From an optimization exercise on the open Yosys and OpenROAD flow, aimed at a short achievable clock period; shortcuts taken in it are not production practice. RTL that was checked went through simulation tests only; none was proved equivalent to the original. Some runs may be left out. An edit can pass the tests and still lose a function that they never use. For runs 3 to 5, only the layout was checked, not whether the RTL still works. Power and IR drop assume default switching activity.

==> design.v <==
module ExALU (a, b, cin, fADD, fAND, fOR, fXOR, res, sum31, log31, zero, resP4, resM4);
input	[31:0]	a, b;
input			cin, fADD, fAND, fOR, fXOR;
output	[31:0]	res;
output			sum31, log31;
output			zero;
output	[19:0]	resP4;
output	[31:0]	resM4;
function [31:0] add32;
	input [31:0] a, b;
	input cin;
	reg [31:0] g, p, gn, pn;
	integer i, d;
	begin
		g = a & b;
		p = a ^ b;
		g[0] = g[0] | (p[0] & cin);
		for (d = 1; d < 32; d = d * 2) begin
			gn = g;
			pn = p;
			for (i = d; i < 32; i = i + 1) begin
				gn[i] = g[i] | (p[i] & g[i-d]);
				pn[i] = p[i] & p[i-d];
			end
			g = gn;
			p = pn;
		end
		add32 = a ^ b ^ {g[30:0], cin};
	end
endfunction
function [19:0] add20;
	input [19:0] a, b;
	input cin;
	reg [19:0] g, p, gn, pn;
	integer i, d;
	begin
		g = a & b;
		p = a ^ b;
		g[0] = g[0] | (p[0] & cin);
		for (d = 1; d < 20; d = d * 2) begin
			gn = g;
			pn = p;
			for (i = d; i < 20; i = i + 1) begin
				gn[i] = g[i] | (p[i] & g[i-d]);
				pn[i] = p[i] & p[i-d];
			end
			g = gn;
			p = pn;
		end
		add20 = a ^ b ^ {g[18:0], cin};
	end
endfunction
function [19:0] inc4;
	input [19:0] x;
	integer i;
	begin
		inc4[1:0] = x[1:0];
		for (i = 2; i < 20; i = i + 1)
			inc4[i] = x[i] ^ (&(x[19:2] | ({18{1'b1}} << (i - 2))));
	end
endfunction
function [31:0] dec4;
	input [31:0] x;
	integer i;
	begin
		dec4[1:0] = x[1:0];
		for (i = 2; i < 32; i = i + 1)
			dec4[i] = x[i] ^ ~(|(x[31:2] & ~({30{1'b1}} << (i - 2))));
	end
endfunction
wire	[31:0]	sum;
KSADD #(.W(32), .L(5)) u_sum (.a(a), .b(b), .cin(cin), .s(sum));
wire	[31:0]	log = ({32{fAND}} & (a & b)) | ({32{fOR}} & (a | b)) | ({32{fXOR}} & (a ^ b));
assign res = fADD ? sum : log;
assign sum31 = sum[31];
assign log31 = log[31];
wire	[31:0]	t = a ^ b;
wire	[31:0]	k = {a[30:0] | b[30:0], cin};
wire	[31:0]	zb;
genvar gi;
generate for (gi = 0; gi < 32; gi = gi + 1) begin : GZ
	ZB u (.t(t[gi]), .k(k[gi]), .z(zb[gi]));
end endgenerate
assign zero = fADD ? &zb : ~|log;
wire	[19:0]	csS = a[19:0] ^ b[19:0] ^ 20'h4;
wire	[19:0]	csC = {(a[18:0] & b[18:0]) | {16'b0, a[2] | b[2], 2'b0}, cin};
wire	[19:0]	sumP4;
KSADD #(.W(20), .L(5)) u_sumP4 (.a(csS), .b(csC), .cin(1'b0), .s(sumP4));
assign resP4 = fADD ? sumP4 : inc4(log[19:0]);
wire	[31:0]	csSm = a ^ b ^ 32'hfffffffc;
wire	[31:0]	csCm = {a[30:2] | b[30:2], a[1:0] & b[1:0], cin};
wire	[31:0]	sumM4;
KSADD #(.W(32), .L(5)) u_sumM4 (.a(csSm), .b(csCm), .cin(1'b0), .s(sumM4));
assign resM4 = fADD ? sumM4 : dec4(log);
endmodule
module ZB (input t, input k, output z);
assign z = ~(t ^ k);
endmodule
module FPEarly (pD, pAb, pE, pLa, pHa, pLb, pHb, abs, own, da, db, pair, v);
input			pD, pAb, pE, pLa, pHa, pLb, pHb, abs;
input	[42:0]	own, da, db, pair;
output	[42:0]	v;
wire	[42:0]	absOpp = {abs ? 1'b0 : ~own[42], own[41:0]};
assign v = ({43{pD}} & own) | ({43{pAb}} & absOpp) | ({43{pE}} & pair) |
			({43{pLa}} & {da[42:32], 32'b0}) | ({43{pHa}} & {11'b0, da[31:0]}) |
			({43{pLb}} & {db[42:32], 32'b0}) | ({43{pHb}} & {11'b0, db[31:0]});
endmodule
module FPEarlyFlags (pD, pAb, pE, pLa, pHa, pLb, pHb, abs, own, da, db, pair, z, n);
input			pD, pAb, pE, pLa, pHa, pLb, pHb, abs;
input	[42:0]	own, da, db, pair;
output			z, n;
assign z = ~((pD | pAb) & |own[41:0]) & ~(pE & |pair[41:0]) &
			~(pLa & |da[41:32]) & ~(pHa & |da[31:0]) & ~(pLb & |db[41:32]) & ~(pHb & |db[31:0]);
assign n = (pD & own[42]) | (pAb & ~abs & ~own[42]) | (pE & pair[42]) | (pLa & da[42]) | (pLb & db[42]);
endmodule
module MemPath (d, p4, m4, z32, z10);
input	[31:0]	d;
output	[19:0]	p4;
output	[31:0]	m4;
output			z32, z10;
function [31:0] add32;
	input [31:0] a, b;
	input cin;
	reg [31:0] g, p, gn, pn;
	integer i, d;
	begin
		g = a & b;
		p = a ^ b;
		g[0] = g[0] | (p[0] & cin);
		for (d = 1; d < 32; d = d * 2) begin
			gn = g;
			pn = p;
			for (i = d; i < 32; i = i + 1) begin
				gn[i] = g[i] | (p[i] & g[i-d]);
				pn[i] = p[i] & p[i-d];
			end
			g = gn;
			p = pn;
		end
		add32 = a ^ b ^ {g[30:0], cin};
	end
endfunction
function [19:0] add20;
	input [19:0] a, b;
	input cin;
	reg [19:0] g, p, gn, pn;
	integer i, d;
	begin
		g = a & b;
		p = a ^ b;
		g[0] = g[0] | (p[0] & cin);
		for (d = 1; d < 20; d = d * 2) begin
			gn = g;
			pn = p;
			for (i = d; i < 20; i = i + 1) begin
				gn[i] = g[i] | (p[i] & g[i-d]);
				pn[i] = p[i] & p[i-d];
			end
			g = gn;
			p = pn;
		end
		add20 = a ^ b ^ {g[18:0], cin};
	end
endfunction
function [19:0] inc4;
	input [19:0] x;
	integer i;
	begin
		inc4[1:0] = x[1:0];
		for (i = 2; i < 20; i = i + 1)
			inc4[i] = x[i] ^ (&(x[19:2] | ({18{1'b1}} << (i - 2))));
	end
endfunction
function [31:0] dec4;
	input [31:0] x;
	integer i;
	begin
		dec4[1:0] = x[1:0];
		for (i = 2; i < 32; i = i + 1)
			dec4[i] = x[i] ^ ~(|(x[31:2] & ~({30{1'b1}} << (i - 2))));
	end
endfunction
assign p4 = inc4(d[19:0]);
assign m4 = dec4(d);
assign z32 = ~|d;
assign z10 = ~|d[9:0];
endmodule
module GPC (input gh, input ph, input gl, input pl, output g, output p);
assign g = gh | (ph & gl);
assign p = ph & pl;
endmodule
module GC (input gh, input ph, input gl, output g);
assign g = gh | (ph & gl);
endmodule
module KSADD #(parameter W = 32, parameter L = 5) (input [W-1:0] a, input [W-1:0] b, input cin, output [W-1:0] s);
wire [W-1:0] g0 = a & b;
wire [W-1:0] p0 = a ^ b;
wire [W*(L+1)-1:0] G, P;
assign G[W-1:0] = {g0[W-1:1], g0[0] | (p0[0] & cin)};
assign P[W-1:0] = p0;
genvar l, i;
generate for (l = 0; l < L; l = l + 1) begin : LV
	for (i = 0; i < W; i = i + 1) begin : B
		if (i >= (1 << l)) begin : N
			GPC u (.gh(G[W*l+i]), .ph(P[W*l+i]), .gl(G[W*l+i-(1<<l)]), .pl(P[W*l+i-(1<<l)]),
				.g(G[W*(l+1)+i]), .p(P[W*(l+1)+i]));
		end else begin : T
			assign G[W*(l+1)+i] = G[W*l+i];
			assign P[W*(l+1)+i] = P[W*l+i];
		end
	end
end endgenerate
assign s = p0 ^ {G[W*L+W-2:W*L], cin};
endmodule
module MUX2 (input s, input a, input b, output y);
assign y = s ? a : b;
endmodule
module BranchPC (
	input			discard,
	input			kUnc, kJZ, kJNZ, kJNEG, kJPOS,	 
	input			bI, bF1, bF2,					 
	input			sMA,							 
	input			zEarly, nEarly,					 
	input			zE1, nE1, zE2, nE2,				 
	input			cz32, cz10, czA,				 
	input			fADD, log31,					 
	input			aluZ, sum31,					 
	input			z32, d31, z10, d10,				 
	input			kLDPC,							 
	input	[19:0]	ldTgt,							 
	input	[19:0]	NPC1, PC4,						 
	output	[19:0]	NextPC,
	output			NPCSel
	);
function taken;
	input zero, neg;
	begin
		taken = ~discard & (kUnc | (kJZ & zero) | (kJNZ & ~zero) | (kJNEG & neg) | (kJPOS & ~zero & ~neg));
	end
endfunction
wire	Ze = (bI & (sMA | zEarly)) | (bF1 & zE1) | (bF2 & zE2);
wire	Ne = (bI & ~sMA & nEarly) | (bF1 & nE1) | (bF2 & nE2);
wire	cE = ~czA & ~cz32 & ~cz10;
wire	zero = (czA & aluZ) | (cz32 & Ze & z32) | (cz10 & Ze & z10) | (cE & Ze);
wire	neg = (czA & (fADD ? sum31 : log31)) | (cz32 & (Ne | (bI & d31))) | (cz10 & d10) | (cE & Ne);
wire	t00 = taken(1'b0, 1'b0), t01 = taken(1'b0, 1'b1), t10 = taken(1'b1, 1'b0), t11 = taken(1'b1, 1'b1);
wire	[20:0]	c00 = {t00, t00 ? NPC1 : PC4}, c01 = {t01, t01 ? NPC1 : PC4};
wire	[20:0]	c10 = {t10, t10 ? NPC1 : PC4}, c11 = {t11, t11 ? NPC1 : PC4};
wire	[20:0]	xL = {1'b1, ldTgt};
wire			sL = ~discard & kLDPC;
wire	[20:0]	x0, x1, x, y;
genvar i;
generate for (i = 0; i < 21; i = i + 1) begin : G
	MUX2 n0 (.s(neg), .a(c01[i]), .b(c00[i]), .y(x0[i]));
	MUX2 n1 (.s(neg), .a(c11[i]), .b(c10[i]), .y(x1[i]));
	MUX2 z (.s(zero), .a(x1[i]), .b(x0[i]), .y(x[i]));
	MUX2 l (.s(sL), .a(xL[i]), .b(x[i]), .y(y[i]));
end endgenerate
assign NextPC = y[19:0];
assign NPCSel = y[20];
endmodule
module EarlyVals (sEa, sEaM4, sAndM4, sTrns, sAddr, ea, eaX, eb, trns, addr, v, vP4, vM4);
input			sEa, sEaM4, sAndM4, sTrns, sAddr;
input	[31:0]	ea, eaX, eb, trns;
input	[19:0]	addr;
output	[31:0]	v, vM4;
output	[19:0]	vP4;
function [31:0] add32;
	input [31:0] a, b;
	input cin;
	reg [31:0] g, p, gn, pn;
	integer i, d;
	begin
		g = a & b;
		p = a ^ b;
		g[0] = g[0] | (p[0] & cin);
		for (d = 1; d < 32; d = d * 2) begin
			gn = g;
			pn = p;
			for (i = d; i < 32; i = i + 1) begin
				gn[i] = g[i] | (p[i] & g[i-d]);
				pn[i] = p[i] & p[i-d];
			end
			g = gn;
			p = pn;
		end
		add32 = a ^ b ^ {g[30:0], cin};
	end
endfunction
function [19:0] add20;
	input [19:0] a, b;
	input cin;
	reg [19:0] g, p, gn, pn;
	integer i, d;
	begin
		g = a & b;
		p = a ^ b;
		g[0] = g[0] | (p[0] & cin);
		for (d = 1; d < 20; d = d * 2) begin
			gn = g;
			pn = p;
			for (i = d; i < 20; i = i + 1) begin
				gn[i] = g[i] | (p[i] & g[i-d]);
				pn[i] = p[i] & p[i-d];
			end
			g = gn;
			p = pn;
		end
		add20 = a ^ b ^ {g[18:0], cin};
	end
endfunction
function [19:0] inc4;
	input [19:0] x;
	integer i;
	begin
		inc4[1:0] = x[1:0];
		for (i = 2; i < 20; i = i + 1)
			inc4[i] = x[i] ^ (&(x[19:2] | ({18{1'b1}} << (i - 2))));
	end
endfunction
function [31:0] dec4;
	input [31:0] x;
	integer i;
	begin
		dec4[1:0] = x[1:0];
		for (i = 2; i < 32; i = i + 1)
			dec4[i] = x[i] ^ ~(|(x[31:2] & ~({30{1'b1}} << (i - 2))));
	end
endfunction
wire	[31:0]	andM4 = eaX & eb;
wire	[31:0]	addr32 = {12'b0, addr};
wire	[31:0]	eaM4 = dec4(ea);
wire	[31:0]	eaM8 = {ea[31:3] - 29'd1, ea[2:0]};
assign v = ({32{sEa}} & ea) | ({32{sEaM4}} & eaM4) | ({32{sAndM4}} & andM4) |
			({32{sTrns}} & trns) | ({32{sAddr}} & addr32);
assign vP4 = ({20{sEa}} & inc4(ea[19:0])) | ({20{sEaM4}} & ea[19:0]) |
			({20{sAndM4}} & inc4(andM4[19:0])) | ({20{sTrns}} & inc4(trns[19:0])) |
			({20{sAddr}} & inc4(addr));
assign vM4 = ({32{sEa}} & eaM4) | ({32{sEaM4}} & eaM8) | ({32{sAndM4}} & dec4(andM4)) |
			({32{sTrns}} & dec4(trns)) | ({32{sAddr}} & dec4(addr32));
endmodule
module EarlyFlags (sEa, sEaM4, sAndM4, sTrns, sAddr, ea, eaX, eb, trns, addr, zLui, nLui, z, n);
input			sEa, sEaM4, sAndM4, sTrns, sAddr;
input	[31:0]	ea, eaX, eb, trns;
input	[19:0]	addr;
input			zLui, nLui;
output			z, n;
wire	[31:0]	andM4 = eaX & eb;
assign z = (sEa & zLui) | (sEaM4 & (ea == 32'd4)) | (sAndM4 & ~|andM4) |
			(sTrns & ~|trns) | (sAddr & ~|addr);
assign n = (sEa & nLui) | (sEaM4 & (ea[31] ^ ~|ea[30:2])) | (sAndM4 & andM4[31]) | (sTrns & trns[31]);
endmodule
module CPU(clock, nReset, iMemOut, dMemOut, iAddr, dAddr, dWr, dMemIn);
input						clock;
input						nReset;
input	[31:0]				iMemOut;
input	[31:0]				dMemOut;
output	[19:0]				iAddr;
output	[19:0]				dAddr;
output						dWr;
output	[31:0]				dMemIn;
genvar gi;
localparam PDW = 63;
function [PDW-1:0] predecode;
	input [31:0] x;
	reg [5:0] op;
	reg isFP, iPUSH, iPOP, iCALL;
	reg [3:0] fop1, fop2;
	reg fstk1, fstk2, ms1, ms2, tr1, tr2, send1, send2, rr1;
	reg [3:0] rna, rnb, frna1, frna2;
	begin
		op = x[31:26];
		isFP = op[5] & op[4];
		iPUSH = op == 6'd18;
		iPOP = op == 6'd19;
		iCALL = op == 6'd12;
		fop1 = x[29:26];
		fop2 = x[14:11];
		send1 = x[17];
		send2 = x[2];
		tr1 = fop1 == 4'd1;
		tr2 = fop2 == 4'd1;
		fstk1 = fop1 == 4'd12;
		fstk2 = fop2 == 4'd12;
		ms1 = (fop1 == 4'd11) | fstk1;
		ms2 = (fop2 == 4'd11) | fstk2;
		rr1 = (tr1 & ~send1) | ms1;
		if (isFP)
			rna = rr1 ? (fstk1 ? 4'd14 : x[21:18]) : (fstk2 ? 4'd14 : x[6:3]);
		else
			rna = (iPUSH | iPOP) ? 4'd14 : x[21:18];
		rnb = isFP ? (rna | 4'b0001) : x[17:14];
		frna1 = ms1 ? x[25:22] : x[21:18];
		frna2 = ms2 ? x[10:7] : x[6:3];
		predecode = {
			frna2, frna1, rnb, rna,								 
			isFP,												 
			op == 6'd1, op == 6'd2, op == 6'd3, op == 6'd4,		 
			op == 6'd5, op == 6'd6, op == 6'd7, op == 6'd8,		 
			op == 6'd9, op == 6'd10, op == 6'd11, iCALL,			 
			op == 6'd13, op == 6'd14, op == 6'd15, op == 6'd16,	 
			op == 6'd17, iPUSH, iPOP,								 
			tr1, fop1 == 4'd2, fop1 == 4'd8, (fop1 == 4'd8) | (fop1 == 4'd9),
			fop1 == 4'd10, ms1, fstk1, fop1 == 4'd0, send1, x[16], tr1 | ms1,
			tr2, fop2 == 4'd2, fop2 == 4'd8, (fop2 == 4'd8) | (fop2 == 4'd9),
			fop2 == 4'd10, ms2, fstk2, fop2 == 4'd0, send2, x[1], tr2 | ms2,
			x[3:0] == 4'd4, x[3:0] == 4'd3, x[3:0] == 4'd2, x[3:0] == 4'd1, x[3:0] == 4'd0
		};
	end
endfunction
reg		[19:0]	PC;
reg		[31:0]	IR;
reg		[PDW-1:0] PD;
reg		[19:0]	IDPC;
reg		[19:0]	brTgt;			 
reg				discard;
reg		[15:0]	selA, selB, selF1, selF2;
reg				mEa1, mEa2, mWa1, mWa2, mEb1, mEb2, mWb1, mWb2;
reg				mF1E1, mF1E2, mF1W1, mF1W2, mF2E1, mF2E2, mF2W1, mF2W2;
reg		[31:0]	ea;				 
reg		[31:0]	eaX;			 
reg		[31:0]	ebx;			 
reg				eADD, eAND, eOR, eXOR, eCIN;
reg				sMem, sAlu, sAndM4, sEa, sEaM4, sTrns, sAddr;
reg		[3:0]	ewn1, ewn2;
reg				ewreg1, ewreg2;
reg				ewmem;
reg		[19:0]	eDatRAMAddr;
reg		[31:0]	eDMemIn;
reg				eiPOP_iFPOP;
reg		[42:0]	eFP_d1a, eFP_d2a;
reg		[3:0]	eFP_Wn_CH1, eFP_Wn_CH2;
reg				eFP_WReg_CH1, eFP_WReg_CH2;
reg				pD1, pAb1, pL1a, pH1a, pL1b, pH1b, pE1;
reg				pD2, pAb2, pL2a, pH2a, pL2b, pH2b, pE2;
reg				eAbs_CH1, eAbs_CH2;
reg		[42:0]	eTrns;			 
reg				eZLui, eNLui;	 
reg				bI, bF1, bF2, bz32, bz10, bzA, bz31;
reg		[31:0]	wd1, wd2;
reg		[31:0]	wd1M4, wd2M4;	 
reg		[31:0]	R14m4;			 
reg		[3:0]	wwn1, wwn2;
reg				wwe1, wwe2;
reg		[42:0]	wfd1, wfd2;
reg		[3:0]	wfwn1, wfwn2;
reg				wfwe1, wfwe2;
assign iAddr = PC;
assign dAddr = eDatRAMAddr;
assign dWr = ewmem;
assign dMemIn = eDMemIn;
wire	[511:0]	Rflat;
reg		[15:0]	Rv;
wire	[687:0]	Fflat;
reg		[15:0]	Fv;
wire	[15:0]	w1hit, w2hit, fw1hit, fw2hit;
wire	[15:0]	RvNext = Rv | w1hit | w2hit;
wire	[15:0]	FvNext = Fv | fw1hit | fw2hit;
generate for (gi = 0; gi < 16; gi = gi + 1) begin : GREG
	reg [31:0] r;
	reg [42:0] f;
	assign Rflat[gi*32 +: 32] = r;
	assign Fflat[gi*43 +: 43] = f;
	assign w1hit[gi] = wwe1 & (wwn1 == gi);
	assign w2hit[gi] = wwe2 & (wwn2 == gi);
	assign fw1hit[gi] = wfwe1 & (wfwn1 == gi);
	assign fw2hit[gi] = wfwe2 & (wfwn2 == gi);
	always @(posedge clock)
		if (w1hit[gi])
			r <= wd1;
		else if (w2hit[gi])
			r <= wd2;
	always @(posedge clock)
		if (fw1hit[gi])
			f <= wfd1;
		else if (fw2hit[gi])
			f <= wfd2;
end endgenerate
always @(posedge clock or negedge nReset)
	if (!nReset) begin
		Rv <= 16'b0;
		Fv <= 16'b0;
	end else begin
		Rv <= RvNext;
		Fv <= FvNext;
	end
function [31:0] rd32;
	input [511:0] flat;
	input [15:0] sel;
	integer j;
	begin
		rd32 = 32'b0;
		for (j = 0; j < 16; j = j + 1)
			rd32 = rd32 | ({32{sel[j]}} & flat[j*32 +: 32]);
	end
endfunction
function [42:0] rd43;
	input [687:0] flat;
	input [15:0] sel;
	integer j;
	begin
		rd43 = 43'b0;
		for (j = 0; j < 16; j = j + 1)
			rd43 = rd43 | ({43{sel[j]}} & flat[j*43 +: 43]);
	end
endfunction
function [15:0] onehot4;
	input [3:0] n;
	integer j;
	begin
		for (j = 0; j < 16; j = j + 1)
			onehot4[j] = (n == j);
	end
endfunction
function [31:0] add32;
	input [31:0] a, b;
	input cin;
	reg [31:0] g, p, gn, pn;
	integer i, d;
	begin
		g = a & b;
		p = a ^ b;
		g[0] = g[0] | (p[0] & cin);
		for (d = 1; d < 32; d = d * 2) begin
			gn = g;
			pn = p;
			for (i = d; i < 32; i = i + 1) begin
				gn[i] = g[i] | (p[i] & g[i-d]);
				pn[i] = p[i] & p[i-d];
			end
			g = gn;
			p = pn;
		end
		add32 = a ^ b ^ {g[30:0], cin};
	end
endfunction
function [19:0] add20;
	input [19:0] a, b;
	input cin;
	reg [19:0] g, p, gn, pn;
	integer i, d;
	begin
		g = a & b;
		p = a ^ b;
		g[0] = g[0] | (p[0] & cin);
		for (d = 1; d < 20; d = d * 2) begin
			gn = g;
			pn = p;
			for (i = d; i < 20; i = i + 1) begin
				gn[i] = g[i] | (p[i] & g[i-d]);
				pn[i] = p[i] & p[i-d];
			end
			g = gn;
			p = pn;
		end
		add20 = a ^ b ^ {g[18:0], cin};
	end
endfunction
function [19:0] inc4;
	input [19:0] x;
	integer i;
	begin
		inc4[1:0] = x[1:0];
		for (i = 2; i < 20; i = i + 1)
			inc4[i] = x[i] ^ (&(x[19:2] | ({18{1'b1}} << (i - 2))));
	end
endfunction
function [31:0] dec4;
	input [31:0] x;
	integer i;
	begin
		dec4[1:0] = x[1:0];
		for (i = 2; i < 32; i = i + 1)
			dec4[i] = x[i] ^ ~(|(x[31:2] & ~({30{1'b1}} << (i - 2))));
	end
endfunction
wire	[31:0]	aluRes, aluResM4;
wire	[19:0]	aluResP4;
wire			aluZero, aluSum31, aluLog31;
ExALU i_ExALU(.a(ea), .b(ebx), .cin(eCIN), .fADD(eADD), .fAND(eAND), .fOR(eOR), .fXOR(eXOR),
	.res(aluRes), .sum31(aluSum31), .log31(aluLog31), .zero(aluZero), .resP4(aluResP4), .resM4(aluResM4));
wire	[31:0]	TrnsHigh = {21'b0, eTrns[42:32]};
wire	[31:0]	early1, early1M4;
wire	[19:0]	early1P4;
wire			zEarly, nEarly;
EarlyVals i_EarlyVals(.sEa(sEa), .sEaM4(sEaM4), .sAndM4(sAndM4), .sTrns(sTrns), .sAddr(sAddr),
	.ea(ea), .eaX(eaX), .eb(ebx), .trns(eTrns[31:0]), .addr(eDatRAMAddr),
	.v(early1), .vP4(early1P4), .vM4(early1M4));
EarlyFlags i_EarlyFlags(.sEa(sEa), .sEaM4(sEaM4), .sAndM4(sAndM4), .sTrns(sTrns), .sAddr(sAddr),
	.ea(ea), .eaX(eaX), .eb(ebx), .trns(eTrns[31:0]), .addr(eDatRAMAddr), .zLui(eZLui), .nLui(eNLui),
	.z(zEarly), .n(nEarly));
wire	[19:0]	memP4;
wire	[31:0]	memM4;
wire			memZero32, memZero10;
MemPath i_MemPath(.d(dMemOut), .p4(memP4), .m4(memM4), .z32(memZero32), .z10(memZero10));
wire	[31:0]	ed1 = sMem ? dMemOut : (sAlu ? aluRes : early1);
wire	[19:0]	ed1P4 = sMem ? memP4 : (sAlu ? aluResP4 : early1P4);
wire	[31:0]	ed1M4 = sMem ? memM4 : (sAlu ? aluResM4 : early1M4);
wire	[31:0]	ed2 = eiPOP_iFPOP ? dMemOut : TrnsHigh;
wire	[31:0]	ed2M4 = eiPOP_iFPOP ? memM4 : dec4(TrnsHigh);
wire	[19:0]	ed2P4 = eiPOP_iFPOP ? memP4 : inc4(TrnsHigh[19:0]);
wire			INT_Zero = sMem ? memZero32 : (sAlu ? aluZero : zEarly);
wire			INT_Neg = ed1[31];
wire	[42:0]	pairE = {ebx[10:0], ea[31:0]};
wire	[42:0]	fpE1, fpE2;
wire			zE1, nE1, zE2, nE2;
FPEarly i_FPEarly1(.pD(pD1), .pAb(pAb1), .pE(pE1), .pLa(pL1a), .pHa(pH1a), .pLb(pL1b), .pHb(pH1b),
	.abs(eAbs_CH1), .own(eFP_d1a), .da(eFP_d1a), .db(eFP_d2a), .pair(pairE), .v(fpE1));
FPEarly i_FPEarly2(.pD(pD2), .pAb(pAb2), .pE(pE2), .pLa(pL2a), .pHa(pH2a), .pLb(pL2b), .pHb(pH2b),
	.abs(eAbs_CH2), .own(eFP_d2a), .da(eFP_d1a), .db(eFP_d2a), .pair(pairE), .v(fpE2));
FPEarlyFlags i_FPEarlyFlags1(.pD(pD1), .pAb(pAb1), .pE(pE1), .pLa(pL1a), .pHa(pH1a), .pLb(pL1b), .pHb(pH1b),
	.abs(eAbs_CH1), .own(eFP_d1a), .da(eFP_d1a), .db(eFP_d2a), .pair(pairE), .z(zE1), .n(nE1));
FPEarlyFlags i_FPEarlyFlags2(.pD(pD2), .pAb(pAb2), .pE(pE2), .pLa(pL2a), .pHa(pH2a), .pLb(pL2b), .pHb(pH2b),
	.abs(eAbs_CH2), .own(eFP_d2a), .da(eFP_d1a), .db(eFP_d2a), .pair(pairE), .z(zE2), .n(nE2));
wire			pL1 = pL1a | pL1b, pH1 = pH1a | pH1b;
wire			pL2 = pL2a | pL2b, pH2 = pH2a | pH2b;
wire	[42:0]	eFP_ed1 = fpE1 | ({43{pL1}} & {11'b0, dMemOut}) | ({43{pH1}} & {dMemOut[10:0], 32'b0});
wire	[42:0]	eFP_ed2 = fpE2 | ({43{pL2}} & {11'b0, dMemOut}) | ({43{pH2}} & {dMemOut[10:0], 32'b0});
wire			FP_Zero_CH1 = ~|fpE1[41:0] & (~pL1 | memZero32) & (~pH1 | memZero10);
wire			FP_Zero_CH2 = ~|fpE2[41:0] & (~pL2 | memZero32) & (~pH2 | memZero10);
wire			FP_Neg_CH1 = fpE1[42] | (pH1 & dMemOut[10]);
wire			FP_Neg_CH2 = fpE2[42] | (pH2 & dMemOut[10]);
wire	[3:0]	rna = PD[50:47];
wire	[3:0]	rnb = PD[54:51];
wire			isFP = PD[46];
wire			iALU = PD[45], iJMP = PD[44], iJZ = PD[43], iJNZ = PD[42];
wire			iJNEG = PD[41], iJPOS = PD[40], iADDI = PD[39], iSUBI = PD[38];
wire			iANDI = PD[37], iORI = PD[36], iXORI = PD[35], iCALL = PD[34];
wire			iLDPC = PD[33], iST = PD[32], iLD = PD[31], iLUI = PD[30];
wire			iSVFL = PD[29], iPUSH = PD[28], iPOP = PD[27];
wire			tr1 = PD[26], mv1 = PD[25], abs1 = PD[24], ao1 = PD[23], svfl1 = PD[22];
wire			ms1 = PD[21], fstk1 = PD[20], nop1 = PD[19], send1 = PD[18], lws1 = PD[17], funTrns1 = PD[16];
wire			tr2 = PD[15], mv2 = PD[14], abs2 = PD[13], ao2 = PD[12], svfl2 = PD[11];
wire			ms2 = PD[10], fstk2 = PD[9], nop2 = PD[8], send2 = PD[7], lws2 = PD[6], funTrns2 = PD[5];
wire			rf4 = PD[4], rf3 = PD[3], rf2 = PD[2], rf1 = PD[1], rf0 = PD[0];
wire	[3:0]	fw1 = IR[25:22], fw2 = IR[10:7];
wire			fdisc = discard | ~isFP;
wire			act1 = ~fdisc & ~nop1, act2 = ~fdisc & ~nop2;
wire			FP_WReg_CH1 = act1 & (mv1 | ao1 | ~send1);
wire			FP_WReg_CH2 = act2 & (mv2 | ao2 | ~send2);
wire			oAbs1 = act1 & ao1, oAbs2 = act2 & ao2;				 
wire			oTrns1 = act1 & ~send1 & funTrns1, oTrns2 = act2 & ~send2 & funTrns2;	 
wire			inTrns1 = act1 & send1 & funTrns1;					 
wire	[3:0]	INT_Wn_CH1 = fstk1 ? 4'd14 : fw1, INT_Wn_CH2 = fstk2 ? 4'd14 : fw2;
wire			WMem_CH1 = ms1 & send1 & ~fdisc, WMem_CH2 = ms2 & send2 & ~fdisc;
wire			INT_WRegN_CH1 = (tr1 & send1) | svfl1 | fstk1;		 
wire			INT_WRegN_CH2 = (tr2 & send2) | svfl2 | fstk2;
wire			INT_WReg_CH1 = INT_WRegN_CH1 & ~fdisc;
wire			INT_WReg_CH2 = INT_WRegN_CH2 & ~fdisc;
wire			FP_LowWordSel = ms1 ? lws1 : lws2;
wire			iTRNS2INT = (tr1 & INT_WReg_CH1) | (tr2 & INT_WReg_CH2);
wire			iFPUSH = isFP & ((fstk1 & WMem_CH1) | (fstk2 & WMem_CH2));
wire			iFPOP = isFP & ((fstk1 & FP_WReg_CH1) | (fstk2 & FP_WReg_CH2));
wire			iPUSH_iPOP = iPUSH | iPOP | (isFP & (fstk1 | fstk2));
wire			iPOP_iFPOP = iPOP | iFPOP;
wire			pushAny = iPUSH | iFPUSH;
wire	[3:0]	INT_Wn = iCALL ? 4'd15 : (iPUSH_iPOP ? 4'd14 : IR[25:22]);
wire	[3:0]	FP_Wn1 = INT_WRegN_CH1 ? INT_Wn_CH1 : INT_Wn_CH2;
wire	[3:0]	wn1 = isFP ? FP_Wn1 : INT_Wn;
wire	[3:0]	wn2 = iPOP ? IR[25:22] : (wn1 | 4'b0001);
wire	[31:0]	qa = rd32(Rflat, selA);
wire	[31:0]	qb = rd32(Rflat, selB);
wire	[31:0]	fqaEarly = mWa1 ? wd1 : (mWa2 ? wd2 : qa);
wire	[31:0]	fqbEarly = mWb1 ? wd1 : (mWb2 ? wd2 : qb);
wire	[31:0]	fqa = mEa1 ? ed1 : (mEa2 ? ed2 : fqaEarly);
wire	[31:0]	fqb = mEb1 ? ed1 : (mEb2 ? ed2 : fqbEarly);
wire	[31:0]	fqaM4 = mEa1 ? ed1M4 : (mEa2 ? ed2M4 : (mWa1 ? wd1M4 : (mWa2 ? wd2M4 :
					(Rv[14] ? R14m4 : 32'hfffffffc))));
wire	[19:0]	fqaP4 = mEa1 ? ed1P4 : (mEa2 ? ed2P4 : inc4(fqaEarly[19:0]));
wire	[42:0]	FP_q1a = rd43(Fflat, selF1);
wire	[42:0]	FP_q2a = rd43(Fflat, selF2);
wire	[42:0]	fq1Early = mF1W1 ? wfd1 : (mF1W2 ? wfd2 : FP_q1a);
wire	[42:0]	fq2Early = mF2W1 ? wfd1 : (mF2W2 ? wfd2 : FP_q2a);
wire	[42:0]	FP_d1a = mF1E1 ? eFP_ed1 : (mF1E2 ? eFP_ed2 : fq1Early);
wire	[42:0]	FP_d2a = mF2E1 ? eFP_ed1 : (mF2E2 ? eFP_ed2 : fq2Early);
wire			INT_Pos = ~INT_Neg & ~INT_Zero;
wire			FP_Pos_CH1 = ~FP_Neg_CH1 & ~FP_Zero_CH1;
wire			FP_Pos_CH2 = ~FP_Neg_CH2 & ~FP_Zero_CH2;
wire			NPCSel;
wire	[19:0]	PC4 = inc4(PC);
wire	[19:0]	NextPC;
BranchPC i_BranchPC(
	.discard(discard),
	.kUnc(iJMP | iCALL), .kJZ(iJZ), .kJNZ(iJNZ), .kJNEG(iJNEG), .kJPOS(iJPOS),
	.bI(bI), .bF1(bF1), .bF2(bF2), .sMA(sMem | sAlu),
	.zEarly(zEarly), .nEarly(nEarly),
	.zE1(zE1), .nE1(nE1), .zE2(zE2), .nE2(nE2),
	.cz32(bz32), .cz10(bz10), .czA(bzA),
	.kLDPC(iLDPC), .ldTgt(fqa[19:0]),
	.fADD(eADD), .log31(aluLog31),
	.aluZ(aluZero), .sum31(aluSum31),
	.z32(memZero32), .d31(dMemOut[31]), .z10(memZero10), .d10(dMemOut[10]),
	.NPC1(brTgt), .PC4(PC4),
	.NextPC(NextPC), .NPCSel(NPCSel)
	);
wire			wregFP = INT_WReg_CH1 | INT_WReg_CH2;
wire			wreg1 = ~discard & (iALU | iADDI | iSUBI | iANDI | iORI | iXORI | iCALL | iLD | iLUI | iSVFL |
							iPOP | (isFP & wregFP) | pushAny | iPOP_iFPOP);
wire			wreg2 = ~discard & (iPOP | (isFP & iTRNS2INT & ~svfl1 & ~svfl2));
wire			wmem = ~discard & (iST | (isFP & (WMem_CH1 | WMem_CH2)) | pushAny);
wire			wra = iCALL | iLUI | iSVFL | (isFP & (svfl1 | svfl2)) | pushAny;
wire			fADD = (iALU & rf3) | iADDI;
wire			fSUB = (iALU & rf4) | iSUBI;
wire			fAND = (iALU & rf0) | iANDI | ~(iALU | iADDI | iSUBI | iANDI | iORI | iXORI);
wire			fOR  = (iALU & rf1) | iORI;
wire			fXOR = (iALU & rf2) | iXORI;
wire	[31:0]	seimm = {{14{IR[17]}}, IR[17:0]};
wire	[31:0]	zeimm = {14'b0, IR[17:0]};
wire	[31:0]	db = (iADDI | iSUBI) ? seimm : ((iANDI | iORI | iXORI) ? zeimm : fqb);
wire	[31:0]	da = iCALL ? ({12'b0, IDPC} + 32'd4) :
				 iLUI ? {IR[15:0], 16'b0} :
				 iSVFL ? {29'b0, INT_Zero, INT_Pos, INT_Neg} :
				 (isFP & ~pushAny & svfl1) ? {29'b0, FP_Zero_CH1, FP_Pos_CH1, FP_Neg_CH1} :
				 (isFP & ~pushAny & svfl2) ? {29'b0, FP_Zero_CH2, FP_Pos_CH2, FP_Neg_CH2} :
				 fqa;			 
wire	[3:0]	srcVec = {iLD, wra, iTRNS2INT, iPOP_iFPOP};
wire			nsMem  = srcVec == 4'b1000;
wire			nsEaAny = srcVec == 4'b0100;
wire			nsTrns = srcVec == 4'b0010;
wire			nsAddr = srcVec == 4'b0001;
wire			nsAluAny = ~(nsMem | nsEaAny | nsTrns | nsAddr);
wire			nD1 = mv1, nD2 = mv2;
wire			nAb1 = ~mv1 & oAbs1, nAb2 = ~mv2 & oAbs2;
wire			nT1 = ~mv1 & ~oAbs1 & oTrns1, nT2 = ~mv2 & ~oAbs2 & oTrns2;
wire			nT1a = nT1 & ms1, nT1b = nT1 & ~ms1 & ms2, nT1e = nT1 & ~ms1 & ~ms2;
wire			nT2a = nT2 & ms1, nT2b = nT2 & ~ms1 & ms2, nT2e = nT2 & ~ms1 & ~ms2;
wire			useP = iPOP_iFPOP | (isFP & ~FP_LowWordSel & ~iFPUSH);
wire			useA = ~useP & (iST | iLD | pushAny | isFP);
wire	[19:0]	DatRAMAddr = useP ? fqaP4 : (useA ? fqa[19:0] : 20'b0);
wire	[42:0]	TrnsInD = inTrns1 ? FP_d1a : FP_d2a;
wire	[31:0]	DMemInD = isFP ? (FP_LowWordSel ? TrnsInD[31:0] : {21'b0, TrnsInD[42:32]}) : fqb;
wire	[PDW-1:0] pdN = predecode(iMemOut);
wire	[19:0]	immTgtN = {iMemOut[17:0], 2'b00};
wire	[19:0]	relTgtN;
KSADD #(.W(20), .L(5)) u_relTgt (.a(PC), .b(immTgtN), .cin(1'b0), .s(relTgtN));
wire	[19:0]	brTgtN = ((iMemOut[31:26] == 6'd2) | (iMemOut[31:26] == 6'd12)) ? immTgtN : relTgtN;
wire	[3:0]	rnaN = pdN[50:47], rnbN = pdN[54:51], frna1N = pdN[58:55], frna2N = pdN[62:59];
wire	[1:0]	fsN = iMemOut[21:20];
wire			fsF1N = fsN == 2'b01, fsF2N = fsN == 2'b10, fsIN = ~fsF1N & ~fsF2N;
wire			nsAlu = nsAluAny & ~pushAny;
wire			nL1 = (nT1a | nT1b) & FP_LowWordSel, nH1 = (nT1a | nT1b) & ~FP_LowWordSel;
wire			nL2 = (nT2a | nT2b) & FP_LowWordSel, nH2 = (nT2a | nT2b) & ~FP_LowWordSel;
always @(posedge clock or negedge nReset)
	if (!nReset) begin
		PC <= 20'b0;
		IR <= 32'b0;
		PD <= predecode(32'b0);
		IDPC <= 20'b0;
		brTgt <= 20'b0;
		discard <= 1'b1;
		selA <= 16'b0;
		selB <= 16'b0;
		selF1 <= 16'b0;
		selF2 <= 16'b0;
		mEa1 <= 1'b0; mEa2 <= 1'b0; mWa1 <= 1'b0; mWa2 <= 1'b0;
		mEb1 <= 1'b0; mEb2 <= 1'b0; mWb1 <= 1'b0; mWb2 <= 1'b0;
		mF1E1 <= 1'b0; mF1E2 <= 1'b0; mF1W1 <= 1'b0; mF1W2 <= 1'b0;
		mF2E1 <= 1'b0; mF2E2 <= 1'b0; mF2W1 <= 1'b0; mF2W2 <= 1'b0;
		ewreg1 <= 1'b0;
		ewreg2 <= 1'b0;
		ewmem <= 1'b0;
		eFP_WReg_CH1 <= 1'b0;
		eFP_WReg_CH2 <= 1'b0;
		wwe1 <= 1'b0;
		wwe2 <= 1'b0;
		wfwe1 <= 1'b0;
		wfwe2 <= 1'b0;
	end else begin
		PC <= NextPC;
		IR <= iMemOut;
		PD <= pdN;
		IDPC <= PC;
		brTgt <= brTgtN;
		discard <= NPCSel;
		selA <= onehot4(rnaN) & RvNext;
		selB <= onehot4(rnbN) & RvNext;
		selF1 <= onehot4(frna1N) & FvNext;
		selF2 <= onehot4(frna2N) & FvNext;
		mEa1 <= wreg1 & (wn1 == rnaN);
		mEa2 <= wreg2 & (wn2 == rnaN);
		mWa1 <= ewreg1 & (ewn1 == rnaN);
		mWa2 <= ewreg2 & (ewn2 == rnaN);
		mEb1 <= wreg1 & (wn1 == rnbN);
		mEb2 <= wreg2 & (wn2 == rnbN);
		mWb1 <= ewreg1 & (ewn1 == rnbN);
		mWb2 <= ewreg2 & (ewn2 == rnbN);
		mF1E1 <= FP_WReg_CH1 & (fw1 == frna1N);
		mF1E2 <= FP_WReg_CH2 & (fw2 == frna1N);
		mF1W1 <= eFP_WReg_CH1 & (eFP_Wn_CH1 == frna1N);
		mF1W2 <= eFP_WReg_CH2 & (eFP_Wn_CH2 == frna1N);
		mF2E1 <= FP_WReg_CH1 & (fw1 == frna2N);
		mF2E2 <= FP_WReg_CH2 & (fw2 == frna2N);
		mF2W1 <= eFP_WReg_CH1 & (eFP_Wn_CH1 == frna2N);
		mF2W2 <= eFP_WReg_CH2 & (eFP_Wn_CH2 == frna2N);
		ewreg1 <= wreg1;
		ewreg2 <= wreg2;
		ewmem <= wmem;
		eFP_WReg_CH1 <= FP_WReg_CH1;
		eFP_WReg_CH2 <= FP_WReg_CH2;
		wwe1 <= ewreg1;
		wwe2 <= ewreg2;
		wfwe1 <= eFP_WReg_CH1;
		wfwe2 <= eFP_WReg_CH2;
	end
always @(posedge clock) begin
	ea <= da;
	eaX <= fqaM4;
	ebx <= fSUB ? ~db : db;
	eADD <= fADD | fSUB;
	eCIN <= fSUB;
	eAND <= fAND;
	eOR <= fOR;
	eXOR <= fXOR;
	sMem <= nsMem;
	sAlu <= nsAlu;
	sAndM4 <= nsAluAny & pushAny;
	sEa <= nsEaAny & ~pushAny;
	sEaM4 <= nsEaAny & pushAny;
	sTrns <= nsTrns;
	sAddr <= nsAddr;
	ewn1 <= wn1;
	ewn2 <= wn2;
	eDatRAMAddr <= DatRAMAddr;
	eDMemIn <= DMemInD;
	eiPOP_iFPOP <= iPOP_iFPOP;
	eFP_d1a <= FP_d1a;
	eFP_d2a <= FP_d2a;
	eFP_Wn_CH1 <= fw1;
	eFP_Wn_CH2 <= fw2;
	pD1 <= nD1;  pAb1 <= nAb1;
	pL1a <= nT1a & FP_LowWordSel;  pH1a <= nT1a & ~FP_LowWordSel;
	pL1b <= nT1b & FP_LowWordSel;  pH1b <= nT1b & ~FP_LowWordSel;
	pE1 <= nT1e;
	pD2 <= nD2;  pAb2 <= nAb2;
	pL2a <= nT2a & FP_LowWordSel;  pH2a <= nT2a & ~FP_LowWordSel;
	pL2b <= nT2b & FP_LowWordSel;  pH2b <= nT2b & ~FP_LowWordSel;
	pE2 <= nT2e;
	eAbs_CH1 <= abs1;
	eAbs_CH2 <= abs2;
	eTrns <= TrnsInD;
	eZLui <= iLUI & ~|IR[15:0];
	eNLui <= iLUI & IR[15];
	bI <= fsIN;
	bF1 <= fsF1N;
	bF2 <= fsF2N;
	bz32 <= (fsIN & nsMem) | (fsF1N & nL1) | (fsF2N & nL2);
	bz10 <= (fsF1N & nH1) | (fsF2N & nH2);
	bzA <= fsIN & nsAlu;
	bz31 <= fsIN & nsMem;
	wd1 <= ed1;
	wd2 <= ed2;
	wd1M4 <= ed1M4;
	wd2M4 <= ed2M4;
	if (w1hit[14])
		R14m4 <= wd1M4;
	else if (w2hit[14])
		R14m4 <= wd2M4;
	wwn1 <= ewn1;
	wwn2 <= ewn2;
	wfd1 <= eFP_ed1;
	wfd2 <= eFP_ed2;
	wfwn1 <= eFP_Wn_CH1;
	wfwn2 <= eFP_Wn_CH2;
end
endmodule
==> flow/run.sh <==
#!/bin/bash
# The standard layout (standard.sh: its synthesis script, floorplan,
# power grid, placement, CTS and routing steps) with these settings changed:
#  - resizing may change a cell's footprint (drive strength);
#  - port buffers are buf_4 cells rather than the library's default pick;
#  - slow cells with three or four series transistors in the pull-up
#    (or3/or4/nor3/nor4 and a2111o/o2111a kinds) are added to the don't-use
#    list, for mapping and for repair.
# The constraints (constraint.sdc, the design's clock period) are unchanged.
set -euo pipefail
DONT_USE="sky130_fd_sc_hd__probe_p_8 sky130_fd_sc_hd__probec_p_8 sky130_fd_sc_hd__lpflow_bleeder_1 sky130_fd_sc_hd__lpflow_clkbufkapwr_1 sky130_fd_sc_hd__lpflow_clkbufkapwr_16 sky130_fd_sc_hd__lpflow_clkbufkapwr_2 sky130_fd_sc_hd__lpflow_clkbufkapwr_4 sky130_fd_sc_hd__lpflow_clkbufkapwr_8 sky130_fd_sc_hd__lpflow_clkinvkapwr_1 sky130_fd_sc_hd__lpflow_clkinvkapwr_16 sky130_fd_sc_hd__lpflow_clkinvkapwr_2 sky130_fd_sc_hd__lpflow_clkinvkapwr_4 sky130_fd_sc_hd__lpflow_clkinvkapwr_8 sky130_fd_sc_hd__lpflow_decapkapwr_12 sky130_fd_sc_hd__lpflow_decapkapwr_3 sky130_fd_sc_hd__lpflow_decapkapwr_4 sky130_fd_sc_hd__lpflow_decapkapwr_6 sky130_fd_sc_hd__lpflow_decapkapwr_8 sky130_fd_sc_hd__lpflow_inputiso0n_1 sky130_fd_sc_hd__lpflow_inputiso0p_1 sky130_fd_sc_hd__lpflow_inputiso1n_1 sky130_fd_sc_hd__lpflow_inputiso1p_1 sky130_fd_sc_hd__lpflow_inputisolatch_1 sky130_fd_sc_hd__lpflow_isobufsrc_1 sky130_fd_sc_hd__lpflow_isobufsrc_16 sky130_fd_sc_hd__lpflow_isobufsrc_2 sky130_fd_sc_hd__lpflow_isobufsrc_4 sky130_fd_sc_hd__lpflow_isobufsrc_8 sky130_fd_sc_hd__lpflow_isobufsrckapwr_16 sky130_fd_sc_hd__lpflow_lsbuf_lh_hl_isowell_tap_1 sky130_fd_sc_hd__lpflow_lsbuf_lh_hl_isowell_tap_2 sky130_fd_sc_hd__lpflow_lsbuf_lh_hl_isowell_tap_4 sky130_fd_sc_hd__lpflow_lsbuf_lh_isowell_4 sky130_fd_sc_hd__lpflow_lsbuf_lh_isowell_tap_1 sky130_fd_sc_hd__lpflow_lsbuf_lh_isowell_tap_2 sky130_fd_sc_hd__lpflow_lsbuf_lh_isowell_tap_4 sky130_fd_sc_hd__or3_1 sky130_fd_sc_hd__or3_2 sky130_fd_sc_hd__or3_4 sky130_fd_sc_hd__or3b_1 sky130_fd_sc_hd__or3b_2 sky130_fd_sc_hd__or3b_4 sky130_fd_sc_hd__or4_1 sky130_fd_sc_hd__or4_2 sky130_fd_sc_hd__or4_4 sky130_fd_sc_hd__or4b_1 sky130_fd_sc_hd__or4b_2 sky130_fd_sc_hd__or4b_4 sky130_fd_sc_hd__or4bb_1 sky130_fd_sc_hd__or4bb_2 sky130_fd_sc_hd__or4bb_4 sky130_fd_sc_hd__nor3_1 sky130_fd_sc_hd__nor3_2 sky130_fd_sc_hd__nor3_4 sky130_fd_sc_hd__nor3b_1 sky130_fd_sc_hd__nor3b_2 sky130_fd_sc_hd__nor3b_4 sky130_fd_sc_hd__nor4_1 sky130_fd_sc_hd__nor4_2 sky130_fd_sc_hd__nor4_4 sky130_fd_sc_hd__nor4b_1 sky130_fd_sc_hd__nor4b_2 sky130_fd_sc_hd__nor4b_4 sky130_fd_sc_hd__nor4bb_1 sky130_fd_sc_hd__nor4bb_2 sky130_fd_sc_hd__nor4bb_4 sky130_fd_sc_hd__a2111o_1 sky130_fd_sc_hd__a2111o_2 sky130_fd_sc_hd__a2111o_4 sky130_fd_sc_hd__a2111oi_0 sky130_fd_sc_hd__a2111oi_1 sky130_fd_sc_hd__a2111oi_2 sky130_fd_sc_hd__a2111oi_4 sky130_fd_sc_hd__o2111a_1 sky130_fd_sc_hd__o2111a_2 sky130_fd_sc_hd__o2111a_4 sky130_fd_sc_hd__o2111ai_1 sky130_fd_sc_hd__o2111ai_2 sky130_fd_sc_hd__o2111ai_4"
bash standard.sh SETUP_SLACK_MARGIN=6.3 MATCH_CELL_FOOTPRINT=0 \
	"BUFFER_PORTS_ARGS=-buffer_cell sky130_fd_sc_hd__buf_4" \
	"DONT_USE_CELLS=$DONT_USE" finish > standard_flow.log 2>&1
==> standard.sh <==
#!/bin/bash
# synth_recipe.tcl (not shown) runs the flow's synth.tcl, then flattens the netlist and writes it again
# the make line also repeats each setting of config.mk as NAME=value (left out here)
make -C /OpenROAD-flow-scripts/flow DESIGN_CONFIG=/design/flow/config.mk WORK_HOME=/design/flow/orfs CLKGATE_MAP_FILE= SYNTH_SCRIPT=/design/flow/synth_recipe.tcl "${@:-finish}"
==> config.mk <==
export PLATFORM = sky130hd
export DESIGN_NAME = CPU
export DESIGN_NICKNAME = CPU
export VERILOG_FILES = /design/flow/design.v
export SDC_FILE = /design/flow/constraint.sdc
export NUM_CORES = 8
export LEC_CHECK = 0
export ABC_CLOCK_PERIOD_IN_PS = 1000
export CAP_MARGIN = 20
export CORE_MARGIN = 2
export CORE_UTILIZATION = 50
export SLEW_MARGIN = 20
export SYNTH_HIERARCHICAL = 1
export SYNTH_MINIMUM_KEEP_SIZE = 0
export TNS_END_PERCENT = 100
==> constraint.sdc <==
create_clock -name core_clock -period 9.0 [get_ports {clock}]
set_input_delay 1.8000 -clock core_clock [delete_from_list [all_inputs] [get_ports {clock}]]
set_output_delay 1.8000 -clock core_clock [all_outputs]
set_load 0.01 [all_outputs]
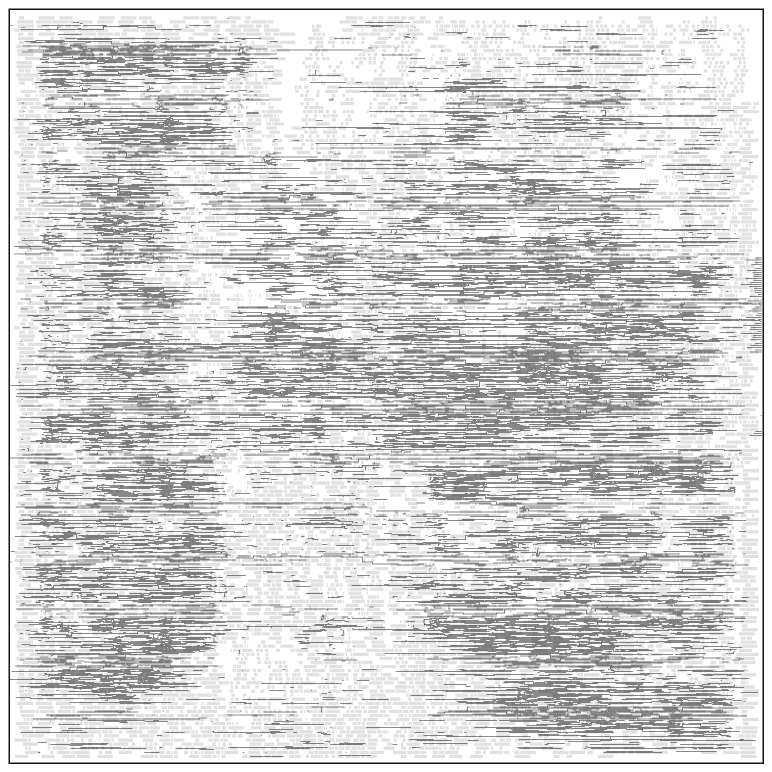
Run 1: the metal 3 layer
Drawn at 1.5 px/um. Cells faint in the background.
share of all routed wire: 15%
main direction: horizontal
wire length on this layer: 104 mm
nets with wire on the layer: 2,371

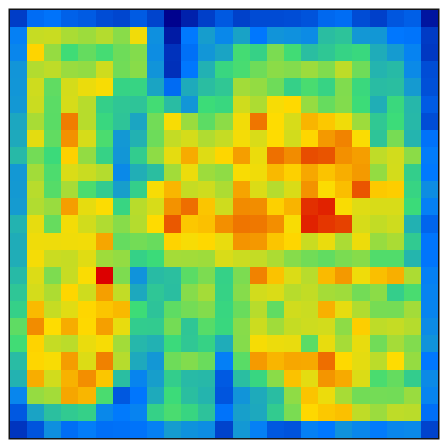
Run 1: wire density map
The die is cut into 25 by 25 equal tiles; dark blue is low, red is high, scaled to the fullest tile. Values are wire area over tile area, all layers added.
densest ninth of the die: middle
mean over tiles: 0.51
fullest tile: 0.92

==> impl_results.md, run 1 <==
- Status: finished clean
- Die area: 252,000 sq um
- Clk power: slightly below 0.01 W
- Die H: approximately 500 um
- RR Startpoint: ea[6]$_DFF_P_
- Clock buffer count: 334
- Row count: roughly 180
- Placer Congestion: 1.06
- GRT overflow: 0
- Area of the multi-input gates: 71,600 sq um
- Mean Syn Cell Area: a little over 10 sq um
- # diodes: 25
- Period utilisation layout: 0.436
- Switching power: 0.0165 W
- Pleak: 60.1 nW
- Seq/total area: 0.361
- Clock power frac: 0.236
- Core Util, Final: 0.618
- Top Registers: GREG.f: 688 flops, GREG.r: 512 flops, PD: 45 flops
- Combinational Power Share: 0.450
- CTS tree: yes
- CTS buffer count: 220
- Initial antenna violation count: 37
- Setup ws final: 5070 ps
- Via-to-Cell Ratio: 7.48
- Total iterations of the first detailed-routing run: 14
- Final Hold Vio Count: 0
- Met3 GRT Util: 0.205
- Synth Warn #: 11
- CP Depth: 19
- CP top delay family: compound AO/OA/AOI/OAI gates
- # nets final: 12,700
- CP Cell Sequence: ha_4, buf_4, buf_6, buf_6, buf_6, buf_6, and2_4, and2_4, a21o_1, a21o_1, a21o_1, xor2_2, mux2_4, mux2i_4, o21ai_4, o22ai_2, o21ba_4, nand3_2, a22oi_2
- NonClk Buf Share: 0.0788
- Critical path required time: 9810 ps
- Non-clk bufs: 1,157
- Final setup viols: 0
- Top layer used by detailed routing: met5
- Register bank with the most flops: GREG.f
- M2 GR Usage: 0.726
- Critical path type: reg -> reg
- CP endpoint kind: flip-flop
- Min Tclk post-route: 3930 ps
- Seq. pwr: 0.0128 W
- Seq_cells: 2,039
- Number of fill cells in the layout: approximately 20,000
- Ratio of cells with drive above 1 in the final layout: 0.339
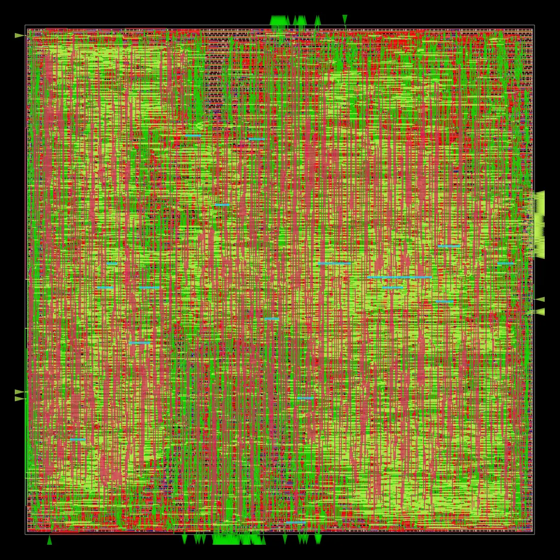
Run 1: wires after detailed routing
Total GRT Usage: 0.518
M1 WL: 224,000 um
Routed WL: 676,000 um
metal2 WL: 269,000 um

==> run 2: changes to the inputs <==
--- a/design.v
+++ b/design.v
@@ -1,6 +1,10 @@
-module ExALU (a, b, cin, fADD, fAND, fOR, fXOR, res, sum31, log31, zero, resP4, resM4);
-input	[31:0]	a, b;
+module ExALU (a, b, aL, bL, cin, fADD, fAND, fOR, fXOR, res, sum, log, sum31, log31, zero, resP4, resM4,
+	sumP4, logP4, sumM4, logM4);
+input	[31:0]	a, b;			 
+input	[31:0]	aL, bL;			 
 input			cin, fADD, fAND, fOR, fXOR;
-output	[31:0]	res;
+output	[31:0]	res, sum, log;
+output	[19:0]	sumP4, logP4;
+output	[31:0]	sumM4, logM4;
 output			sum31, log31;
 output			zero;
@@ -69,7 +73,6 @@
 	end
 endfunction
-wire	[31:0]	sum;
 KSADD #(.W(32), .L(5)) u_sum (.a(a), .b(b), .cin(cin), .s(sum));
-wire	[31:0]	log = ({32{fAND}} & (a & b)) | ({32{fOR}} & (a | b)) | ({32{fXOR}} & (a ^ b));
+assign log = ({32{fAND}} & (aL & bL)) | ({32{fOR}} & (aL | bL)) | ({32{fXOR}} & (aL ^ bL));
 assign res = fADD ? sum : log;
 assign sum31 = sum[31];
@@ -85,12 +88,12 @@
 wire	[19:0]	csS = a[19:0] ^ b[19:0] ^ 20'h4;
 wire	[19:0]	csC = {(a[18:0] & b[18:0]) | {16'b0, a[2] | b[2], 2'b0}, cin};
-wire	[19:0]	sumP4;
 KSADD #(.W(20), .L(5)) u_sumP4 (.a(csS), .b(csC), .cin(1'b0), .s(sumP4));
-assign resP4 = fADD ? sumP4 : inc4(log[19:0]);
+assign logP4 = inc4(log[19:0]);
+assign resP4 = fADD ? sumP4 : logP4;
 wire	[31:0]	csSm = a ^ b ^ 32'hfffffffc;
 wire	[31:0]	csCm = {a[30:2] | b[30:2], a[1:0] & b[1:0], cin};
-wire	[31:0]	sumM4;
 KSADD #(.W(32), .L(5)) u_sumM4 (.a(csSm), .b(csCm), .cin(1'b0), .s(sumM4));
-assign resM4 = fADD ? sumM4 : dec4(log);
+assign logM4 = dec4(log);
+assign resM4 = fADD ? sumM4 : logM4;
 endmodule
 module ZB (input t, input k, output z);
@@ -216,4 +219,18 @@
 assign y = s ? a : b;
 endmodule
+module SEL3 (input s0, input a0, input s1, input a1, input s2, input a2, output y);
+assign y = (s0 & a0) | (s1 & a1) | (s2 & a2);
+endmodule
+module SEL4 (input s0, input a0, input s1, input a1, input s2, input a2, input s3, input a3, output y);
+assign y = (s0 & a0) | (s1 & a1) | (s2 & a2) | (s3 & a3);
+endmodule
+module INC4 (input [19:0] x, output [19:0] y);
+genvar i;
+assign y[1:0] = x[1:0];
+assign y[2] = ~x[2];
+generate for (i = 3; i < 20; i = i + 1) begin : G
+	assign y[i] = x[i] ^ (&x[i-1:2]);
+end endgenerate
+endmodule
 module BranchPC (
 	input			discard,
@@ -242,6 +259,7 @@
 wire	Ne = (bI & ~sMA & nEarly) | (bF1 & nE1) | (bF2 & nE2);
 wire	cE = ~czA & ~cz32 & ~cz10;
+wire	czAs = czA & fADD;
 wire	zero = (czA & aluZ) | (cz32 & Ze & z32) | (cz10 & Ze & z10) | (cE & Ze);
-wire	neg = (czA & (fADD ? sum31 : log31)) | (cz32 & (Ne | (bI & d31))) | (cz10 & d10) | (cE & Ne);
+wire	negR = (czA & ~fADD & log31) | (cz32 & (Ne | (bI & d31))) | (cz10 & d10) | (cE & Ne);
 wire	t00 = taken(1'b0, 1'b0), t01 = taken(1'b0, 1'b1), t10 = taken(1'b1, 1'b0), t11 = taken(1'b1, 1'b1);
 wire	[20:0]	c00 = {t00, t00 ? NPC1 : PC4}, c01 = {t01, t01 ? NPC1 : PC4};
@@ -249,11 +267,15 @@
 wire	[20:0]	xL = {1'b1, ldTgt};
 wire			sL = ~discard & kLDPC;
-wire	[20:0]	x0, x1, x, y;
+wire			neg0 = negR, neg1 = negR | czAs;
+wire	[20:0]	p0, p1, q0, q1, r0, r1, y;
 genvar i;
 generate for (i = 0; i < 21; i = i + 1) begin : G
-	MUX2 n0 (.s(neg), .a(c01[i]), .b(c00[i]), .y(x0[i]));
-	MUX2 n1 (.s(neg), .a(c11[i]), .b(c10[i]), .y(x1[i]));
-	MUX2 z (.s(zero), .a(x1[i]), .b(x0[i]), .y(x[i]));
-	MUX2 l (.s(sL), .a(xL[i]), .b(x[i]), .y(y[i]));
+	MUX2 n00 (.s(neg0), .a(c01[i]), .b(c00[i]), .y(p0[i]));
+	MUX2 n01 (.s(neg0), .a(c11[i]), .b(c10[i]), .y(p1[i]));
+	MUX2 n10 (.s(neg1), .a(c01[i]), .b(c00[i]), .y(q0[i]));
+	MUX2 n11 (.s(neg1), .a(c11[i]), .b(c10[i]), .y(q1[i]));
+	MUX2 z0 (.s(zero), .a(p1[i]), .b(p0[i]), .y(r0[i]));
+	MUX2 z1 (.s(zero), .a(q1[i]), .b(q0[i]), .y(r1[i]));
+	SEL3 l (.s0(sL), .a0(xL[i]), .s1(~sL & ~sum31), .a1(r0[i]), .s2(~sL & sum31), .a2(r1[i]), .y(y[i]));
 end endgenerate
 assign NextPC = y[19:0];
@@ -417,8 +439,11 @@
 reg		[15:0]	selA, selB, selF1, selF2;
 reg				mEa1, mEa2, mWa1, mWa2, mEb1, mEb2, mWb1, mWb2;
+reg				fAs1, fAl1, fM1, fR1, fAs2, fAl2, fM2, fR2;
 reg				mF1E1, mF1E2, mF1W1, mF1W2, mF2E1, mF2E2, mF2W1, mF2W2;
 reg		[31:0]	ea;				 
 reg		[31:0]	eaX;			 
+reg		[31:0]	eaA;			 
 reg		[31:0]	ebx;			 
+reg		[31:0]	eb;				 
 reg				eADD, eAND, eOR, eXOR, eCIN;
 reg				sMem, sAlu, sAndM4, sEa, sEaM4, sTrns, sAddr;
@@ -440,4 +465,5 @@
 reg		[31:0]	wd1, wd2;
 reg		[31:0]	wd1M4, wd2M4;	 
+reg		[19:0]	wd1P4, wd2P4;	 
 reg		[31:0]	R14m4;			 
 reg		[3:0]	wwn1, wwn2;
@@ -575,9 +601,10 @@
 	end
 endfunction
-wire	[31:0]	aluRes, aluResM4;
-wire	[19:0]	aluResP4;
+wire	[31:0]	aluRes, aluResM4, aluSum, aluLog, aluSumM4, aluLogM4;
+wire	[19:0]	aluResP4, aluSumP4, aluLogP4;
 wire			aluZero, aluSum31, aluLog31;
-ExALU i_ExALU(.a(ea), .b(ebx), .cin(eCIN), .fADD(eADD), .fAND(eAND), .fOR(eOR), .fXOR(eXOR),
-	.res(aluRes), .sum31(aluSum31), .log31(aluLog31), .zero(aluZero), .resP4(aluResP4), .resM4(aluResM4));
+ExALU i_ExALU(.a(eaA), .b(ebx), .aL(ea), .bL(eb), .cin(eCIN), .fADD(eADD), .fAND(eAND), .fOR(eOR), .fXOR(eXOR),
+	.res(aluRes), .sum(aluSum), .log(aluLog), .sum31(aluSum31), .log31(aluLog31), .zero(aluZero),
+	.resP4(aluResP4), .resM4(aluResM4), .sumP4(aluSumP4), .logP4(aluLogP4), .sumM4(aluSumM4), .logM4(aluLogM4));
 wire	[31:0]	TrnsHigh = {21'b0, eTrns[42:32]};
 wire	[31:0]	early1, early1M4;
@@ -585,8 +612,8 @@
 wire			zEarly, nEarly;
 EarlyVals i_EarlyVals(.sEa(sEa), .sEaM4(sEaM4), .sAndM4(sAndM4), .sTrns(sTrns), .sAddr(sAddr),
-	.ea(ea), .eaX(eaX), .eb(ebx), .trns(eTrns[31:0]), .addr(eDatRAMAddr),
+	.ea(ea), .eaX(eaX), .eb(eb), .trns(eTrns[31:0]), .addr(eDatRAMAddr),
 	.v(early1), .vP4(early1P4), .vM4(early1M4));
 EarlyFlags i_EarlyFlags(.sEa(sEa), .sEaM4(sEaM4), .sAndM4(sAndM4), .sTrns(sTrns), .sAddr(sAddr),
-	.ea(ea), .eaX(eaX), .eb(ebx), .trns(eTrns[31:0]), .addr(eDatRAMAddr), .zLui(eZLui), .nLui(eNLui),
+	.ea(ea), .eaX(eaX), .eb(eb), .trns(eTrns[31:0]), .addr(eDatRAMAddr), .zLui(eZLui), .nLui(eNLui),
 	.z(zEarly), .n(nEarly));
 wire	[19:0]	memP4;
@@ -602,5 +629,5 @@
 wire			INT_Zero = sMem ? memZero32 : (sAlu ? aluZero : zEarly);
 wire			INT_Neg = ed1[31];
-wire	[42:0]	pairE = {ebx[10:0], ea[31:0]};
+wire	[42:0]	pairE = {eb[10:0], ea[31:0]};
 wire	[42:0]	fpE1, fpE2;
 wire			zE1, nE1, zE2, nE2;
@@ -663,9 +690,25 @@
 wire	[31:0]	fqaEarly = mWa1 ? wd1 : (mWa2 ? wd2 : qa);
 wire	[31:0]	fqbEarly = mWb1 ? wd1 : (mWb2 ? wd2 : qb);
-wire	[31:0]	fqa = mEa1 ? ed1 : (mEa2 ? ed2 : fqaEarly);
-wire	[31:0]	fqb = mEb1 ? ed1 : (mEb2 ? ed2 : fqbEarly);
-wire	[31:0]	fqaM4 = mEa1 ? ed1M4 : (mEa2 ? ed2M4 : (mWa1 ? wd1M4 : (mWa2 ? wd2M4 :
+wire	[31:0]	fqaRest = mEa1 ? early1 : (mEa2 ? TrnsHigh : fqaEarly);
+wire	[31:0]	fqbRest = mEb1 ? early1 : (mEb2 ? TrnsHigh : fqbEarly);
+wire	[19:0]	qaP4;
+INC4 u_qaP4 (.x(qa[19:0]), .y(qaP4));
+wire	[19:0]	fqaRestP4 = mEa1 ? early1P4 : (mEa2 ? inc4(TrnsHigh[19:0]) : (mWa1 ? wd1P4 : (mWa2 ? wd2P4 : qaP4)));
+wire	[31:0]	fqaRestM4 = mEa1 ? early1M4 : (mEa2 ? dec4(TrnsHigh) : (mWa1 ? wd1M4 : (mWa2 ? wd2M4 :
 					(Rv[14] ? R14m4 : 32'hfffffffc))));
-wire	[19:0]	fqaP4 = mEa1 ? ed1P4 : (mEa2 ? ed2P4 : inc4(fqaEarly[19:0]));
+wire	[31:0]	fqa, fqb, fqaM4;
+wire	[19:0]	fqaP4;
+generate for (gi = 0; gi < 32; gi = gi + 1) begin : GFWD
+	SEL4 ua (.s0(fAs1), .a0(aluSum[gi]), .s1(fAl1), .a1(aluLog[gi]), .s2(fM1), .a2(dMemOut[gi]),
+		.s3(fR1), .a3(fqaRest[gi]), .y(fqa[gi]));
+	SEL4 ub (.s0(fAs2), .a0(aluSum[gi]), .s1(fAl2), .a1(aluLog[gi]), .s2(fM2), .a2(dMemOut[gi]),
+		.s3(fR2), .a3(fqbRest[gi]), .y(fqb[gi]));
+	SEL4 um (.s0(fAs1), .a0(aluSumM4[gi]), .s1(fAl1), .a1(aluLogM4[gi]), .s2(fM1), .a2(memM4[gi]),
+		.s3(fR1), .a3(fqaRestM4[gi]), .y(fqaM4[gi]));
+	if (gi < 20) begin : P
+		SEL4 up (.s0(fAs1), .a0(aluSumP4[gi]), .s1(fAl1), .a1(aluLogP4[gi]), .s2(fM1), .a2(memP4[gi]),
+			.s3(fR1), .a3(fqaRestP4[gi]), .y(fqaP4[gi]));
+	end
+end endgenerate
 wire	[42:0]	FP_q1a = rd43(Fflat, selF1);
 wire	[42:0]	FP_q2a = rd43(Fflat, selF2);
@@ -736,4 +779,6 @@
 wire	[19:0]	brTgtN = ((iMemOut[31:26] == 6'd2) | (iMemOut[31:26] == 6'd12)) ? immTgtN : relTgtN;
 wire	[3:0]	rnaN = pdN[50:47], rnbN = pdN[54:51], frna1N = pdN[58:55], frna2N = pdN[62:59];
+wire			mEa1N = wreg1 & (wn1 == rnaN), mEa2N = wreg2 & (wn2 == rnaN);
+wire			mEb1N = wreg1 & (wn1 == rnbN), mEb2N = wreg2 & (wn2 == rnbN);
 wire	[1:0]	fsN = iMemOut[21:20];
 wire			fsF1N = fsN == 2'b01, fsF2N = fsN == 2'b10, fsIN = ~fsF1N & ~fsF2N;
@@ -755,4 +800,6 @@
 		mEa1 <= 1'b0; mEa2 <= 1'b0; mWa1 <= 1'b0; mWa2 <= 1'b0;
 		mEb1 <= 1'b0; mEb2 <= 1'b0; mWb1 <= 1'b0; mWb2 <= 1'b0;
+		fAs1 <= 1'b0; fAl1 <= 1'b0; fM1 <= 1'b0; fR1 <= 1'b1;
+		fAs2 <= 1'b0; fAl2 <= 1'b0; fM2 <= 1'b0; fR2 <= 1'b1;
 		mF1E1 <= 1'b0; mF1E2 <= 1'b0; mF1W1 <= 1'b0; mF1W2 <= 1'b0;
 		mF2E1 <= 1'b0; mF2E2 <= 1'b0; mF2W1 <= 1'b0; mF2W2 <= 1'b0;
@@ -777,10 +824,18 @@
 		selF1 <= onehot4(frna1N) & FvNext;
 		selF2 <= onehot4(frna2N) & FvNext;
-		mEa1 <= wreg1 & (wn1 == rnaN);
-		mEa2 <= wreg2 & (wn2 == rnaN);
+		fAs1 <= mEa1N & nsAlu & (fADD | fSUB);
+		fAl1 <= mEa1N & nsAlu & ~(fADD | fSUB);
+		fM1 <= (mEa1N & nsMem) | (~mEa1N & mEa2N & iPOP_iFPOP);
+		fR1 <= ~(mEa1N & nsAlu) & ~((mEa1N & nsMem) | (~mEa1N & mEa2N & iPOP_iFPOP));
+		fAs2 <= mEb1N & nsAlu & (fADD | fSUB);
+		fAl2 <= mEb1N & nsAlu & ~(fADD | fSUB);
+		fM2 <= (mEb1N & nsMem) | (~mEb1N & mEb2N & iPOP_iFPOP);
+		fR2 <= ~(mEb1N & nsAlu) & ~((mEb1N & nsMem) | (~mEb1N & mEb2N & iPOP_iFPOP));
+		mEa1 <= mEa1N;
+		mEa2 <= mEa2N;
 		mWa1 <= ewreg1 & (ewn1 == rnaN);
 		mWa2 <= ewreg2 & (ewn2 == rnaN);
-		mEb1 <= wreg1 & (wn1 == rnbN);
-		mEb2 <= wreg2 & (wn2 == rnbN);
+		mEb1 <= mEb1N;
+		mEb2 <= mEb2N;
 		mWb1 <= ewreg1 & (ewn1 == rnbN);
 		mWb2 <= ewreg2 & (ewn2 == rnbN);
@@ -807,4 +862,6 @@
 	eaX <= fqaM4;
 	ebx <= fSUB ? ~db : db;
+	eb <= db;
+	eaA <= fqa;
 	eADD <= fADD | fSUB;
 	eCIN <= fSUB;
@@ -851,4 +908,6 @@
 	wd2 <= ed2;
 	wd1M4 <= ed1M4;
+	wd1P4 <= ed1P4;
+	wd2P4 <= ed2P4;
 	wd2M4 <= ed2M4;
 	if (w1hit[14])
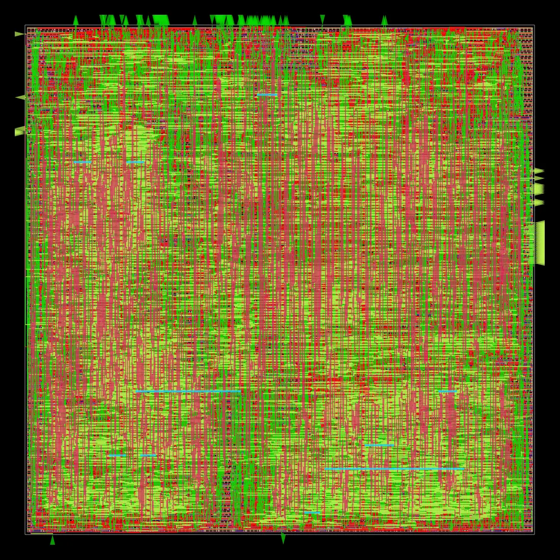
Run 2: wires after detailed routing
WL met3: 119,000 um
M1 WL: 251,000 um
WL/cell: 44.2 um

==> run 2 against run 1 <==
Net effect:
- still clean on timing, DRC and antenna
- wire length rose by 11%
- synthesized cell count rose by 7.5%
- register-to-register slack improved by 90 ps
- sequential share of layout area fell by 1.2 points
- clock power rose by 9.6%
- non-clock buffer count rose by 97
- worst hold slack got worse by 13 ps
- critical endpoint is now eDatRAMAddr[2]$_DFF_P_
==> impl_results.md, run 2 <==
- Status: finished clean
- Seq/total area: 0.349
- Count of pins over their slew limit: 0
- WP data arrival: 4680 ps
- CP top delay family: compound AO/OA/AOI/OAI gates
- Total power draw: 0.0446 W
- Met3 GRT Util: 0.240
- Setup Buffers After CTS: around 570
- Placed cell areas: 135,000 sq um
- Pwr/cell area: around 270 nW/um^2
- Critical path required time: 9850 ps
- Post-Synthesis Cell Area: 130,000 sq um
- CP most frequent cell: buf_6
- Total GRT Usage: 0.542
- Clock buffer count: 300
- Final instance area: about 160,000 sq um
- Register bank with the most flops: GREG.f
- Top layer used by detailed routing: met5
- # Taps: 3,402
- Commonest non-fill, non-tap cell in the layout: edfxtp_1
- NonClk Buf Share: 0.0882
- Initial antenna violation count: 63
- First-pass GRT wire length: roughly 1,000,000 um
- Non-clk bufs: 1,254
- # nets final: 13,700
- Die width: around 510 um
- CP endpoint kind: flip-flop
- Clock power frac: 0.238
- Synth Warn #: 11
- Setup ws final: 5160 ps
- Die area: between 200,000 and 300,000 sq um
- Total iterations of the first detailed-routing run: 15
- Ratio of cells with drive above 1 in the final layout: 0.347
- # diodes: 71
- GRT overflow: 0
- Final setup viols: 0
- RR Startpoint: selA[10]$_DFF_PN0_
- Inverters: about 460
- FF-to-FF path depth: 17
- Via-to-Cell Ratio: 7.58
- Metal2 WL: around 290,000 um
- Seq. pwr: 0.0133 W
- Vias in the first global route: approximately 120k
- Clock skew: about 85 ps
- Hold EP: eAbs_CH2$_DFF_P_
- Clk power: 0.0106 W
- Min Tclk post-route: 3840 ps
- R2r setup slk: 5160 ps
- Placer Congestion: roughly 1.1
- Number of fill cells in the layout: 20,500
- Io pins: 139
- M2 GR Usage: 0.747
- Setup TNS: 0 ps
- Met1 Use GR: 0.636
- Routed WL: 751,000 um
- CTS tree: yes
- Gate count of the mapped netlist: ~13,000
- Switching power: 0.0185 W
- Critical path type: reg -> reg
- # resized after CTS: 2,402
- Largest net degree at the start of global routing: 74
- CTS buffer count: 235
- Peak supply drop: around 0.24 mV
- Final Hold Vio Count: 0
- Pint: 0.0261 W
- Core Util, Final: 0.632
- Pleak: 65.4 nW
- Multi-input logic portion of the cell area: 0.474
- Row count: 187
- Crit path to: eDatRAMAddr[2]$_DFF_P_
- Dpl cells: about 16,000
- CP Depth: 17
- Seq_cells: 2,151
- Sw Ratio: 0.414
- Area of the multi-input gates: 77,800 sq um
- DP Worst Slack: 3230 ps
- F_max: 261 MHz
- Top Registers: GREG.f: 688 flops, GREG.r: 512 flops, PD: 45 flops
- Die H: 514 um
- # H-tree levels: 4
- Clk cell area share: 0.0501
- CP Cell Sequence: buf_8, a22o_1, a221oi_2, nand4_1, buf_4, buf_6, buf_6, buf_6, inv_1, mux2i_1, nor2_1, a21oi_1, o21ai_0, mux2_2, a22oi_1, nand2_1, a22o_1
- CP max stage delay: 730 ps
- Mean Syn Cell Area: 10.1 sq um
- Hold Path Origin: PD[13]$_DFF_PN0_
- Class of the worst hold path: reg -> reg
- Period utilisation layout: 0.426
- Combinational Power Share: 0.463
- Buf+Inv Stages, Crit Path: 6
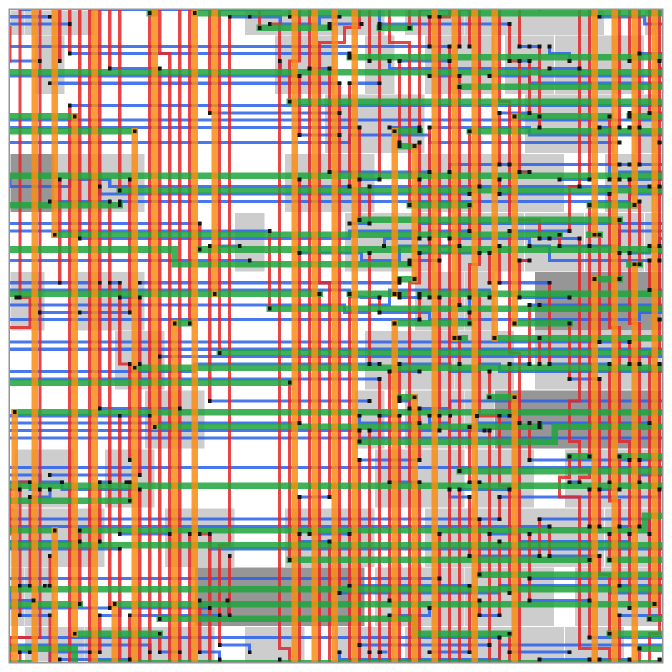
Run 2: zoomed window
Region (371, 371) to (401, 401) um. Cells in gray, sequential cells in the stronger gray; small squares are vias.
| color | layer |
|---|---|
| orange | metal 4 |
| green | metal 3 |
| blue | metal 1 |
| red | metal 2 |
most frequent: buf_6 (11), buf_4 (10), nand2_1 (4)
sequential cells in the window: 3
netlist names of flops here include: eDatRAMAddr (3)
cells with their middle in the window: 54

--- run 3 (changed files replaced; the others as in run 2) ---
removed: flow/run.sh
removed: standard.sh
==> design.v <==
module CPU(clock, nReset, iMemOut, dMemOut, iAddr, dAddr, dWr, dMemIn);
input						clock;
input						nReset;
input	[31:0]				iMemOut;
input	[31:0]				dMemOut;
output	[19:0]				iAddr;
output	[19:0]				dAddr;
output						dWr;
output	[31:0]				dMemIn;
genvar gi;
localparam PDW = 63;
function [PDW-1:0] predecode;
	input [31:0] x;
	reg [5:0] op;
	reg isFP, iPUSH, iPOP, iCALL;
	reg [3:0] fop1, fop2;
	reg fstk1, fstk2, ms1, ms2, tr1, tr2, send1, send2, rr1;
	reg [3:0] rna, rnb, frna1, frna2;
	begin
		op = x[31:26];
		isFP = op[5] & op[4];
		iPUSH = op == 6'd18;
		iPOP = op == 6'd19;
		iCALL = op == 6'd12;
		fop1 = x[29:26];
		fop2 = x[14:11];
		send1 = x[17];
		send2 = x[2];
		tr1 = fop1 == 4'd1;
		tr2 = fop2 == 4'd1;
		fstk1 = fop1 == 4'd12;
		fstk2 = fop2 == 4'd12;
		ms1 = (fop1 == 4'd11) | fstk1;
		ms2 = (fop2 == 4'd11) | fstk2;
		rr1 = (tr1 & ~send1) | ms1;
		if (isFP)
			rna = rr1 ? (fstk1 ? 4'd14 : x[21:18]) : (fstk2 ? 4'd14 : x[6:3]);
		else
			rna = (iPUSH | iPOP) ? 4'd14 : x[21:18];
		rnb = isFP ? (rna | 4'b0001) : x[17:14];
		frna1 = ms1 ? x[25:22] : x[21:18];
		frna2 = ms2 ? x[10:7] : x[6:3];
		predecode = {
			frna2, frna1, rnb, rna,								 
			isFP,												 
			op == 6'd1, op == 6'd2, op == 6'd3, op == 6'd4,		 
			op == 6'd5, op == 6'd6, op == 6'd7, op == 6'd8,		 
			op == 6'd9, op == 6'd10, op == 6'd11, iCALL,			 
			op == 6'd13, op == 6'd14, op == 6'd15, op == 6'd16,	 
			op == 6'd17, iPUSH, iPOP,								 
			tr1, fop1 == 4'd2, fop1 == 4'd8, (fop1 == 4'd8) | (fop1 == 4'd9),
			fop1 == 4'd10, ms1, fstk1, fop1 == 4'd0, send1, x[16], tr1 | ms1,
			tr2, fop2 == 4'd2, fop2 == 4'd8, (fop2 == 4'd8) | (fop2 == 4'd9),
			fop2 == 4'd10, ms2, fstk2, fop2 == 4'd0, send2, x[1], tr2 | ms2,
			x[3:0] == 4'd4, x[3:0] == 4'd3, x[3:0] == 4'd2, x[3:0] == 4'd1, x[3:0] == 4'd0
		};
	end
endfunction
reg		[19:0]	PC;
reg		[31:0]	IR;
reg		[PDW-1:0] PD;
reg		[19:0]	IDPC;
reg				discard;
reg		[15:0]	selA, selB, selF1, selF2;
reg				mEa1, mEa2, mWa1, mWa2, mEb1, mEb2, mWb1, mWb2;
reg				mF1E1, mF1E2, mF1W1, mF1W2, mF2E1, mF2E2, mF2W1, mF2W2;
reg		[31:0]	ea;				 
reg		[31:0]	ebx;			 
reg				eADD, eAND, eOR, eXOR, eCIN;
reg				sMem, sAlu, sAndM4, sEa, sEaM4, sTrns, sAddr;
reg		[3:0]	ewn1, ewn2;
reg				ewreg1, ewreg2;
reg				ewmem;
reg		[19:0]	eDatRAMAddr;
reg		[31:0]	eDMemIn;
reg				eiPOP_iFPOP;
reg		[42:0]	eFP_d1a, eFP_d2a;
reg		[3:0]	eFP_Wn_CH1, eFP_Wn_CH2;
reg				eFP_WReg_CH1, eFP_WReg_CH2;
reg				pD1, pAb1, pL1a, pH1a, pL1b, pH1b, pE1;
reg				pD2, pAb2, pL2a, pH2a, pL2b, pH2b, pE2;
reg				eAbs_CH1, eAbs_CH2;
reg				eInTrns1;
reg		[31:0]	wd1, wd2;
reg		[3:0]	wwn1, wwn2;
reg				wwe1, wwe2;
reg		[42:0]	wfd1, wfd2;
reg		[3:0]	wfwn1, wfwn2;
reg				wfwe1, wfwe2;
assign iAddr = PC;
assign dAddr = eDatRAMAddr;
assign dWr = ewmem;
assign dMemIn = eDMemIn;
wire	[511:0]	Rflat;
reg		[15:0]	Rv;
wire	[687:0]	Fflat;
reg		[15:0]	Fv;
wire	[15:0]	w1hit, w2hit, fw1hit, fw2hit;
wire	[15:0]	RvNext = Rv | w1hit | w2hit;
wire	[15:0]	FvNext = Fv | fw1hit | fw2hit;
generate for (gi = 0; gi < 16; gi = gi + 1) begin : GREG
	reg [31:0] r;
	reg [42:0] f;
	assign Rflat[gi*32 +: 32] = r;
	assign Fflat[gi*43 +: 43] = f;
	assign w1hit[gi] = wwe1 & (wwn1 == gi);
	assign w2hit[gi] = wwe2 & (wwn2 == gi);
	assign fw1hit[gi] = wfwe1 & (wfwn1 == gi);
	assign fw2hit[gi] = wfwe2 & (wfwn2 == gi);
	always @(posedge clock)
		if (w1hit[gi])
			r <= wd1;
		else if (w2hit[gi])
			r <= wd2;
	always @(posedge clock)
		if (fw1hit[gi])
			f <= wfd1;
		else if (fw2hit[gi])
			f <= wfd2;
end endgenerate
always @(posedge clock or negedge nReset)
	if (!nReset) begin
		Rv <= 16'b0;
		Fv <= 16'b0;
	end else begin
		Rv <= RvNext;
		Fv <= FvNext;
	end
function [31:0] rd32;
	input [511:0] flat;
	input [15:0] sel;
	integer j;
	begin
		rd32 = 32'b0;
		for (j = 0; j < 16; j = j + 1)
			rd32 = rd32 | ({32{sel[j]}} & flat[j*32 +: 32]);
	end
endfunction
function [42:0] rd43;
	input [687:0] flat;
	input [15:0] sel;
	integer j;
	begin
		rd43 = 43'b0;
		for (j = 0; j < 16; j = j + 1)
			rd43 = rd43 | ({43{sel[j]}} & flat[j*43 +: 43]);
	end
endfunction
function [15:0] onehot4;
	input [3:0] n;
	integer j;
	begin
		for (j = 0; j < 16; j = j + 1)
			onehot4[j] = (n == j);
	end
endfunction
wire	[31:0]	aluSum = ea + ebx + {31'b0, eCIN};
wire	[31:0]	aluLog = ({32{eAND}} & (ea & ebx)) | ({32{eOR}} & (ea | ebx)) | ({32{eXOR}} & (ea ^ ebx));
wire	[31:0]	aluRes = eADD ? aluSum : aluLog;
wire	[31:0]	aluT = ea ^ ebx;
wire	[31:0]	aluK = {ea[30:0] | ebx[30:0], eCIN};
wire			aluSumZero = (aluT == aluK);
wire			aluZero = eADD ? aluSumZero : ~|aluLog;
wire	[19:0]	csS = ea[19:0] ^ ebx[19:0] ^ 20'h4;
wire	[19:0]	csC = {(ea[18:0] & ebx[18:0]) | {16'b0, ea[2] | ebx[2], 2'b0}, eCIN};
wire	[19:0]	aluSumP4 = csS + csC;
wire	[19:0]	aluLogP4 = aluLog[19:0] + 20'd4;
wire	[19:0]	aluResP4 = eADD ? aluSumP4 : aluLogP4;
wire	[31:0]	eaM4 = ea - 32'd4;
wire	[31:0]	andM4 = eaM4 & ebx;
wire	[42:0]	TrnsIn = eInTrns1 ? eFP_d1a : eFP_d2a;
wire	[31:0]	TrnsLow = TrnsIn[31:0];
wire	[31:0]	TrnsHigh = {21'b0, TrnsIn[42:32]};
wire	[31:0]	addr32 = {12'b0, eDatRAMAddr};
wire	[31:0]	early1 = ({32{sEa}} & ea) | ({32{sEaM4}} & eaM4) | ({32{sAndM4}} & andM4) |
					({32{sTrns}} & TrnsLow) | ({32{sAddr}} & addr32);
wire	[19:0]	early1P4 = ({20{sEa}} & (ea[19:0] + 20'd4)) | ({20{sEaM4}} & ea[19:0]) |
					({20{sAndM4}} & (andM4[19:0] + 20'd4)) | ({20{sTrns}} & (TrnsLow[19:0] + 20'd4)) |
					({20{sAddr}} & (eDatRAMAddr + 20'd4));
wire	[19:0]	memP4 = dMemOut[19:0] + 20'd4;
wire	[31:0]	ed1 = sMem ? dMemOut : (sAlu ? aluRes : early1);
wire	[19:0]	ed1P4 = sMem ? memP4 : (sAlu ? aluResP4 : early1P4);
wire	[31:0]	ed2 = eiPOP_iFPOP ? dMemOut : TrnsHigh;
wire	[19:0]	ed2P4 = eiPOP_iFPOP ? memP4 : (TrnsHigh[19:0] + 20'd4);
wire			memZero32 = ~|dMemOut;
wire			memZero10 = ~|dMemOut[9:0];
wire			INT_Zero = sMem ? memZero32 : (sAlu ? aluZero : ~|early1);
wire			INT_Neg = ed1[31];
wire	[42:0]	AbsOpp1 = {eAbs_CH1 ? 1'b0 : ~eFP_d1a[42], eFP_d1a[41:0]};
wire	[42:0]	AbsOpp2 = {eAbs_CH2 ? 1'b0 : ~eFP_d2a[42], eFP_d2a[41:0]};
wire	[42:0]	pairE = {ebx[10:0], ea[31:0]};
wire	[42:0]	fpE1 = ({43{pD1}} & eFP_d1a) | ({43{pAb1}} & AbsOpp1) | ({43{pE1}} & pairE) |
					({43{pL1a}} & {eFP_d1a[42:32], 32'b0}) | ({43{pH1a}} & {11'b0, eFP_d1a[31:0]}) |
					({43{pL1b}} & {eFP_d2a[42:32], 32'b0}) | ({43{pH1b}} & {11'b0, eFP_d2a[31:0]});
wire	[42:0]	fpE2 = ({43{pD2}} & eFP_d2a) | ({43{pAb2}} & AbsOpp2) | ({43{pE2}} & pairE) |
					({43{pL2a}} & {eFP_d1a[42:32], 32'b0}) | ({43{pH2a}} & {11'b0, eFP_d1a[31:0]}) |
					({43{pL2b}} & {eFP_d2a[42:32], 32'b0}) | ({43{pH2b}} & {11'b0, eFP_d2a[31:0]});
wire			pL1 = pL1a | pL1b, pH1 = pH1a | pH1b;
wire			pL2 = pL2a | pL2b, pH2 = pH2a | pH2b;
wire	[42:0]	eFP_ed1 = fpE1 | ({43{pL1}} & {11'b0, dMemOut}) | ({43{pH1}} & {dMemOut[10:0], 32'b0});
wire	[42:0]	eFP_ed2 = fpE2 | ({43{pL2}} & {11'b0, dMemOut}) | ({43{pH2}} & {dMemOut[10:0], 32'b0});
wire			FP_Zero_CH1 = ~|fpE1[41:0] & (~pL1 | memZero32) & (~pH1 | memZero10);
wire			FP_Zero_CH2 = ~|fpE2[41:0] & (~pL2 | memZero32) & (~pH2 | memZero10);
wire			FP_Neg_CH1 = fpE1[42] | (pH1 & dMemOut[10]);
wire			FP_Neg_CH2 = fpE2[42] | (pH2 & dMemOut[10]);
wire	[3:0]	rna = PD[50:47];
wire	[3:0]	rnb = PD[54:51];
wire			isFP = PD[46];
wire			iALU = PD[45], iJMP = PD[44], iJZ = PD[43], iJNZ = PD[42];
wire			iJNEG = PD[41], iJPOS = PD[40], iADDI = PD[39], iSUBI = PD[38];
wire			iANDI = PD[37], iORI = PD[36], iXORI = PD[35], iCALL = PD[34];
wire			iLDPC = PD[33], iST = PD[32], iLD = PD[31], iLUI = PD[30];
wire			iSVFL = PD[29], iPUSH = PD[28], iPOP = PD[27];
wire			tr1 = PD[26], mv1 = PD[25], abs1 = PD[24], ao1 = PD[23], svfl1 = PD[22];
wire			ms1 = PD[21], fstk1 = PD[20], nop1 = PD[19], send1 = PD[18], lws1 = PD[17], funTrns1 = PD[16];
wire			tr2 = PD[15], mv2 = PD[14], abs2 = PD[13], ao2 = PD[12], svfl2 = PD[11];
wire			ms2 = PD[10], fstk2 = PD[9], nop2 = PD[8], send2 = PD[7], lws2 = PD[6], funTrns2 = PD[5];
wire			rf4 = PD[4], rf3 = PD[3], rf2 = PD[2], rf1 = PD[1], rf0 = PD[0];
wire	[3:0]	fw1 = IR[25:22], fw2 = IR[10:7];
wire			fdisc = discard | ~isFP;
wire			act1 = ~fdisc & ~nop1, act2 = ~fdisc & ~nop2;
wire			FP_WReg_CH1 = act1 & (mv1 | ao1 | ~send1);
wire			FP_WReg_CH2 = act2 & (mv2 | ao2 | ~send2);
wire			oAbs1 = act1 & ao1, oAbs2 = act2 & ao2;				 
wire			oTrns1 = act1 & ~send1 & funTrns1, oTrns2 = act2 & ~send2 & funTrns2;	 
wire			inTrns1 = act1 & send1 & funTrns1;					 
wire	[3:0]	INT_Wn_CH1 = fstk1 ? 4'd14 : fw1, INT_Wn_CH2 = fstk2 ? 4'd14 : fw2;
wire			WMem_CH1 = ms1 & send1 & ~fdisc, WMem_CH2 = ms2 & send2 & ~fdisc;
wire			INT_WRegN_CH1 = (tr1 & send1) | svfl1 | fstk1;		 
wire			INT_WRegN_CH2 = (tr2 & send2) | svfl2 | fstk2;
wire			INT_WReg_CH1 = INT_WRegN_CH1 & ~fdisc;
wire			INT_WReg_CH2 = INT_WRegN_CH2 & ~fdisc;
wire			FP_LowWordSel = ms1 ? lws1 : lws2;
wire			iTRNS2INT = (tr1 & INT_WReg_CH1) | (tr2 & INT_WReg_CH2);
wire			iFPUSH = isFP & ((fstk1 & WMem_CH1) | (fstk2 & WMem_CH2));
wire			iFPOP = isFP & ((fstk1 & FP_WReg_CH1) | (fstk2 & FP_WReg_CH2));
wire			iPUSH_iPOP = iPUSH | iPOP | (isFP & (fstk1 | fstk2));
wire			iPOP_iFPOP = iPOP | iFPOP;
wire			pushAny = iPUSH | iFPUSH;
wire	[3:0]	INT_Wn = iCALL ? 4'd15 : (iPUSH_iPOP ? 4'd14 : IR[25:22]);
wire	[3:0]	FP_Wn1 = INT_WRegN_CH1 ? INT_Wn_CH1 : INT_Wn_CH2;
wire	[3:0]	wn1 = isFP ? FP_Wn1 : INT_Wn;
wire	[3:0]	wn2 = iPOP ? IR[25:22] : (wn1 | 4'b0001);
wire	[31:0]	qa = rd32(Rflat, selA);
wire	[31:0]	qb = rd32(Rflat, selB);
wire	[31:0]	fqaEarly = mWa1 ? wd1 : (mWa2 ? wd2 : qa);
wire	[31:0]	fqbEarly = mWb1 ? wd1 : (mWb2 ? wd2 : qb);
wire	[31:0]	fqa = mEa1 ? ed1 : (mEa2 ? ed2 : fqaEarly);
wire	[31:0]	fqb = mEb1 ? ed1 : (mEb2 ? ed2 : fqbEarly);
wire	[19:0]	fqaP4 = mEa1 ? ed1P4 : (mEa2 ? ed2P4 : (fqaEarly[19:0] + 20'd4));
wire	[42:0]	FP_q1a = rd43(Fflat, selF1);
wire	[42:0]	FP_q2a = rd43(Fflat, selF2);
wire	[42:0]	fq1Early = mF1W1 ? wfd1 : (mF1W2 ? wfd2 : FP_q1a);
wire	[42:0]	fq2Early = mF2W1 ? wfd1 : (mF2W2 ? wfd2 : FP_q2a);
wire	[42:0]	FP_d1a = mF1E1 ? eFP_ed1 : (mF1E2 ? eFP_ed2 : fq1Early);
wire	[42:0]	FP_d2a = mF2E1 ? eFP_ed1 : (mF2E2 ? eFP_ed2 : fq2Early);
wire			INT_Pos = ~INT_Neg & ~INT_Zero;
wire			FP_Pos_CH1 = ~FP_Neg_CH1 & ~FP_Zero_CH1;
wire			FP_Pos_CH2 = ~FP_Neg_CH2 & ~FP_Zero_CH2;
wire	[1:0]	FlagSel = IR[21:20];
wire			zero = (FlagSel == 2'b01) ? FP_Zero_CH1 : ((FlagSel == 2'b10) ? FP_Zero_CH2 : INT_Zero);
wire			negtive = (FlagSel == 2'b01) ? FP_Neg_CH1 : ((FlagSel == 2'b10) ? FP_Neg_CH2 : INT_Neg);
wire			positive = ~zero & ~negtive;
wire			condTaken = (iJZ & zero) | (iJNZ & ~zero) | (iJNEG & negtive) | (iJPOS & positive);
wire			NPCSel = ~discard & (iJMP | iCALL | iLDPC | condTaken);
wire	[19:0]	immTgt = {IR[17:0], 2'b00};
wire	[19:0]	brTgt = (iJMP | iCALL) ? immTgt : (IDPC + immTgt);
wire	[19:0]	NPC1 = iLDPC ? fqa[19:0] : brTgt;
wire	[19:0]	NextPC = NPCSel ? NPC1 : (PC + 20'd4);
wire			wregFP = INT_WReg_CH1 | INT_WReg_CH2;
wire			wreg1 = ~discard & (iALU | iADDI | iSUBI | iANDI | iORI | iXORI | iCALL | iLD | iLUI | iSVFL |
							iPOP | (isFP & wregFP) | pushAny | iPOP_iFPOP);
wire			wreg2 = ~discard & (iPOP | (isFP & iTRNS2INT & ~svfl1 & ~svfl2));
wire			wmem = ~discard & (iST | (isFP & (WMem_CH1 | WMem_CH2)) | pushAny);
wire			wra = iCALL | iLUI | iSVFL | (isFP & (svfl1 | svfl2)) | pushAny;
wire			fADD = (iALU & rf3) | iADDI;
wire			fSUB = (iALU & rf4) | iSUBI;
wire			fAND = (iALU & rf0) | iANDI | ~(iALU | iADDI | iSUBI | iANDI | iORI | iXORI);
wire			fOR  = (iALU & rf1) | iORI;
wire			fXOR = (iALU & rf2) | iXORI;
wire	[31:0]	seimm = {{14{IR[17]}}, IR[17:0]};
wire	[31:0]	zeimm = {14'b0, IR[17:0]};
wire	[31:0]	db = (iADDI | iSUBI) ? seimm : ((iANDI | iORI | iXORI) ? zeimm : fqb);
wire	[31:0]	da = iCALL ? ({12'b0, IDPC} + 32'd4) :
				 iLUI ? {IR[15:0], 16'b0} :
				 iSVFL ? {29'b0, INT_Zero, INT_Pos, INT_Neg} :
				 (isFP & ~pushAny & svfl1) ? {29'b0, FP_Zero_CH1, FP_Pos_CH1, FP_Neg_CH1} :
				 (isFP & ~pushAny & svfl2) ? {29'b0, FP_Zero_CH2, FP_Pos_CH2, FP_Neg_CH2} :
				 fqa;			 
wire	[3:0]	srcVec = {iLD, wra, iTRNS2INT, iPOP_iFPOP};
wire			nsMem  = srcVec == 4'b1000;
wire			nsEaAny = srcVec == 4'b0100;
wire			nsTrns = srcVec == 4'b0010;
wire			nsAddr = srcVec == 4'b0001;
wire			nsAluAny = ~(nsMem | nsEaAny | nsTrns | nsAddr);
wire			nD1 = mv1, nD2 = mv2;
wire			nAb1 = ~mv1 & oAbs1, nAb2 = ~mv2 & oAbs2;
wire			nT1 = ~mv1 & ~oAbs1 & oTrns1, nT2 = ~mv2 & ~oAbs2 & oTrns2;
wire			nT1a = nT1 & ms1, nT1b = nT1 & ~ms1 & ms2, nT1e = nT1 & ~ms1 & ~ms2;
wire			nT2a = nT2 & ms1, nT2b = nT2 & ~ms1 & ms2, nT2e = nT2 & ~ms1 & ~ms2;
wire			useP = iPOP_iFPOP | (isFP & ~FP_LowWordSel & ~iFPUSH);
wire			useA = ~useP & (iST | iLD | pushAny | isFP);
wire	[19:0]	DatRAMAddr = useP ? fqaP4 : (useA ? fqa[19:0] : 20'b0);
wire	[42:0]	TrnsInD = inTrns1 ? FP_d1a : FP_d2a;
wire	[31:0]	DMemInD = isFP ? (FP_LowWordSel ? TrnsInD[31:0] : {21'b0, TrnsInD[42:32]}) : fqb;
wire	[PDW-1:0] pdN = predecode(iMemOut);
wire	[3:0]	rnaN = pdN[50:47], rnbN = pdN[54:51], frna1N = pdN[58:55], frna2N = pdN[62:59];
always @(posedge clock or negedge nReset)
	if (!nReset) begin
		PC <= 20'b0;
		IR <= 32'b0;
		PD <= predecode(32'b0);
		IDPC <= 20'b0;
		discard <= 1'b1;
		selA <= 16'b0;
		selB <= 16'b0;
		selF1 <= 16'b0;
		selF2 <= 16'b0;
		mEa1 <= 1'b0; mEa2 <= 1'b0; mWa1 <= 1'b0; mWa2 <= 1'b0;
		mEb1 <= 1'b0; mEb2 <= 1'b0; mWb1 <= 1'b0; mWb2 <= 1'b0;
		mF1E1 <= 1'b0; mF1E2 <= 1'b0; mF1W1 <= 1'b0; mF1W2 <= 1'b0;
		mF2E1 <= 1'b0; mF2E2 <= 1'b0; mF2W1 <= 1'b0; mF2W2 <= 1'b0;
		ewreg1 <= 1'b0;
		ewreg2 <= 1'b0;
		ewmem <= 1'b0;
		eFP_WReg_CH1 <= 1'b0;
		eFP_WReg_CH2 <= 1'b0;
		wwe1 <= 1'b0;
		wwe2 <= 1'b0;
		wfwe1 <= 1'b0;
		wfwe2 <= 1'b0;
	end else begin
		PC <= NextPC;
		IR <= iMemOut;
		PD <= pdN;
		IDPC <= PC;
		discard <= NPCSel;
		selA <= onehot4(rnaN) & RvNext;
		selB <= onehot4(rnbN) & RvNext;
		selF1 <= onehot4(frna1N) & FvNext;
		selF2 <= onehot4(frna2N) & FvNext;
		mEa1 <= wreg1 & (wn1 == rnaN);
		mEa2 <= wreg2 & (wn2 == rnaN);
		mWa1 <= ewreg1 & (ewn1 == rnaN);
		mWa2 <= ewreg2 & (ewn2 == rnaN);
		mEb1 <= wreg1 & (wn1 == rnbN);
		mEb2 <= wreg2 & (wn2 == rnbN);
		mWb1 <= ewreg1 & (ewn1 == rnbN);
		mWb2 <= ewreg2 & (ewn2 == rnbN);
		mF1E1 <= FP_WReg_CH1 & (fw1 == frna1N);
		mF1E2 <= FP_WReg_CH2 & (fw2 == frna1N);
		mF1W1 <= eFP_WReg_CH1 & (eFP_Wn_CH1 == frna1N);
		mF1W2 <= eFP_WReg_CH2 & (eFP_Wn_CH2 == frna1N);
		mF2E1 <= FP_WReg_CH1 & (fw1 == frna2N);
		mF2E2 <= FP_WReg_CH2 & (fw2 == frna2N);
		mF2W1 <= eFP_WReg_CH1 & (eFP_Wn_CH1 == frna2N);
		mF2W2 <= eFP_WReg_CH2 & (eFP_Wn_CH2 == frna2N);
		ewreg1 <= wreg1;
		ewreg2 <= wreg2;
		ewmem <= wmem;
		eFP_WReg_CH1 <= FP_WReg_CH1;
		eFP_WReg_CH2 <= FP_WReg_CH2;
		wwe1 <= ewreg1;
		wwe2 <= ewreg2;
		wfwe1 <= eFP_WReg_CH1;
		wfwe2 <= eFP_WReg_CH2;
	end
always @(posedge clock) begin
	ea <= da;
	ebx <= fSUB ? ~db : db;
	eADD <= fADD | fSUB;
	eCIN <= fSUB;
	eAND <= fAND;
	eOR <= fOR;
	eXOR <= fXOR;
	sMem <= nsMem;
	sAlu <= nsAluAny & ~pushAny;
	sAndM4 <= nsAluAny & pushAny;
	sEa <= nsEaAny & ~pushAny;
	sEaM4 <= nsEaAny & pushAny;
	sTrns <= nsTrns;
	sAddr <= nsAddr;
	ewn1 <= wn1;
	ewn2 <= wn2;
	eDatRAMAddr <= DatRAMAddr;
	eDMemIn <= DMemInD;
	eiPOP_iFPOP <= iPOP_iFPOP;
	eFP_d1a <= FP_d1a;
	eFP_d2a <= FP_d2a;
	eFP_Wn_CH1 <= fw1;
	eFP_Wn_CH2 <= fw2;
	pD1 <= nD1;  pAb1 <= nAb1;
	pL1a <= nT1a & FP_LowWordSel;  pH1a <= nT1a & ~FP_LowWordSel;
	pL1b <= nT1b & FP_LowWordSel;  pH1b <= nT1b & ~FP_LowWordSel;
	pE1 <= nT1e;
	pD2 <= nD2;  pAb2 <= nAb2;
	pL2a <= nT2a & FP_LowWordSel;  pH2a <= nT2a & ~FP_LowWordSel;
	pL2b <= nT2b & FP_LowWordSel;  pH2b <= nT2b & ~FP_LowWordSel;
	pE2 <= nT2e;
	eAbs_CH1 <= abs1;
	eAbs_CH2 <= abs2;
	eInTrns1 <= inTrns1;
	wd1 <= ed1;
	wd2 <= ed2;
	wwn1 <= ewn1;
	wwn2 <= ewn2;
	wfd1 <= eFP_ed1;
	wfd2 <= eFP_ed2;
	wfwn1 <= eFP_Wn_CH1;
	wfwn2 <= eFP_Wn_CH2;
end
endmodule
==> run.sh <==
#!/bin/bash
# synth_recipe.tcl (not shown) runs the flow's synth.tcl, then flattens the netlist and writes it again
# the make line also repeats each setting of config.mk as NAME=value (left out here)
make -C /OpenROAD-flow-scripts/flow DESIGN_CONFIG=/design/flow/config.mk WORK_HOME=/design/flow/orfs CLKGATE_MAP_FILE= SYNTH_SCRIPT=/design/flow/synth_recipe.tcl finish
==> config.mk <==
export PLATFORM = sky130hd
export DESIGN_NAME = CPU
export DESIGN_NICKNAME = CPU
export VERILOG_FILES = /design/flow/design.v
export SDC_FILE = /design/flow/constraint.sdc
export NUM_CORES = 8
export LEC_CHECK = 0
export ABC_CLOCK_PERIOD_IN_PS = 2500
export CAP_MARGIN = 20
export CORE_MARGIN = 2
export CORE_UTILIZATION = 40
export SETUP_SLACK_MARGIN = 5
export SLEW_MARGIN = 20
export TNS_END_PERCENT = 100
==> run 3 against run 2 <==
Net effect:
- still clean
- maximum frequency is 15% lower
- via count is 27% lower
- cell area is 27% lower
- area after synthesis is 20% lower
- register-to-register slack worse by 660 ps
- sequential power is 17% lower
- first-iteration DRC count is 29% lower
- clock skew is 12 ps higher
- combinational power is 59% lower
- sequential cell count is 308 lower
- critical endpoint is now PC[1]$_DFFE_PN0P_
- largest cell class unchanged
- largest power group is now sequential cells
==> impl_results.md, run 3 <==
- Pwr/cell area: approximately 240 nW/um^2
- Top layer used by detailed routing: met5
- Seq_cells: 1,843
- Clock power frac: 0.312
- Multi-input logic portion of the cell area: 0.436
- F_max: 223 MHz
- DP Worst Slack: 3210 ps
- RR Startpoint: pH2a$_DFF_P_
- Mean Syn Cell Area: 11.1 sq um
- Placed cell areas: 110,000 sq um
- Hold_buf cts: 0
- Vias in the first global route: 89,000
- Met3 GRT Util: 0.138
- Setup TNS: 0 ps
- Crit path to: PC[1]$_DFFE_PN0P_
- Seq. pwr: 0.0111 W
- Setup Buffers After CTS: 78
- Period utilisation layout: 0.499
- CP top delay family: simple AND/OR/NAND/NOR gates
- Hold EP: eAbs_CH1$_DFF_P_
- Ratio of cells with drive above 1 in the final layout: 0.264
- M1 WL: between 150,000 and 200,000 um
- Non-clk bufs: 554
- Count of pins over their slew limit: 0
- WL/cell: 42.4 um
- Critical path required time: a little under 10,000 ps
- Clk power: around 0.0089 W
- Final Hold Vio Count: 0
- Io pins: 139
- Area of the multi-input gates: between 50,000 and 60,000 sq um
- Clk cell area share: 0.0586
- Critical path type: reg -> reg
- CTS tree: yes
- Sw Ratio: 0.375
- CTS buffer count: 204
- Largest net degree at the start of global routing: 131
- Total iterations of the first detailed-routing run: 10
- Total GRT Usage: 0.396
- Final setup viols: 0
- Final instance area: 120,000 sq um
- Peak supply drop: 0.258 mV
- M2 GR Usage: 0.549
- Setup ws final: 4510 ps
- FF-to-FF path depth: 13
- Status: finished clean
- Met1 Use GR: 0.507
- Synth Warn #: 1
- Placer Congestion: 1.10
- Min Tclk post-route: 4490 ps
- Register bank with the most flops: GREG.f
- Pint: 0.0178 W
- R2r setup slk: 4510 ps
- Row count: 187
- Metal2 WL: 219,000 um
- Top Registers: GREG.f: 688 flops, GREG.r: 512 flops, PD: 47 flops
- Initial antenna violation count: 33
- Core Util, Final: 0.463
- Total power draw: 0.0285 W
- Class of the worst hold path: reg -> reg
- Inverters: 247
- Clock buffer count: 279
- CP endpoint kind: flip-flop
- Via-to-Cell Ratio: 7.32
- Die area: about 270,000 sq um
- Buf+Inv Stages, Crit Path: 3
- First-pass GRT wire length: 735,000 um
- Die width: 515 um
- Seq/total area: 0.419
- Dpl cells: 12,400
- WP data arrival: 5240 ps
- Clock skew: 97.5 ps
- Combinational Power Share: 0.297
- CP max stage delay: 590 ps
- Pleak: 44.0 nW
- # H-tree levels: 4
- Commonest non-fill, non-tap cell in the layout: mux2_2
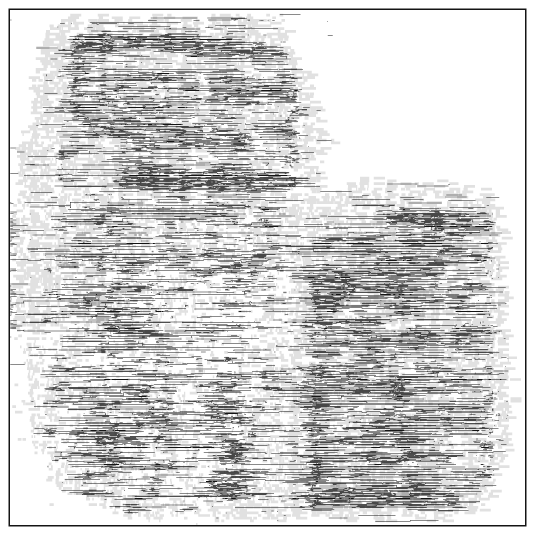
Run 3: the metal 3 layer
Drawn at 1 px/um. Cells faint in the background.
share of all routed wire: 15%
wire length on this layer: 82.2 mm
main direction: horizontal
nets with wire on the layer: 1,855

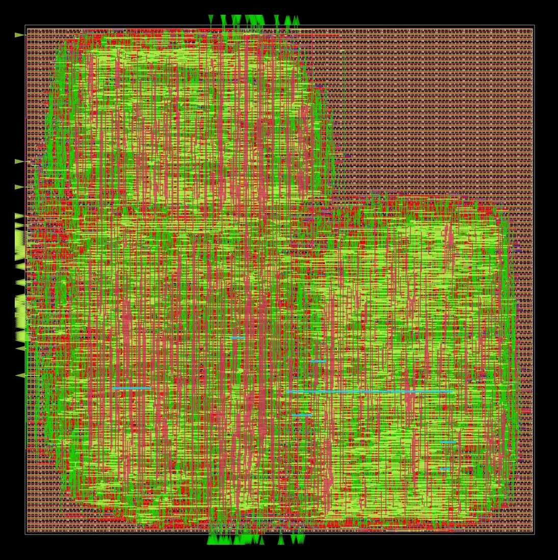
Run 3: wires after detailed routing
WL met3: 82,200 um
Routed WL: 547,000 um

==> run 4: changes to the inputs <==
--- a/design.v
+++ b/design.v
@@ -155,5 +155,67 @@
 	end
 endfunction
-wire	[31:0]	aluSum = ea + ebx + {31'b0, eCIN};
+function [31:0] add32;
+	input [31:0] a, b;
+	input cin;
+	reg [31:0] g, p, gn, pn;
+	integer i, d;
+	begin
+		g = a & b;
+		p = a ^ b;
+		g[0] = g[0] | (p[0] & cin);
+		for (d = 1; d < 32; d = d * 2) begin
+			gn = g;
+			pn = p;
+			for (i = d; i < 32; i = i + 1) begin
+				gn[i] = g[i] | (p[i] & g[i-d]);
+				pn[i] = p[i] & p[i-d];
+			end
+			g = gn;
+			p = pn;
+		end
+		add32 = a ^ b ^ {g[30:0], cin};
+	end
+endfunction
+function [19:0] add20;
+	input [19:0] a, b;
+	input cin;
+	reg [19:0] g, p, gn, pn;
+	integer i, d;
+	begin
+		g = a & b;
+		p = a ^ b;
+		g[0] = g[0] | (p[0] & cin);
+		for (d = 1; d < 20; d = d * 2) begin
+			gn = g;
+			pn = p;
+			for (i = d; i < 20; i = i + 1) begin
+				gn[i] = g[i] | (p[i] & g[i-d]);
+				pn[i] = p[i] & p[i-d];
+			end
+			g = gn;
+			p = pn;
+		end
+		add20 = a ^ b ^ {g[18:0], cin};
+	end
+endfunction
+function [19:0] inc4;
+	input [19:0] x;
+	integer i;
+	begin
+		inc4[1:0] = x[1:0];
+		for (i = 2; i < 20; i = i + 1)
+			inc4[i] = x[i] ^ (&(x[19:2] | ({18{1'b1}} << (i - 2))));
+	end
+endfunction
+function [31:0] dec4;
+	input [31:0] x;
+	integer i;
+	begin
+		dec4[1:0] = x[1:0];
+		for (i = 2; i < 32; i = i + 1)
+			dec4[i] = x[i] ^ ~(|(x[31:2] & ~({30{1'b1}} << (i - 2))));
+	end
+endfunction
+wire	[31:0]	aluSum = add32(ea, ebx, eCIN);
 wire	[31:0]	aluLog = ({32{eAND}} & (ea & ebx)) | ({32{eOR}} & (ea | ebx)) | ({32{eXOR}} & (ea ^ ebx));
 wire	[31:0]	aluRes = eADD ? aluSum : aluLog;
@@ -164,8 +226,8 @@
 wire	[19:0]	csS = ea[19:0] ^ ebx[19:0] ^ 20'h4;
 wire	[19:0]	csC = {(ea[18:0] & ebx[18:0]) | {16'b0, ea[2] | ebx[2], 2'b0}, eCIN};
-wire	[19:0]	aluSumP4 = csS + csC;
-wire	[19:0]	aluLogP4 = aluLog[19:0] + 20'd4;
+wire	[19:0]	aluSumP4 = add20(csS, csC, 1'b0);
+wire	[19:0]	aluLogP4 = inc4(aluLog[19:0]);
 wire	[19:0]	aluResP4 = eADD ? aluSumP4 : aluLogP4;
-wire	[31:0]	eaM4 = ea - 32'd4;
+wire	[31:0]	eaM4 = dec4(ea);
 wire	[31:0]	andM4 = eaM4 & ebx;
 wire	[42:0]	TrnsIn = eInTrns1 ? eFP_d1a : eFP_d2a;
@@ -175,12 +237,12 @@
 wire	[31:0]	early1 = ({32{sEa}} & ea) | ({32{sEaM4}} & eaM4) | ({32{sAndM4}} & andM4) |
 					({32{sTrns}} & TrnsLow) | ({32{sAddr}} & addr32);
-wire	[19:0]	early1P4 = ({20{sEa}} & (ea[19:0] + 20'd4)) | ({20{sEaM4}} & ea[19:0]) |
-					({20{sAndM4}} & (andM4[19:0] + 20'd4)) | ({20{sTrns}} & (TrnsLow[19:0] + 20'd4)) |
-					({20{sAddr}} & (eDatRAMAddr + 20'd4));
-wire	[19:0]	memP4 = dMemOut[19:0] + 20'd4;
+wire	[19:0]	early1P4 = ({20{sEa}} & inc4(ea[19:0])) | ({20{sEaM4}} & ea[19:0]) |
+					({20{sAndM4}} & inc4(andM4[19:0])) | ({20{sTrns}} & inc4(TrnsLow[19:0])) |
+					({20{sAddr}} & inc4(eDatRAMAddr));
+wire	[19:0]	memP4 = inc4(dMemOut[19:0]);
 wire	[31:0]	ed1 = sMem ? dMemOut : (sAlu ? aluRes : early1);
 wire	[19:0]	ed1P4 = sMem ? memP4 : (sAlu ? aluResP4 : early1P4);
 wire	[31:0]	ed2 = eiPOP_iFPOP ? dMemOut : TrnsHigh;
-wire	[19:0]	ed2P4 = eiPOP_iFPOP ? memP4 : (TrnsHigh[19:0] + 20'd4);
+wire	[19:0]	ed2P4 = eiPOP_iFPOP ? memP4 : inc4(TrnsHigh[19:0]);
 wire			memZero32 = ~|dMemOut;
 wire			memZero10 = ~|dMemOut[9:0];
@@ -248,5 +310,5 @@
 wire	[31:0]	fqa = mEa1 ? ed1 : (mEa2 ? ed2 : fqaEarly);
 wire	[31:0]	fqb = mEb1 ? ed1 : (mEb2 ? ed2 : fqbEarly);
-wire	[19:0]	fqaP4 = mEa1 ? ed1P4 : (mEa2 ? ed2P4 : (fqaEarly[19:0] + 20'd4));
+wire	[19:0]	fqaP4 = mEa1 ? ed1P4 : (mEa2 ? ed2P4 : inc4(fqaEarly[19:0]));
 wire	[42:0]	FP_q1a = rd43(Fflat, selF1);
 wire	[42:0]	FP_q2a = rd43(Fflat, selF2);
@@ -265,7 +327,7 @@
 wire			NPCSel = ~discard & (iJMP | iCALL | iLDPC | condTaken);
 wire	[19:0]	immTgt = {IR[17:0], 2'b00};
-wire	[19:0]	brTgt = (iJMP | iCALL) ? immTgt : (IDPC + immTgt);
+wire	[19:0]	brTgt = (iJMP | iCALL) ? immTgt : add20(IDPC, immTgt, 1'b0);
 wire	[19:0]	NPC1 = iLDPC ? fqa[19:0] : brTgt;
-wire	[19:0]	NextPC = NPCSel ? NPC1 : (PC + 20'd4);
+wire	[19:0]	NextPC = NPCSel ? NPC1 : inc4(PC);
 wire			wregFP = INT_WReg_CH1 | INT_WReg_CH2;
 wire			wreg1 = ~discard & (iALU | iADDI | iSUBI | iANDI | iORI | iXORI | iCALL | iLD | iLUI | iSVFL |
==> flow/run.sh (new file) <==
#!/bin/bash
set -euo pipefail
bash standard.sh SETUP_SLACK_MARGIN=6.3 finish > standard_flow.log 2>&1
==> standard.sh (new file) <==
#!/bin/bash
# synth_recipe.tcl (not shown) runs the flow's synth.tcl, then flattens the netlist and writes it again
# the make line also repeats each setting of config.mk as NAME=value (left out here)
make -C /OpenROAD-flow-scripts/flow DESIGN_CONFIG=/design/flow/config.mk WORK_HOME=/design/flow/orfs CLKGATE_MAP_FILE= SYNTH_SCRIPT=/design/flow/synth_recipe.tcl "${@:-finish}"
--- a/config.mk
+++ b/config.mk
@@ -6,9 +6,8 @@
 export NUM_CORES = 8
 export LEC_CHECK = 0
-export ABC_CLOCK_PERIOD_IN_PS = 2500
+export ABC_CLOCK_PERIOD_IN_PS = 2000
 export CAP_MARGIN = 20
 export CORE_MARGIN = 2
-export CORE_UTILIZATION = 40
-export SETUP_SLACK_MARGIN = 5
+export CORE_UTILIZATION = 50
 export SLEW_MARGIN = 20
 export TNS_END_PERCENT = 100
removed: run.sh
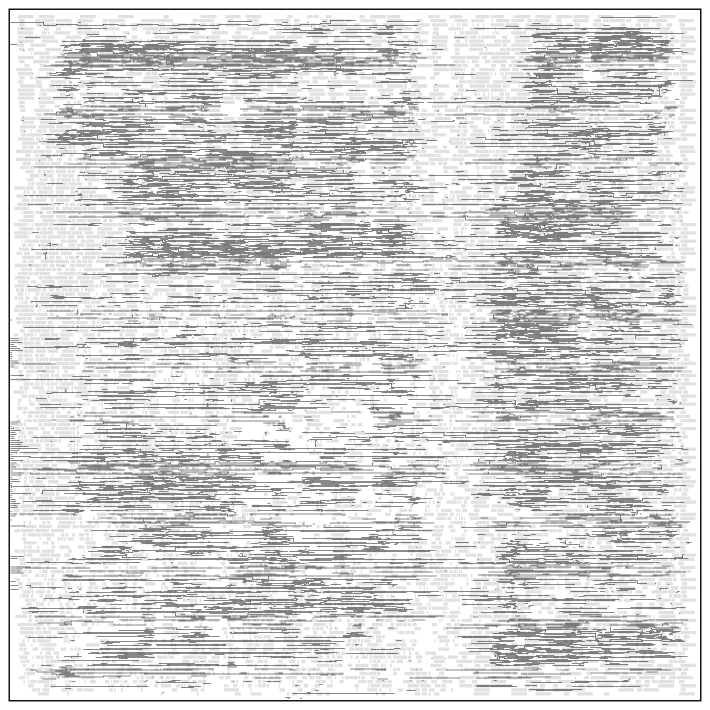
Run 4: the metal 3 layer
Drawn at 1.5 px/um. Cells faint in the background.
share of all routed wire: 15%
longest straight run: 217 um
wire length on this layer: 82.6 mm
main direction: horizontal

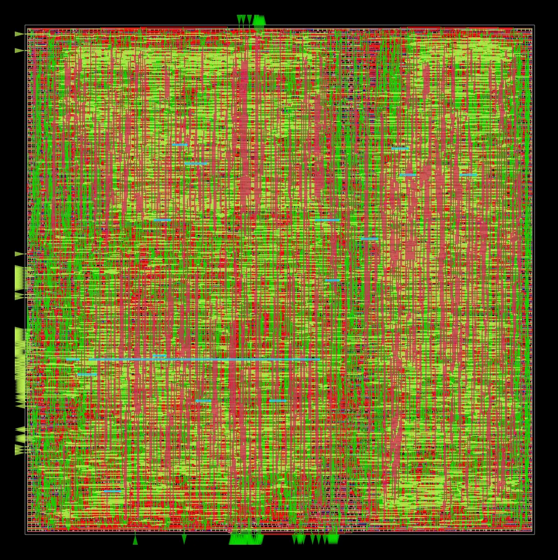
Run 4: wires after detailed routing
WL/cell: 44.5 um
Routed WL: 560,000 um
metal2 WL: 225,000 um

==> run 4 against run 3 <==
Net effect:
- utilization rose by 16 points
- critical endpoint is now PC[14]$_DFF_PN0_
- power grew 5.1%
- cell area rose by 7.7%
- largest cell class unchanged
- register-to-register slack worse by 420 ps
- worst hold slack got worse by 24 ps
- sequential power hardly changed
- largest power group unchanged
- cell count down 2.4%
==> impl_results.md, run 4 <==
- Status: finished clean
- First-pass GRT wire length: approximately 750,000 um
- Peak supply drop: ~0.25 mV
- Core Util, Final: 0.626
- Total power draw: 0.0299 W
- Buf+Inv Stages, Crit Path: 6
- Gate count of the mapped netlist: ~9,400
- R2r setup slk: 4090 ps
- WL met3: between 80,000 and 90,000 um
- # Taps: 2,704
- Class of the worst hold path: reg -> reg
- Combinational Power Share: 0.340
- Non-clk bufs: 981
- Die width: 460 um
- CTS buffer count: 200
- RR Startpoint: ea[3]$_DFF_P_
- Crit path launch type: flip-flop
- Clock skew: 83.0 ps
- Critical path type: reg -> reg
- Seq. pwr: between 0.01 and 0.015 W
- # nets final: 9,914
- Hold Path Origin: PD[13]$_DFF_PN0_
- Total iterations of the first detailed-routing run: 10
- CP most frequent cell: nor4_4
- Commonest non-fill, non-tap cell in the layout: edfxtp_1
- Count of pins over their slew limit: 0
- Pleak: 47.7 nW
- Register bank with the most flops: GREG.f
- Min Tclk post-route: 4910 ps
- Clk cell area share: 0.0522
- Synth Warn #: 1
- Top layer used by detailed routing: met5
- NonClk Buf Share: 0.0853
- Crit path to: PC[14]$_DFF_PN0_
- Dpl cells: 11,600
- Vias in the first global route: 91,500
- Sw Ratio: 0.377
- Pwr/cell area: 231 nW/um^2
- Max reg flops: 688
- Critical path required time: a little under 10,000 ps
- Post-Synthesis Cell Area: 104,000 sq um
- CP max stage delay: about 590 ps
- Gr busiest metal: met2
- M2 GR Usage: 0.716
- Final setup viols: 0
- Number of fill cells in the layout: 16,400
- Met1 Use GR: 0.641
- Die area: 212,000 sq um
- Hold EP: eAbs_CH2$_DFF_P_
- Inverters: approximately 250
- # diodes: 29
- WP data arrival: around 5700 ps
- Setup TNS: 0 ps
- Clock power frac: 0.289
- Initial antenna violation count: 47
- CP Cell Sequence: inv_4, ha_4, or3b_4, clkinv_4, nand2_8, nor4_4, ha_4, inv_2, a222oi_1, nand3_2, or4_4, nor4_4, nand4_1, nor4_4, buf_4, o211a_1, o31ai_4, a31oi_4, buf_12, buf_16, mux2_4
- Final Hold Vio Count: 0
- Setup Buffers After CTS: 471
- CTS tree: yes
- Top Registers: GREG.f: 688 flops, GREG.r: 512 flops, PD: 45 flops
- Clk power: 0.00865 W
- Mean Syn Cell Area: 11.1 sq um
- Ratio of cells with drive above 1 in the final layout: 0.368
- GRT overflow: 0
- Period utilisation layout: 0.546
- CP endpoint kind: flip-flop
- Die H: ~460 um
- Synth cell count leaders: mux2_2, edfxtp_1, clkbuf_1, nand2_1, a22o_1
- Largest net degree at the start of global routing: between 100 and 150
- Clock buffer count: 285
- Io pins: 139
- Total GRT Usage: 0.513
- Pint: 0.0186 W
- Hold_buf cts: 0
- Switching power: about 0.011 W
- CP Depth: 21
- Setup ws final: 4090 ps
- CP top delay family: simple AND/OR/NAND/NOR gates
- DP Worst Slack: 2730 ps
- FF-to-FF path depth: 21
- Via-to-Cell Ratio: 7.72
- F_max: ~200 MHz
- Placed cell areas: 109,000 sq um
- Final instance area: 129,000 sq um
==> run 5: changes to the inputs <==
==> run.sh (new file) <==
#!/bin/bash
# synth_recipe.tcl (not shown) runs the flow's synth.tcl, then flattens the netlist and writes it again
# the make line also repeats each setting of config.mk as NAME=value (left out here)
make -C /OpenROAD-flow-scripts/flow DESIGN_CONFIG=/design/flow/config.mk WORK_HOME=/design/flow/orfs CLKGATE_MAP_FILE= SYNTH_SCRIPT=/design/flow/synth_recipe.tcl finish
--- a/config.mk
+++ b/config.mk
@@ -10,4 +10,5 @@
 export CORE_MARGIN = 2
 export CORE_UTILIZATION = 50
+export SETUP_SLACK_MARGIN = 5
 export SLEW_MARGIN = 20
 export TNS_END_PERCENT = 100
removed: flow/run.sh
removed: standard.sh
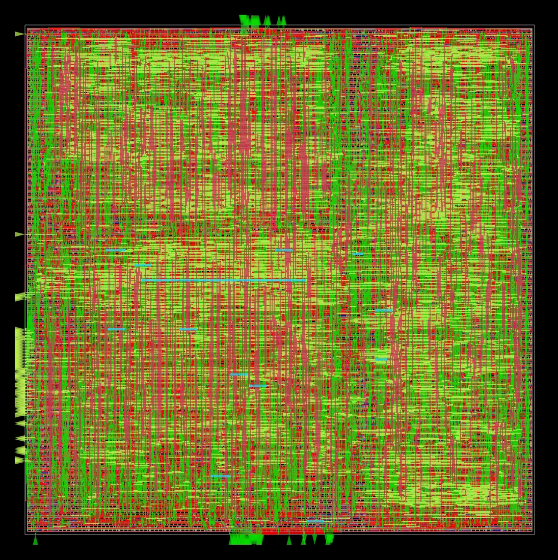
Run 5: wires after detailed routing
WL met3: 74,900 um
M1 WL: 187,000 um
via count: 93,300

==> run 5 against run 4 <==
Net effect:
- sequential cell count did not move
- register-to-register slack improved by 40 ps
- cell count fell by 3.8%
- synthesized cell count did not move
- still clean on timing, DRC and antenna
- global-route usage fell by 2.5 points
- highest routed layer unchanged
- combinational power fell by 17%
- cell area fell by 9.0%
- maximum frequency rose by 0.85%
- largest power group unchanged
- critical path depth fell by 7
==> impl_results.md, run 5 <==
- Status: finished clean
- Slew HR: 0.128
- Clk cell area share: 0.0577
- Synth Warn #: 1
- Switching power: 0.0105 W
- R2r setup slk: 4130 ps
- Vias in the first global route: roughly 90,000
- Core Util, Final: 0.569
- Seq. pwr: 0.0110 W
- CP top delay family: compound AO/OA/AOI/OAI gates
- Gate count of the mapped netlist: about 9,400
- Pleak: 43.1 nW
- Placed cell areas: 108,000 sq um
- Final setup viols: 0
- Initial Util: 0.503
- Peak supply drop: 0.231 mV
- Non-clk bufs: 504
- Min Tclk post-route: about 4900 ps
- RR Startpoint: pE2$_DFF_P_
- Seq/total area: 0.427
- Critical path required time: 9760 ps
- Critical Path Fanout Max: 37
- DP Worst Slack: 2230 ps
- Total iterations of the first detailed-routing run: 10
- Buf+Inv Stages, Crit Path: 4
- FF-to-FF path depth: 14
- Die width: 460 um
- WP data arrival: 5630 ps
- Clk power: 0.00867 W
- Synth cell count leaders: mux2_2, edfxtp_1, clkbuf_1, nand2_1, a22o_1
- CTS tree: yes
- Placer Congestion: between 1 and 1.5
- DRT antenna net count: 0
- Pint: 0.0177 W
- Total GRT Usage: 0.488
- Hold_buf cts: 0
- Row count: roughly 170
- WL/cell: 44.0 um
- Top layer used by detailed routing: met5
- GRT overflow: 0
- Clock buffer count: roughly 290
- Initial antenna violation count: 45
- Top Consumer: sequential cells
- # resized after CTS: around 260
- Die H: between 400 and 500 um
- Register bank with the most flops: GREG.f
- Critical path type: reg -> reg
- Total power draw: 0.0282 W
- Inverters: ~250
- Count of pins over their slew limit: 0
- Max reg flops: 688
- CP Depth: 14
- Metal2 WL: ~220,000 um
- # nets final: 9,435
- CP most frequent cell: buf_4
- RR Endpoint: PC[7]$_DFF_PN0_
- Crit path to: PC[7]$_DFF_PN0_
- Gr busiest metal: met2
- Ratio of cells with drive above 1 in the final layout: 0.251
- Number of fill cells in the layout: between 15,000 and 20,000
- Top Registers: GREG.f: 688 flops, GREG.r: 512 flops, PD: 45 flops
- Routed WL: 532,000 um
- Largest net degree at the start of global routing: 100
- Via-to-Cell Ratio: 7.71
- Met1 Use GR: 0.606
- Async set-reset flop share out of synthesis: 0.124
- Final instance area: around 120,000 sq um
- First-pass GRT wire length: 720,000 um
- Die area: 212,000 sq um
- M2 GR Usage: 0.711
- Io pins: 139
- Clock skew: 57.6 ps
- # diodes: 28
- Post-Synthesis Cell Area: 104,000 sq um
- Period utilisation layout: 0.541
- CP endpoint kind: flip-flop
- CTS buffer count: 200
- Pwr/cell area: 239 nW/um^2
- Setup TNS: 0 ps
- Met3 GRT Util: 0.163
- NonClk Buf Share: 0.0379
- Sw Ratio: 0.371
- F_max: 205 MHz
- Clock power frac: 0.308
- Mean Syn Cell Area: 11.1 sq um
- Hold EP: wfwn1[2]$_DFF_P_
- Crit path launch type: flip-flop
- Hold Path Cell Cnt: 0
- CP max stage delay: between 900 and 1000 ps
- # H-tree levels: 4
- CP Cell Sequence: buf_4, a222oi_1, nand4_1, nor4_1, and4b_2, nand2_1, o211ai_1, buf_4, o2111ai_4, o31ai_4, a31oi_4, buf_6, buf_16, mux2_4
- Synth cell types: between 90 and 100
- # Taps: 2,704
- Area of the multi-input gates: 51,800 sq um
- Multi-input logic portion of the cell area: 0.440
- Dpl cells: between 10,000 and 15,000
- Setup ws final: 4130 ps
- Hold Path Origin: eFP_Wn_CH1[2]$_DFF_P_
- Combinational Power Share: 0.302
- Final Hold Vio Count: 0
- Commonest non-fill, non-tap cell in the layout: mux2_2
- Class of the worst hold path: reg -> reg
- Seq_cells: between 1,500 and 2,000
- Setup Buffers After CTS: 54
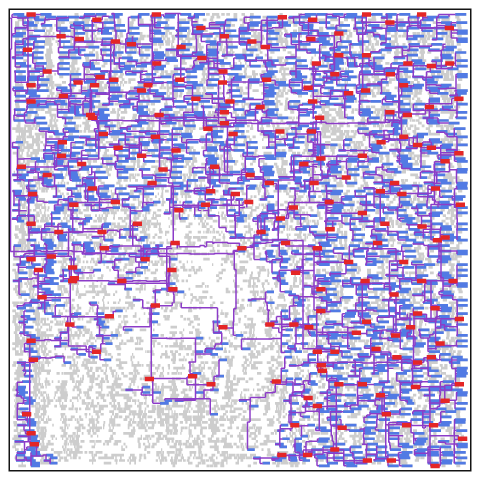
Run 5: clock network drawn from the DEF
Drawn at 1 px/um.
[blue] flip-flops | count: 1,843
[purple] clock wires | length: 24.5 mm
[red] clock drivers | count: 200
flops lie: spread over the die


==> layout pictures side by side <==
Wire density map.
picture 1
The die is cut into 23 by 23 equal tiles; dark blue is low, red is high, scaled to the fullest tile. Values are wire area over tile area, all layers added.
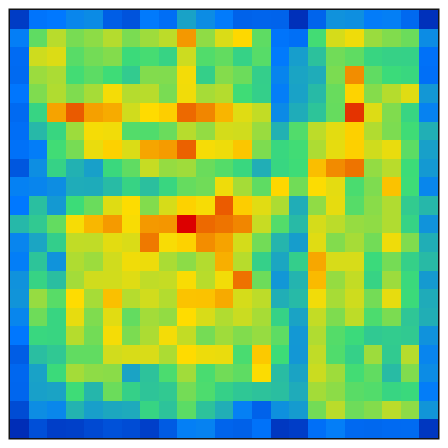
picture 2
The die is cut into 23 by 23 equal tiles; dark blue is low, red is high, scaled to the fullest tile. Values are wire area over tile area, all layers added.
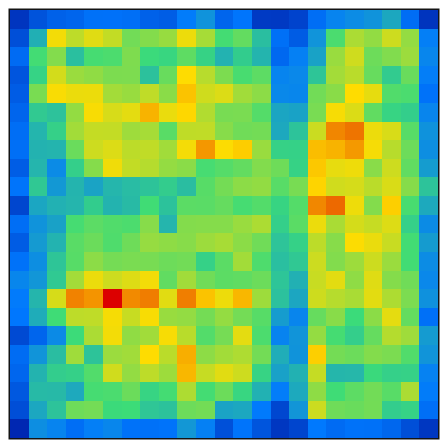
picture 3
The die is cut into 26 by 26 equal tiles; dark blue is low, red is high, scaled to the fullest tile. Values are wire area over tile area, all layers added.
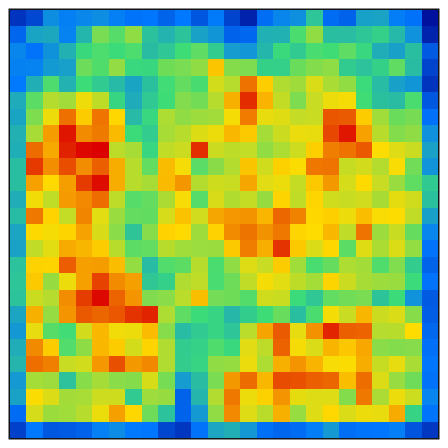
picture 4
The die is cut into 26 by 26 equal tiles; dark blue is low, red is high, scaled to the fullest tile. Values are wire area over tile area, all layers added.
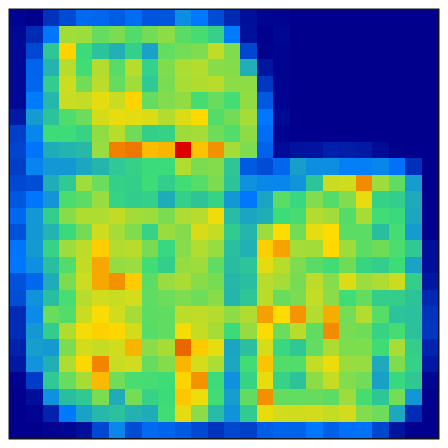
run 4: picture 2
run 2: picture 3
run 5: picture 1
run 3: picture 4


==> gallery <==
Clock network drawn from the DEF.
Drawn at 1 px/um.
Plate I
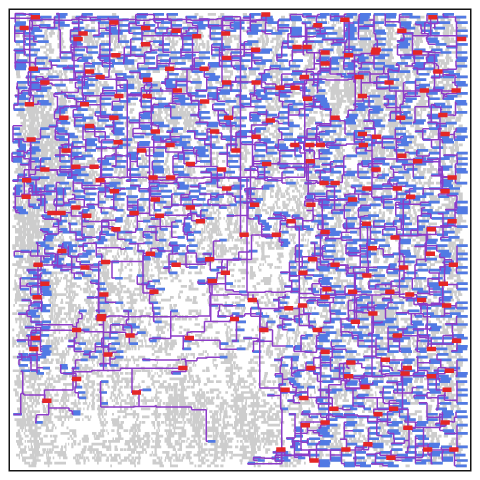
Plate II
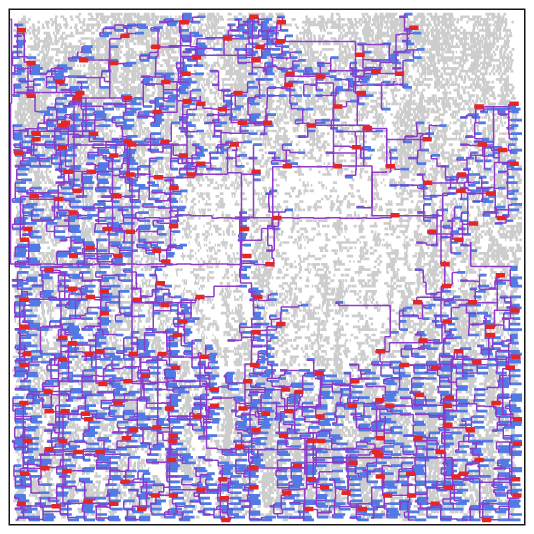
Plate III
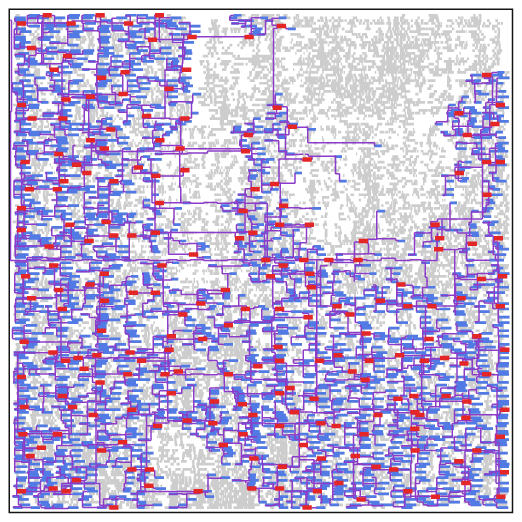
Plate IV
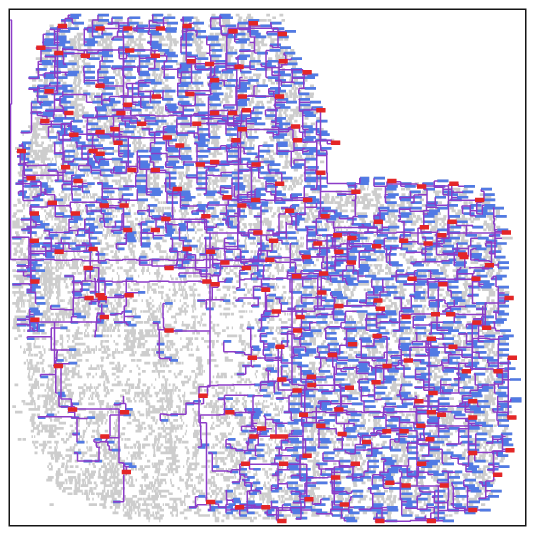
Plate II -> run 2
Plate I -> run 4
Plate III -> run 1
Plate IV -> run 3

Key to Plate I:
[purple] clock wires | length: 24.7 mm
[red] clock drivers | count: 200
[blue] flip-flops | count: 1,843
routed clock nets: 201
flops lie: spread over the die

static timing again, ports no longer ideal:
No port has a modelled driver above. Below, the same layouts with a new extraction and two added sets of constraints.
Step 1 sets driving cells, clkbuf_16 on the clock port and buf_2 on the other inputs (assumed; they add their load-dependent delay and slew).
Step 2 times the ports against the registers' clock, not the clock port: input delays grow and output delays shrink by t, the midpoint of the rising clock arrivals with the driver on.
a / b / c = ideal / step 1 / step 2; a / b = the first two.
run | shift t [ns] | setup slack, ns | worst hold slack (ns) | worst setup path after step 2
run 1 | 1.027 | 5.072 / 5.072 / 4.358 | 0.343 / 0.343 / 0.343 | input to register
run 2 | 1.094 | 5.162 / 5.162 / 4.126 | 0.330 / 0.330 / 0.330 | input to register
run 3 | 0.975 | 4.507 / 4.507 / 3.654 | 0.378 / 0.378 / 0.378 | input to register
run 4 | 0.975 | 4.090 / 4.090 / 3.310 | 0.354 / 0.354 / 0.354 | input to register
run 5 | 0.967 | 4.131 / 4.131 / 3.348 | 0.397 / 0.397 / 0.397 | input to register
After both steps every run listed still meets setup and hold. The setup slack of run 2, which loses most, moves by 0.000 ns with the drivers and by -1.036 ns with both steps.
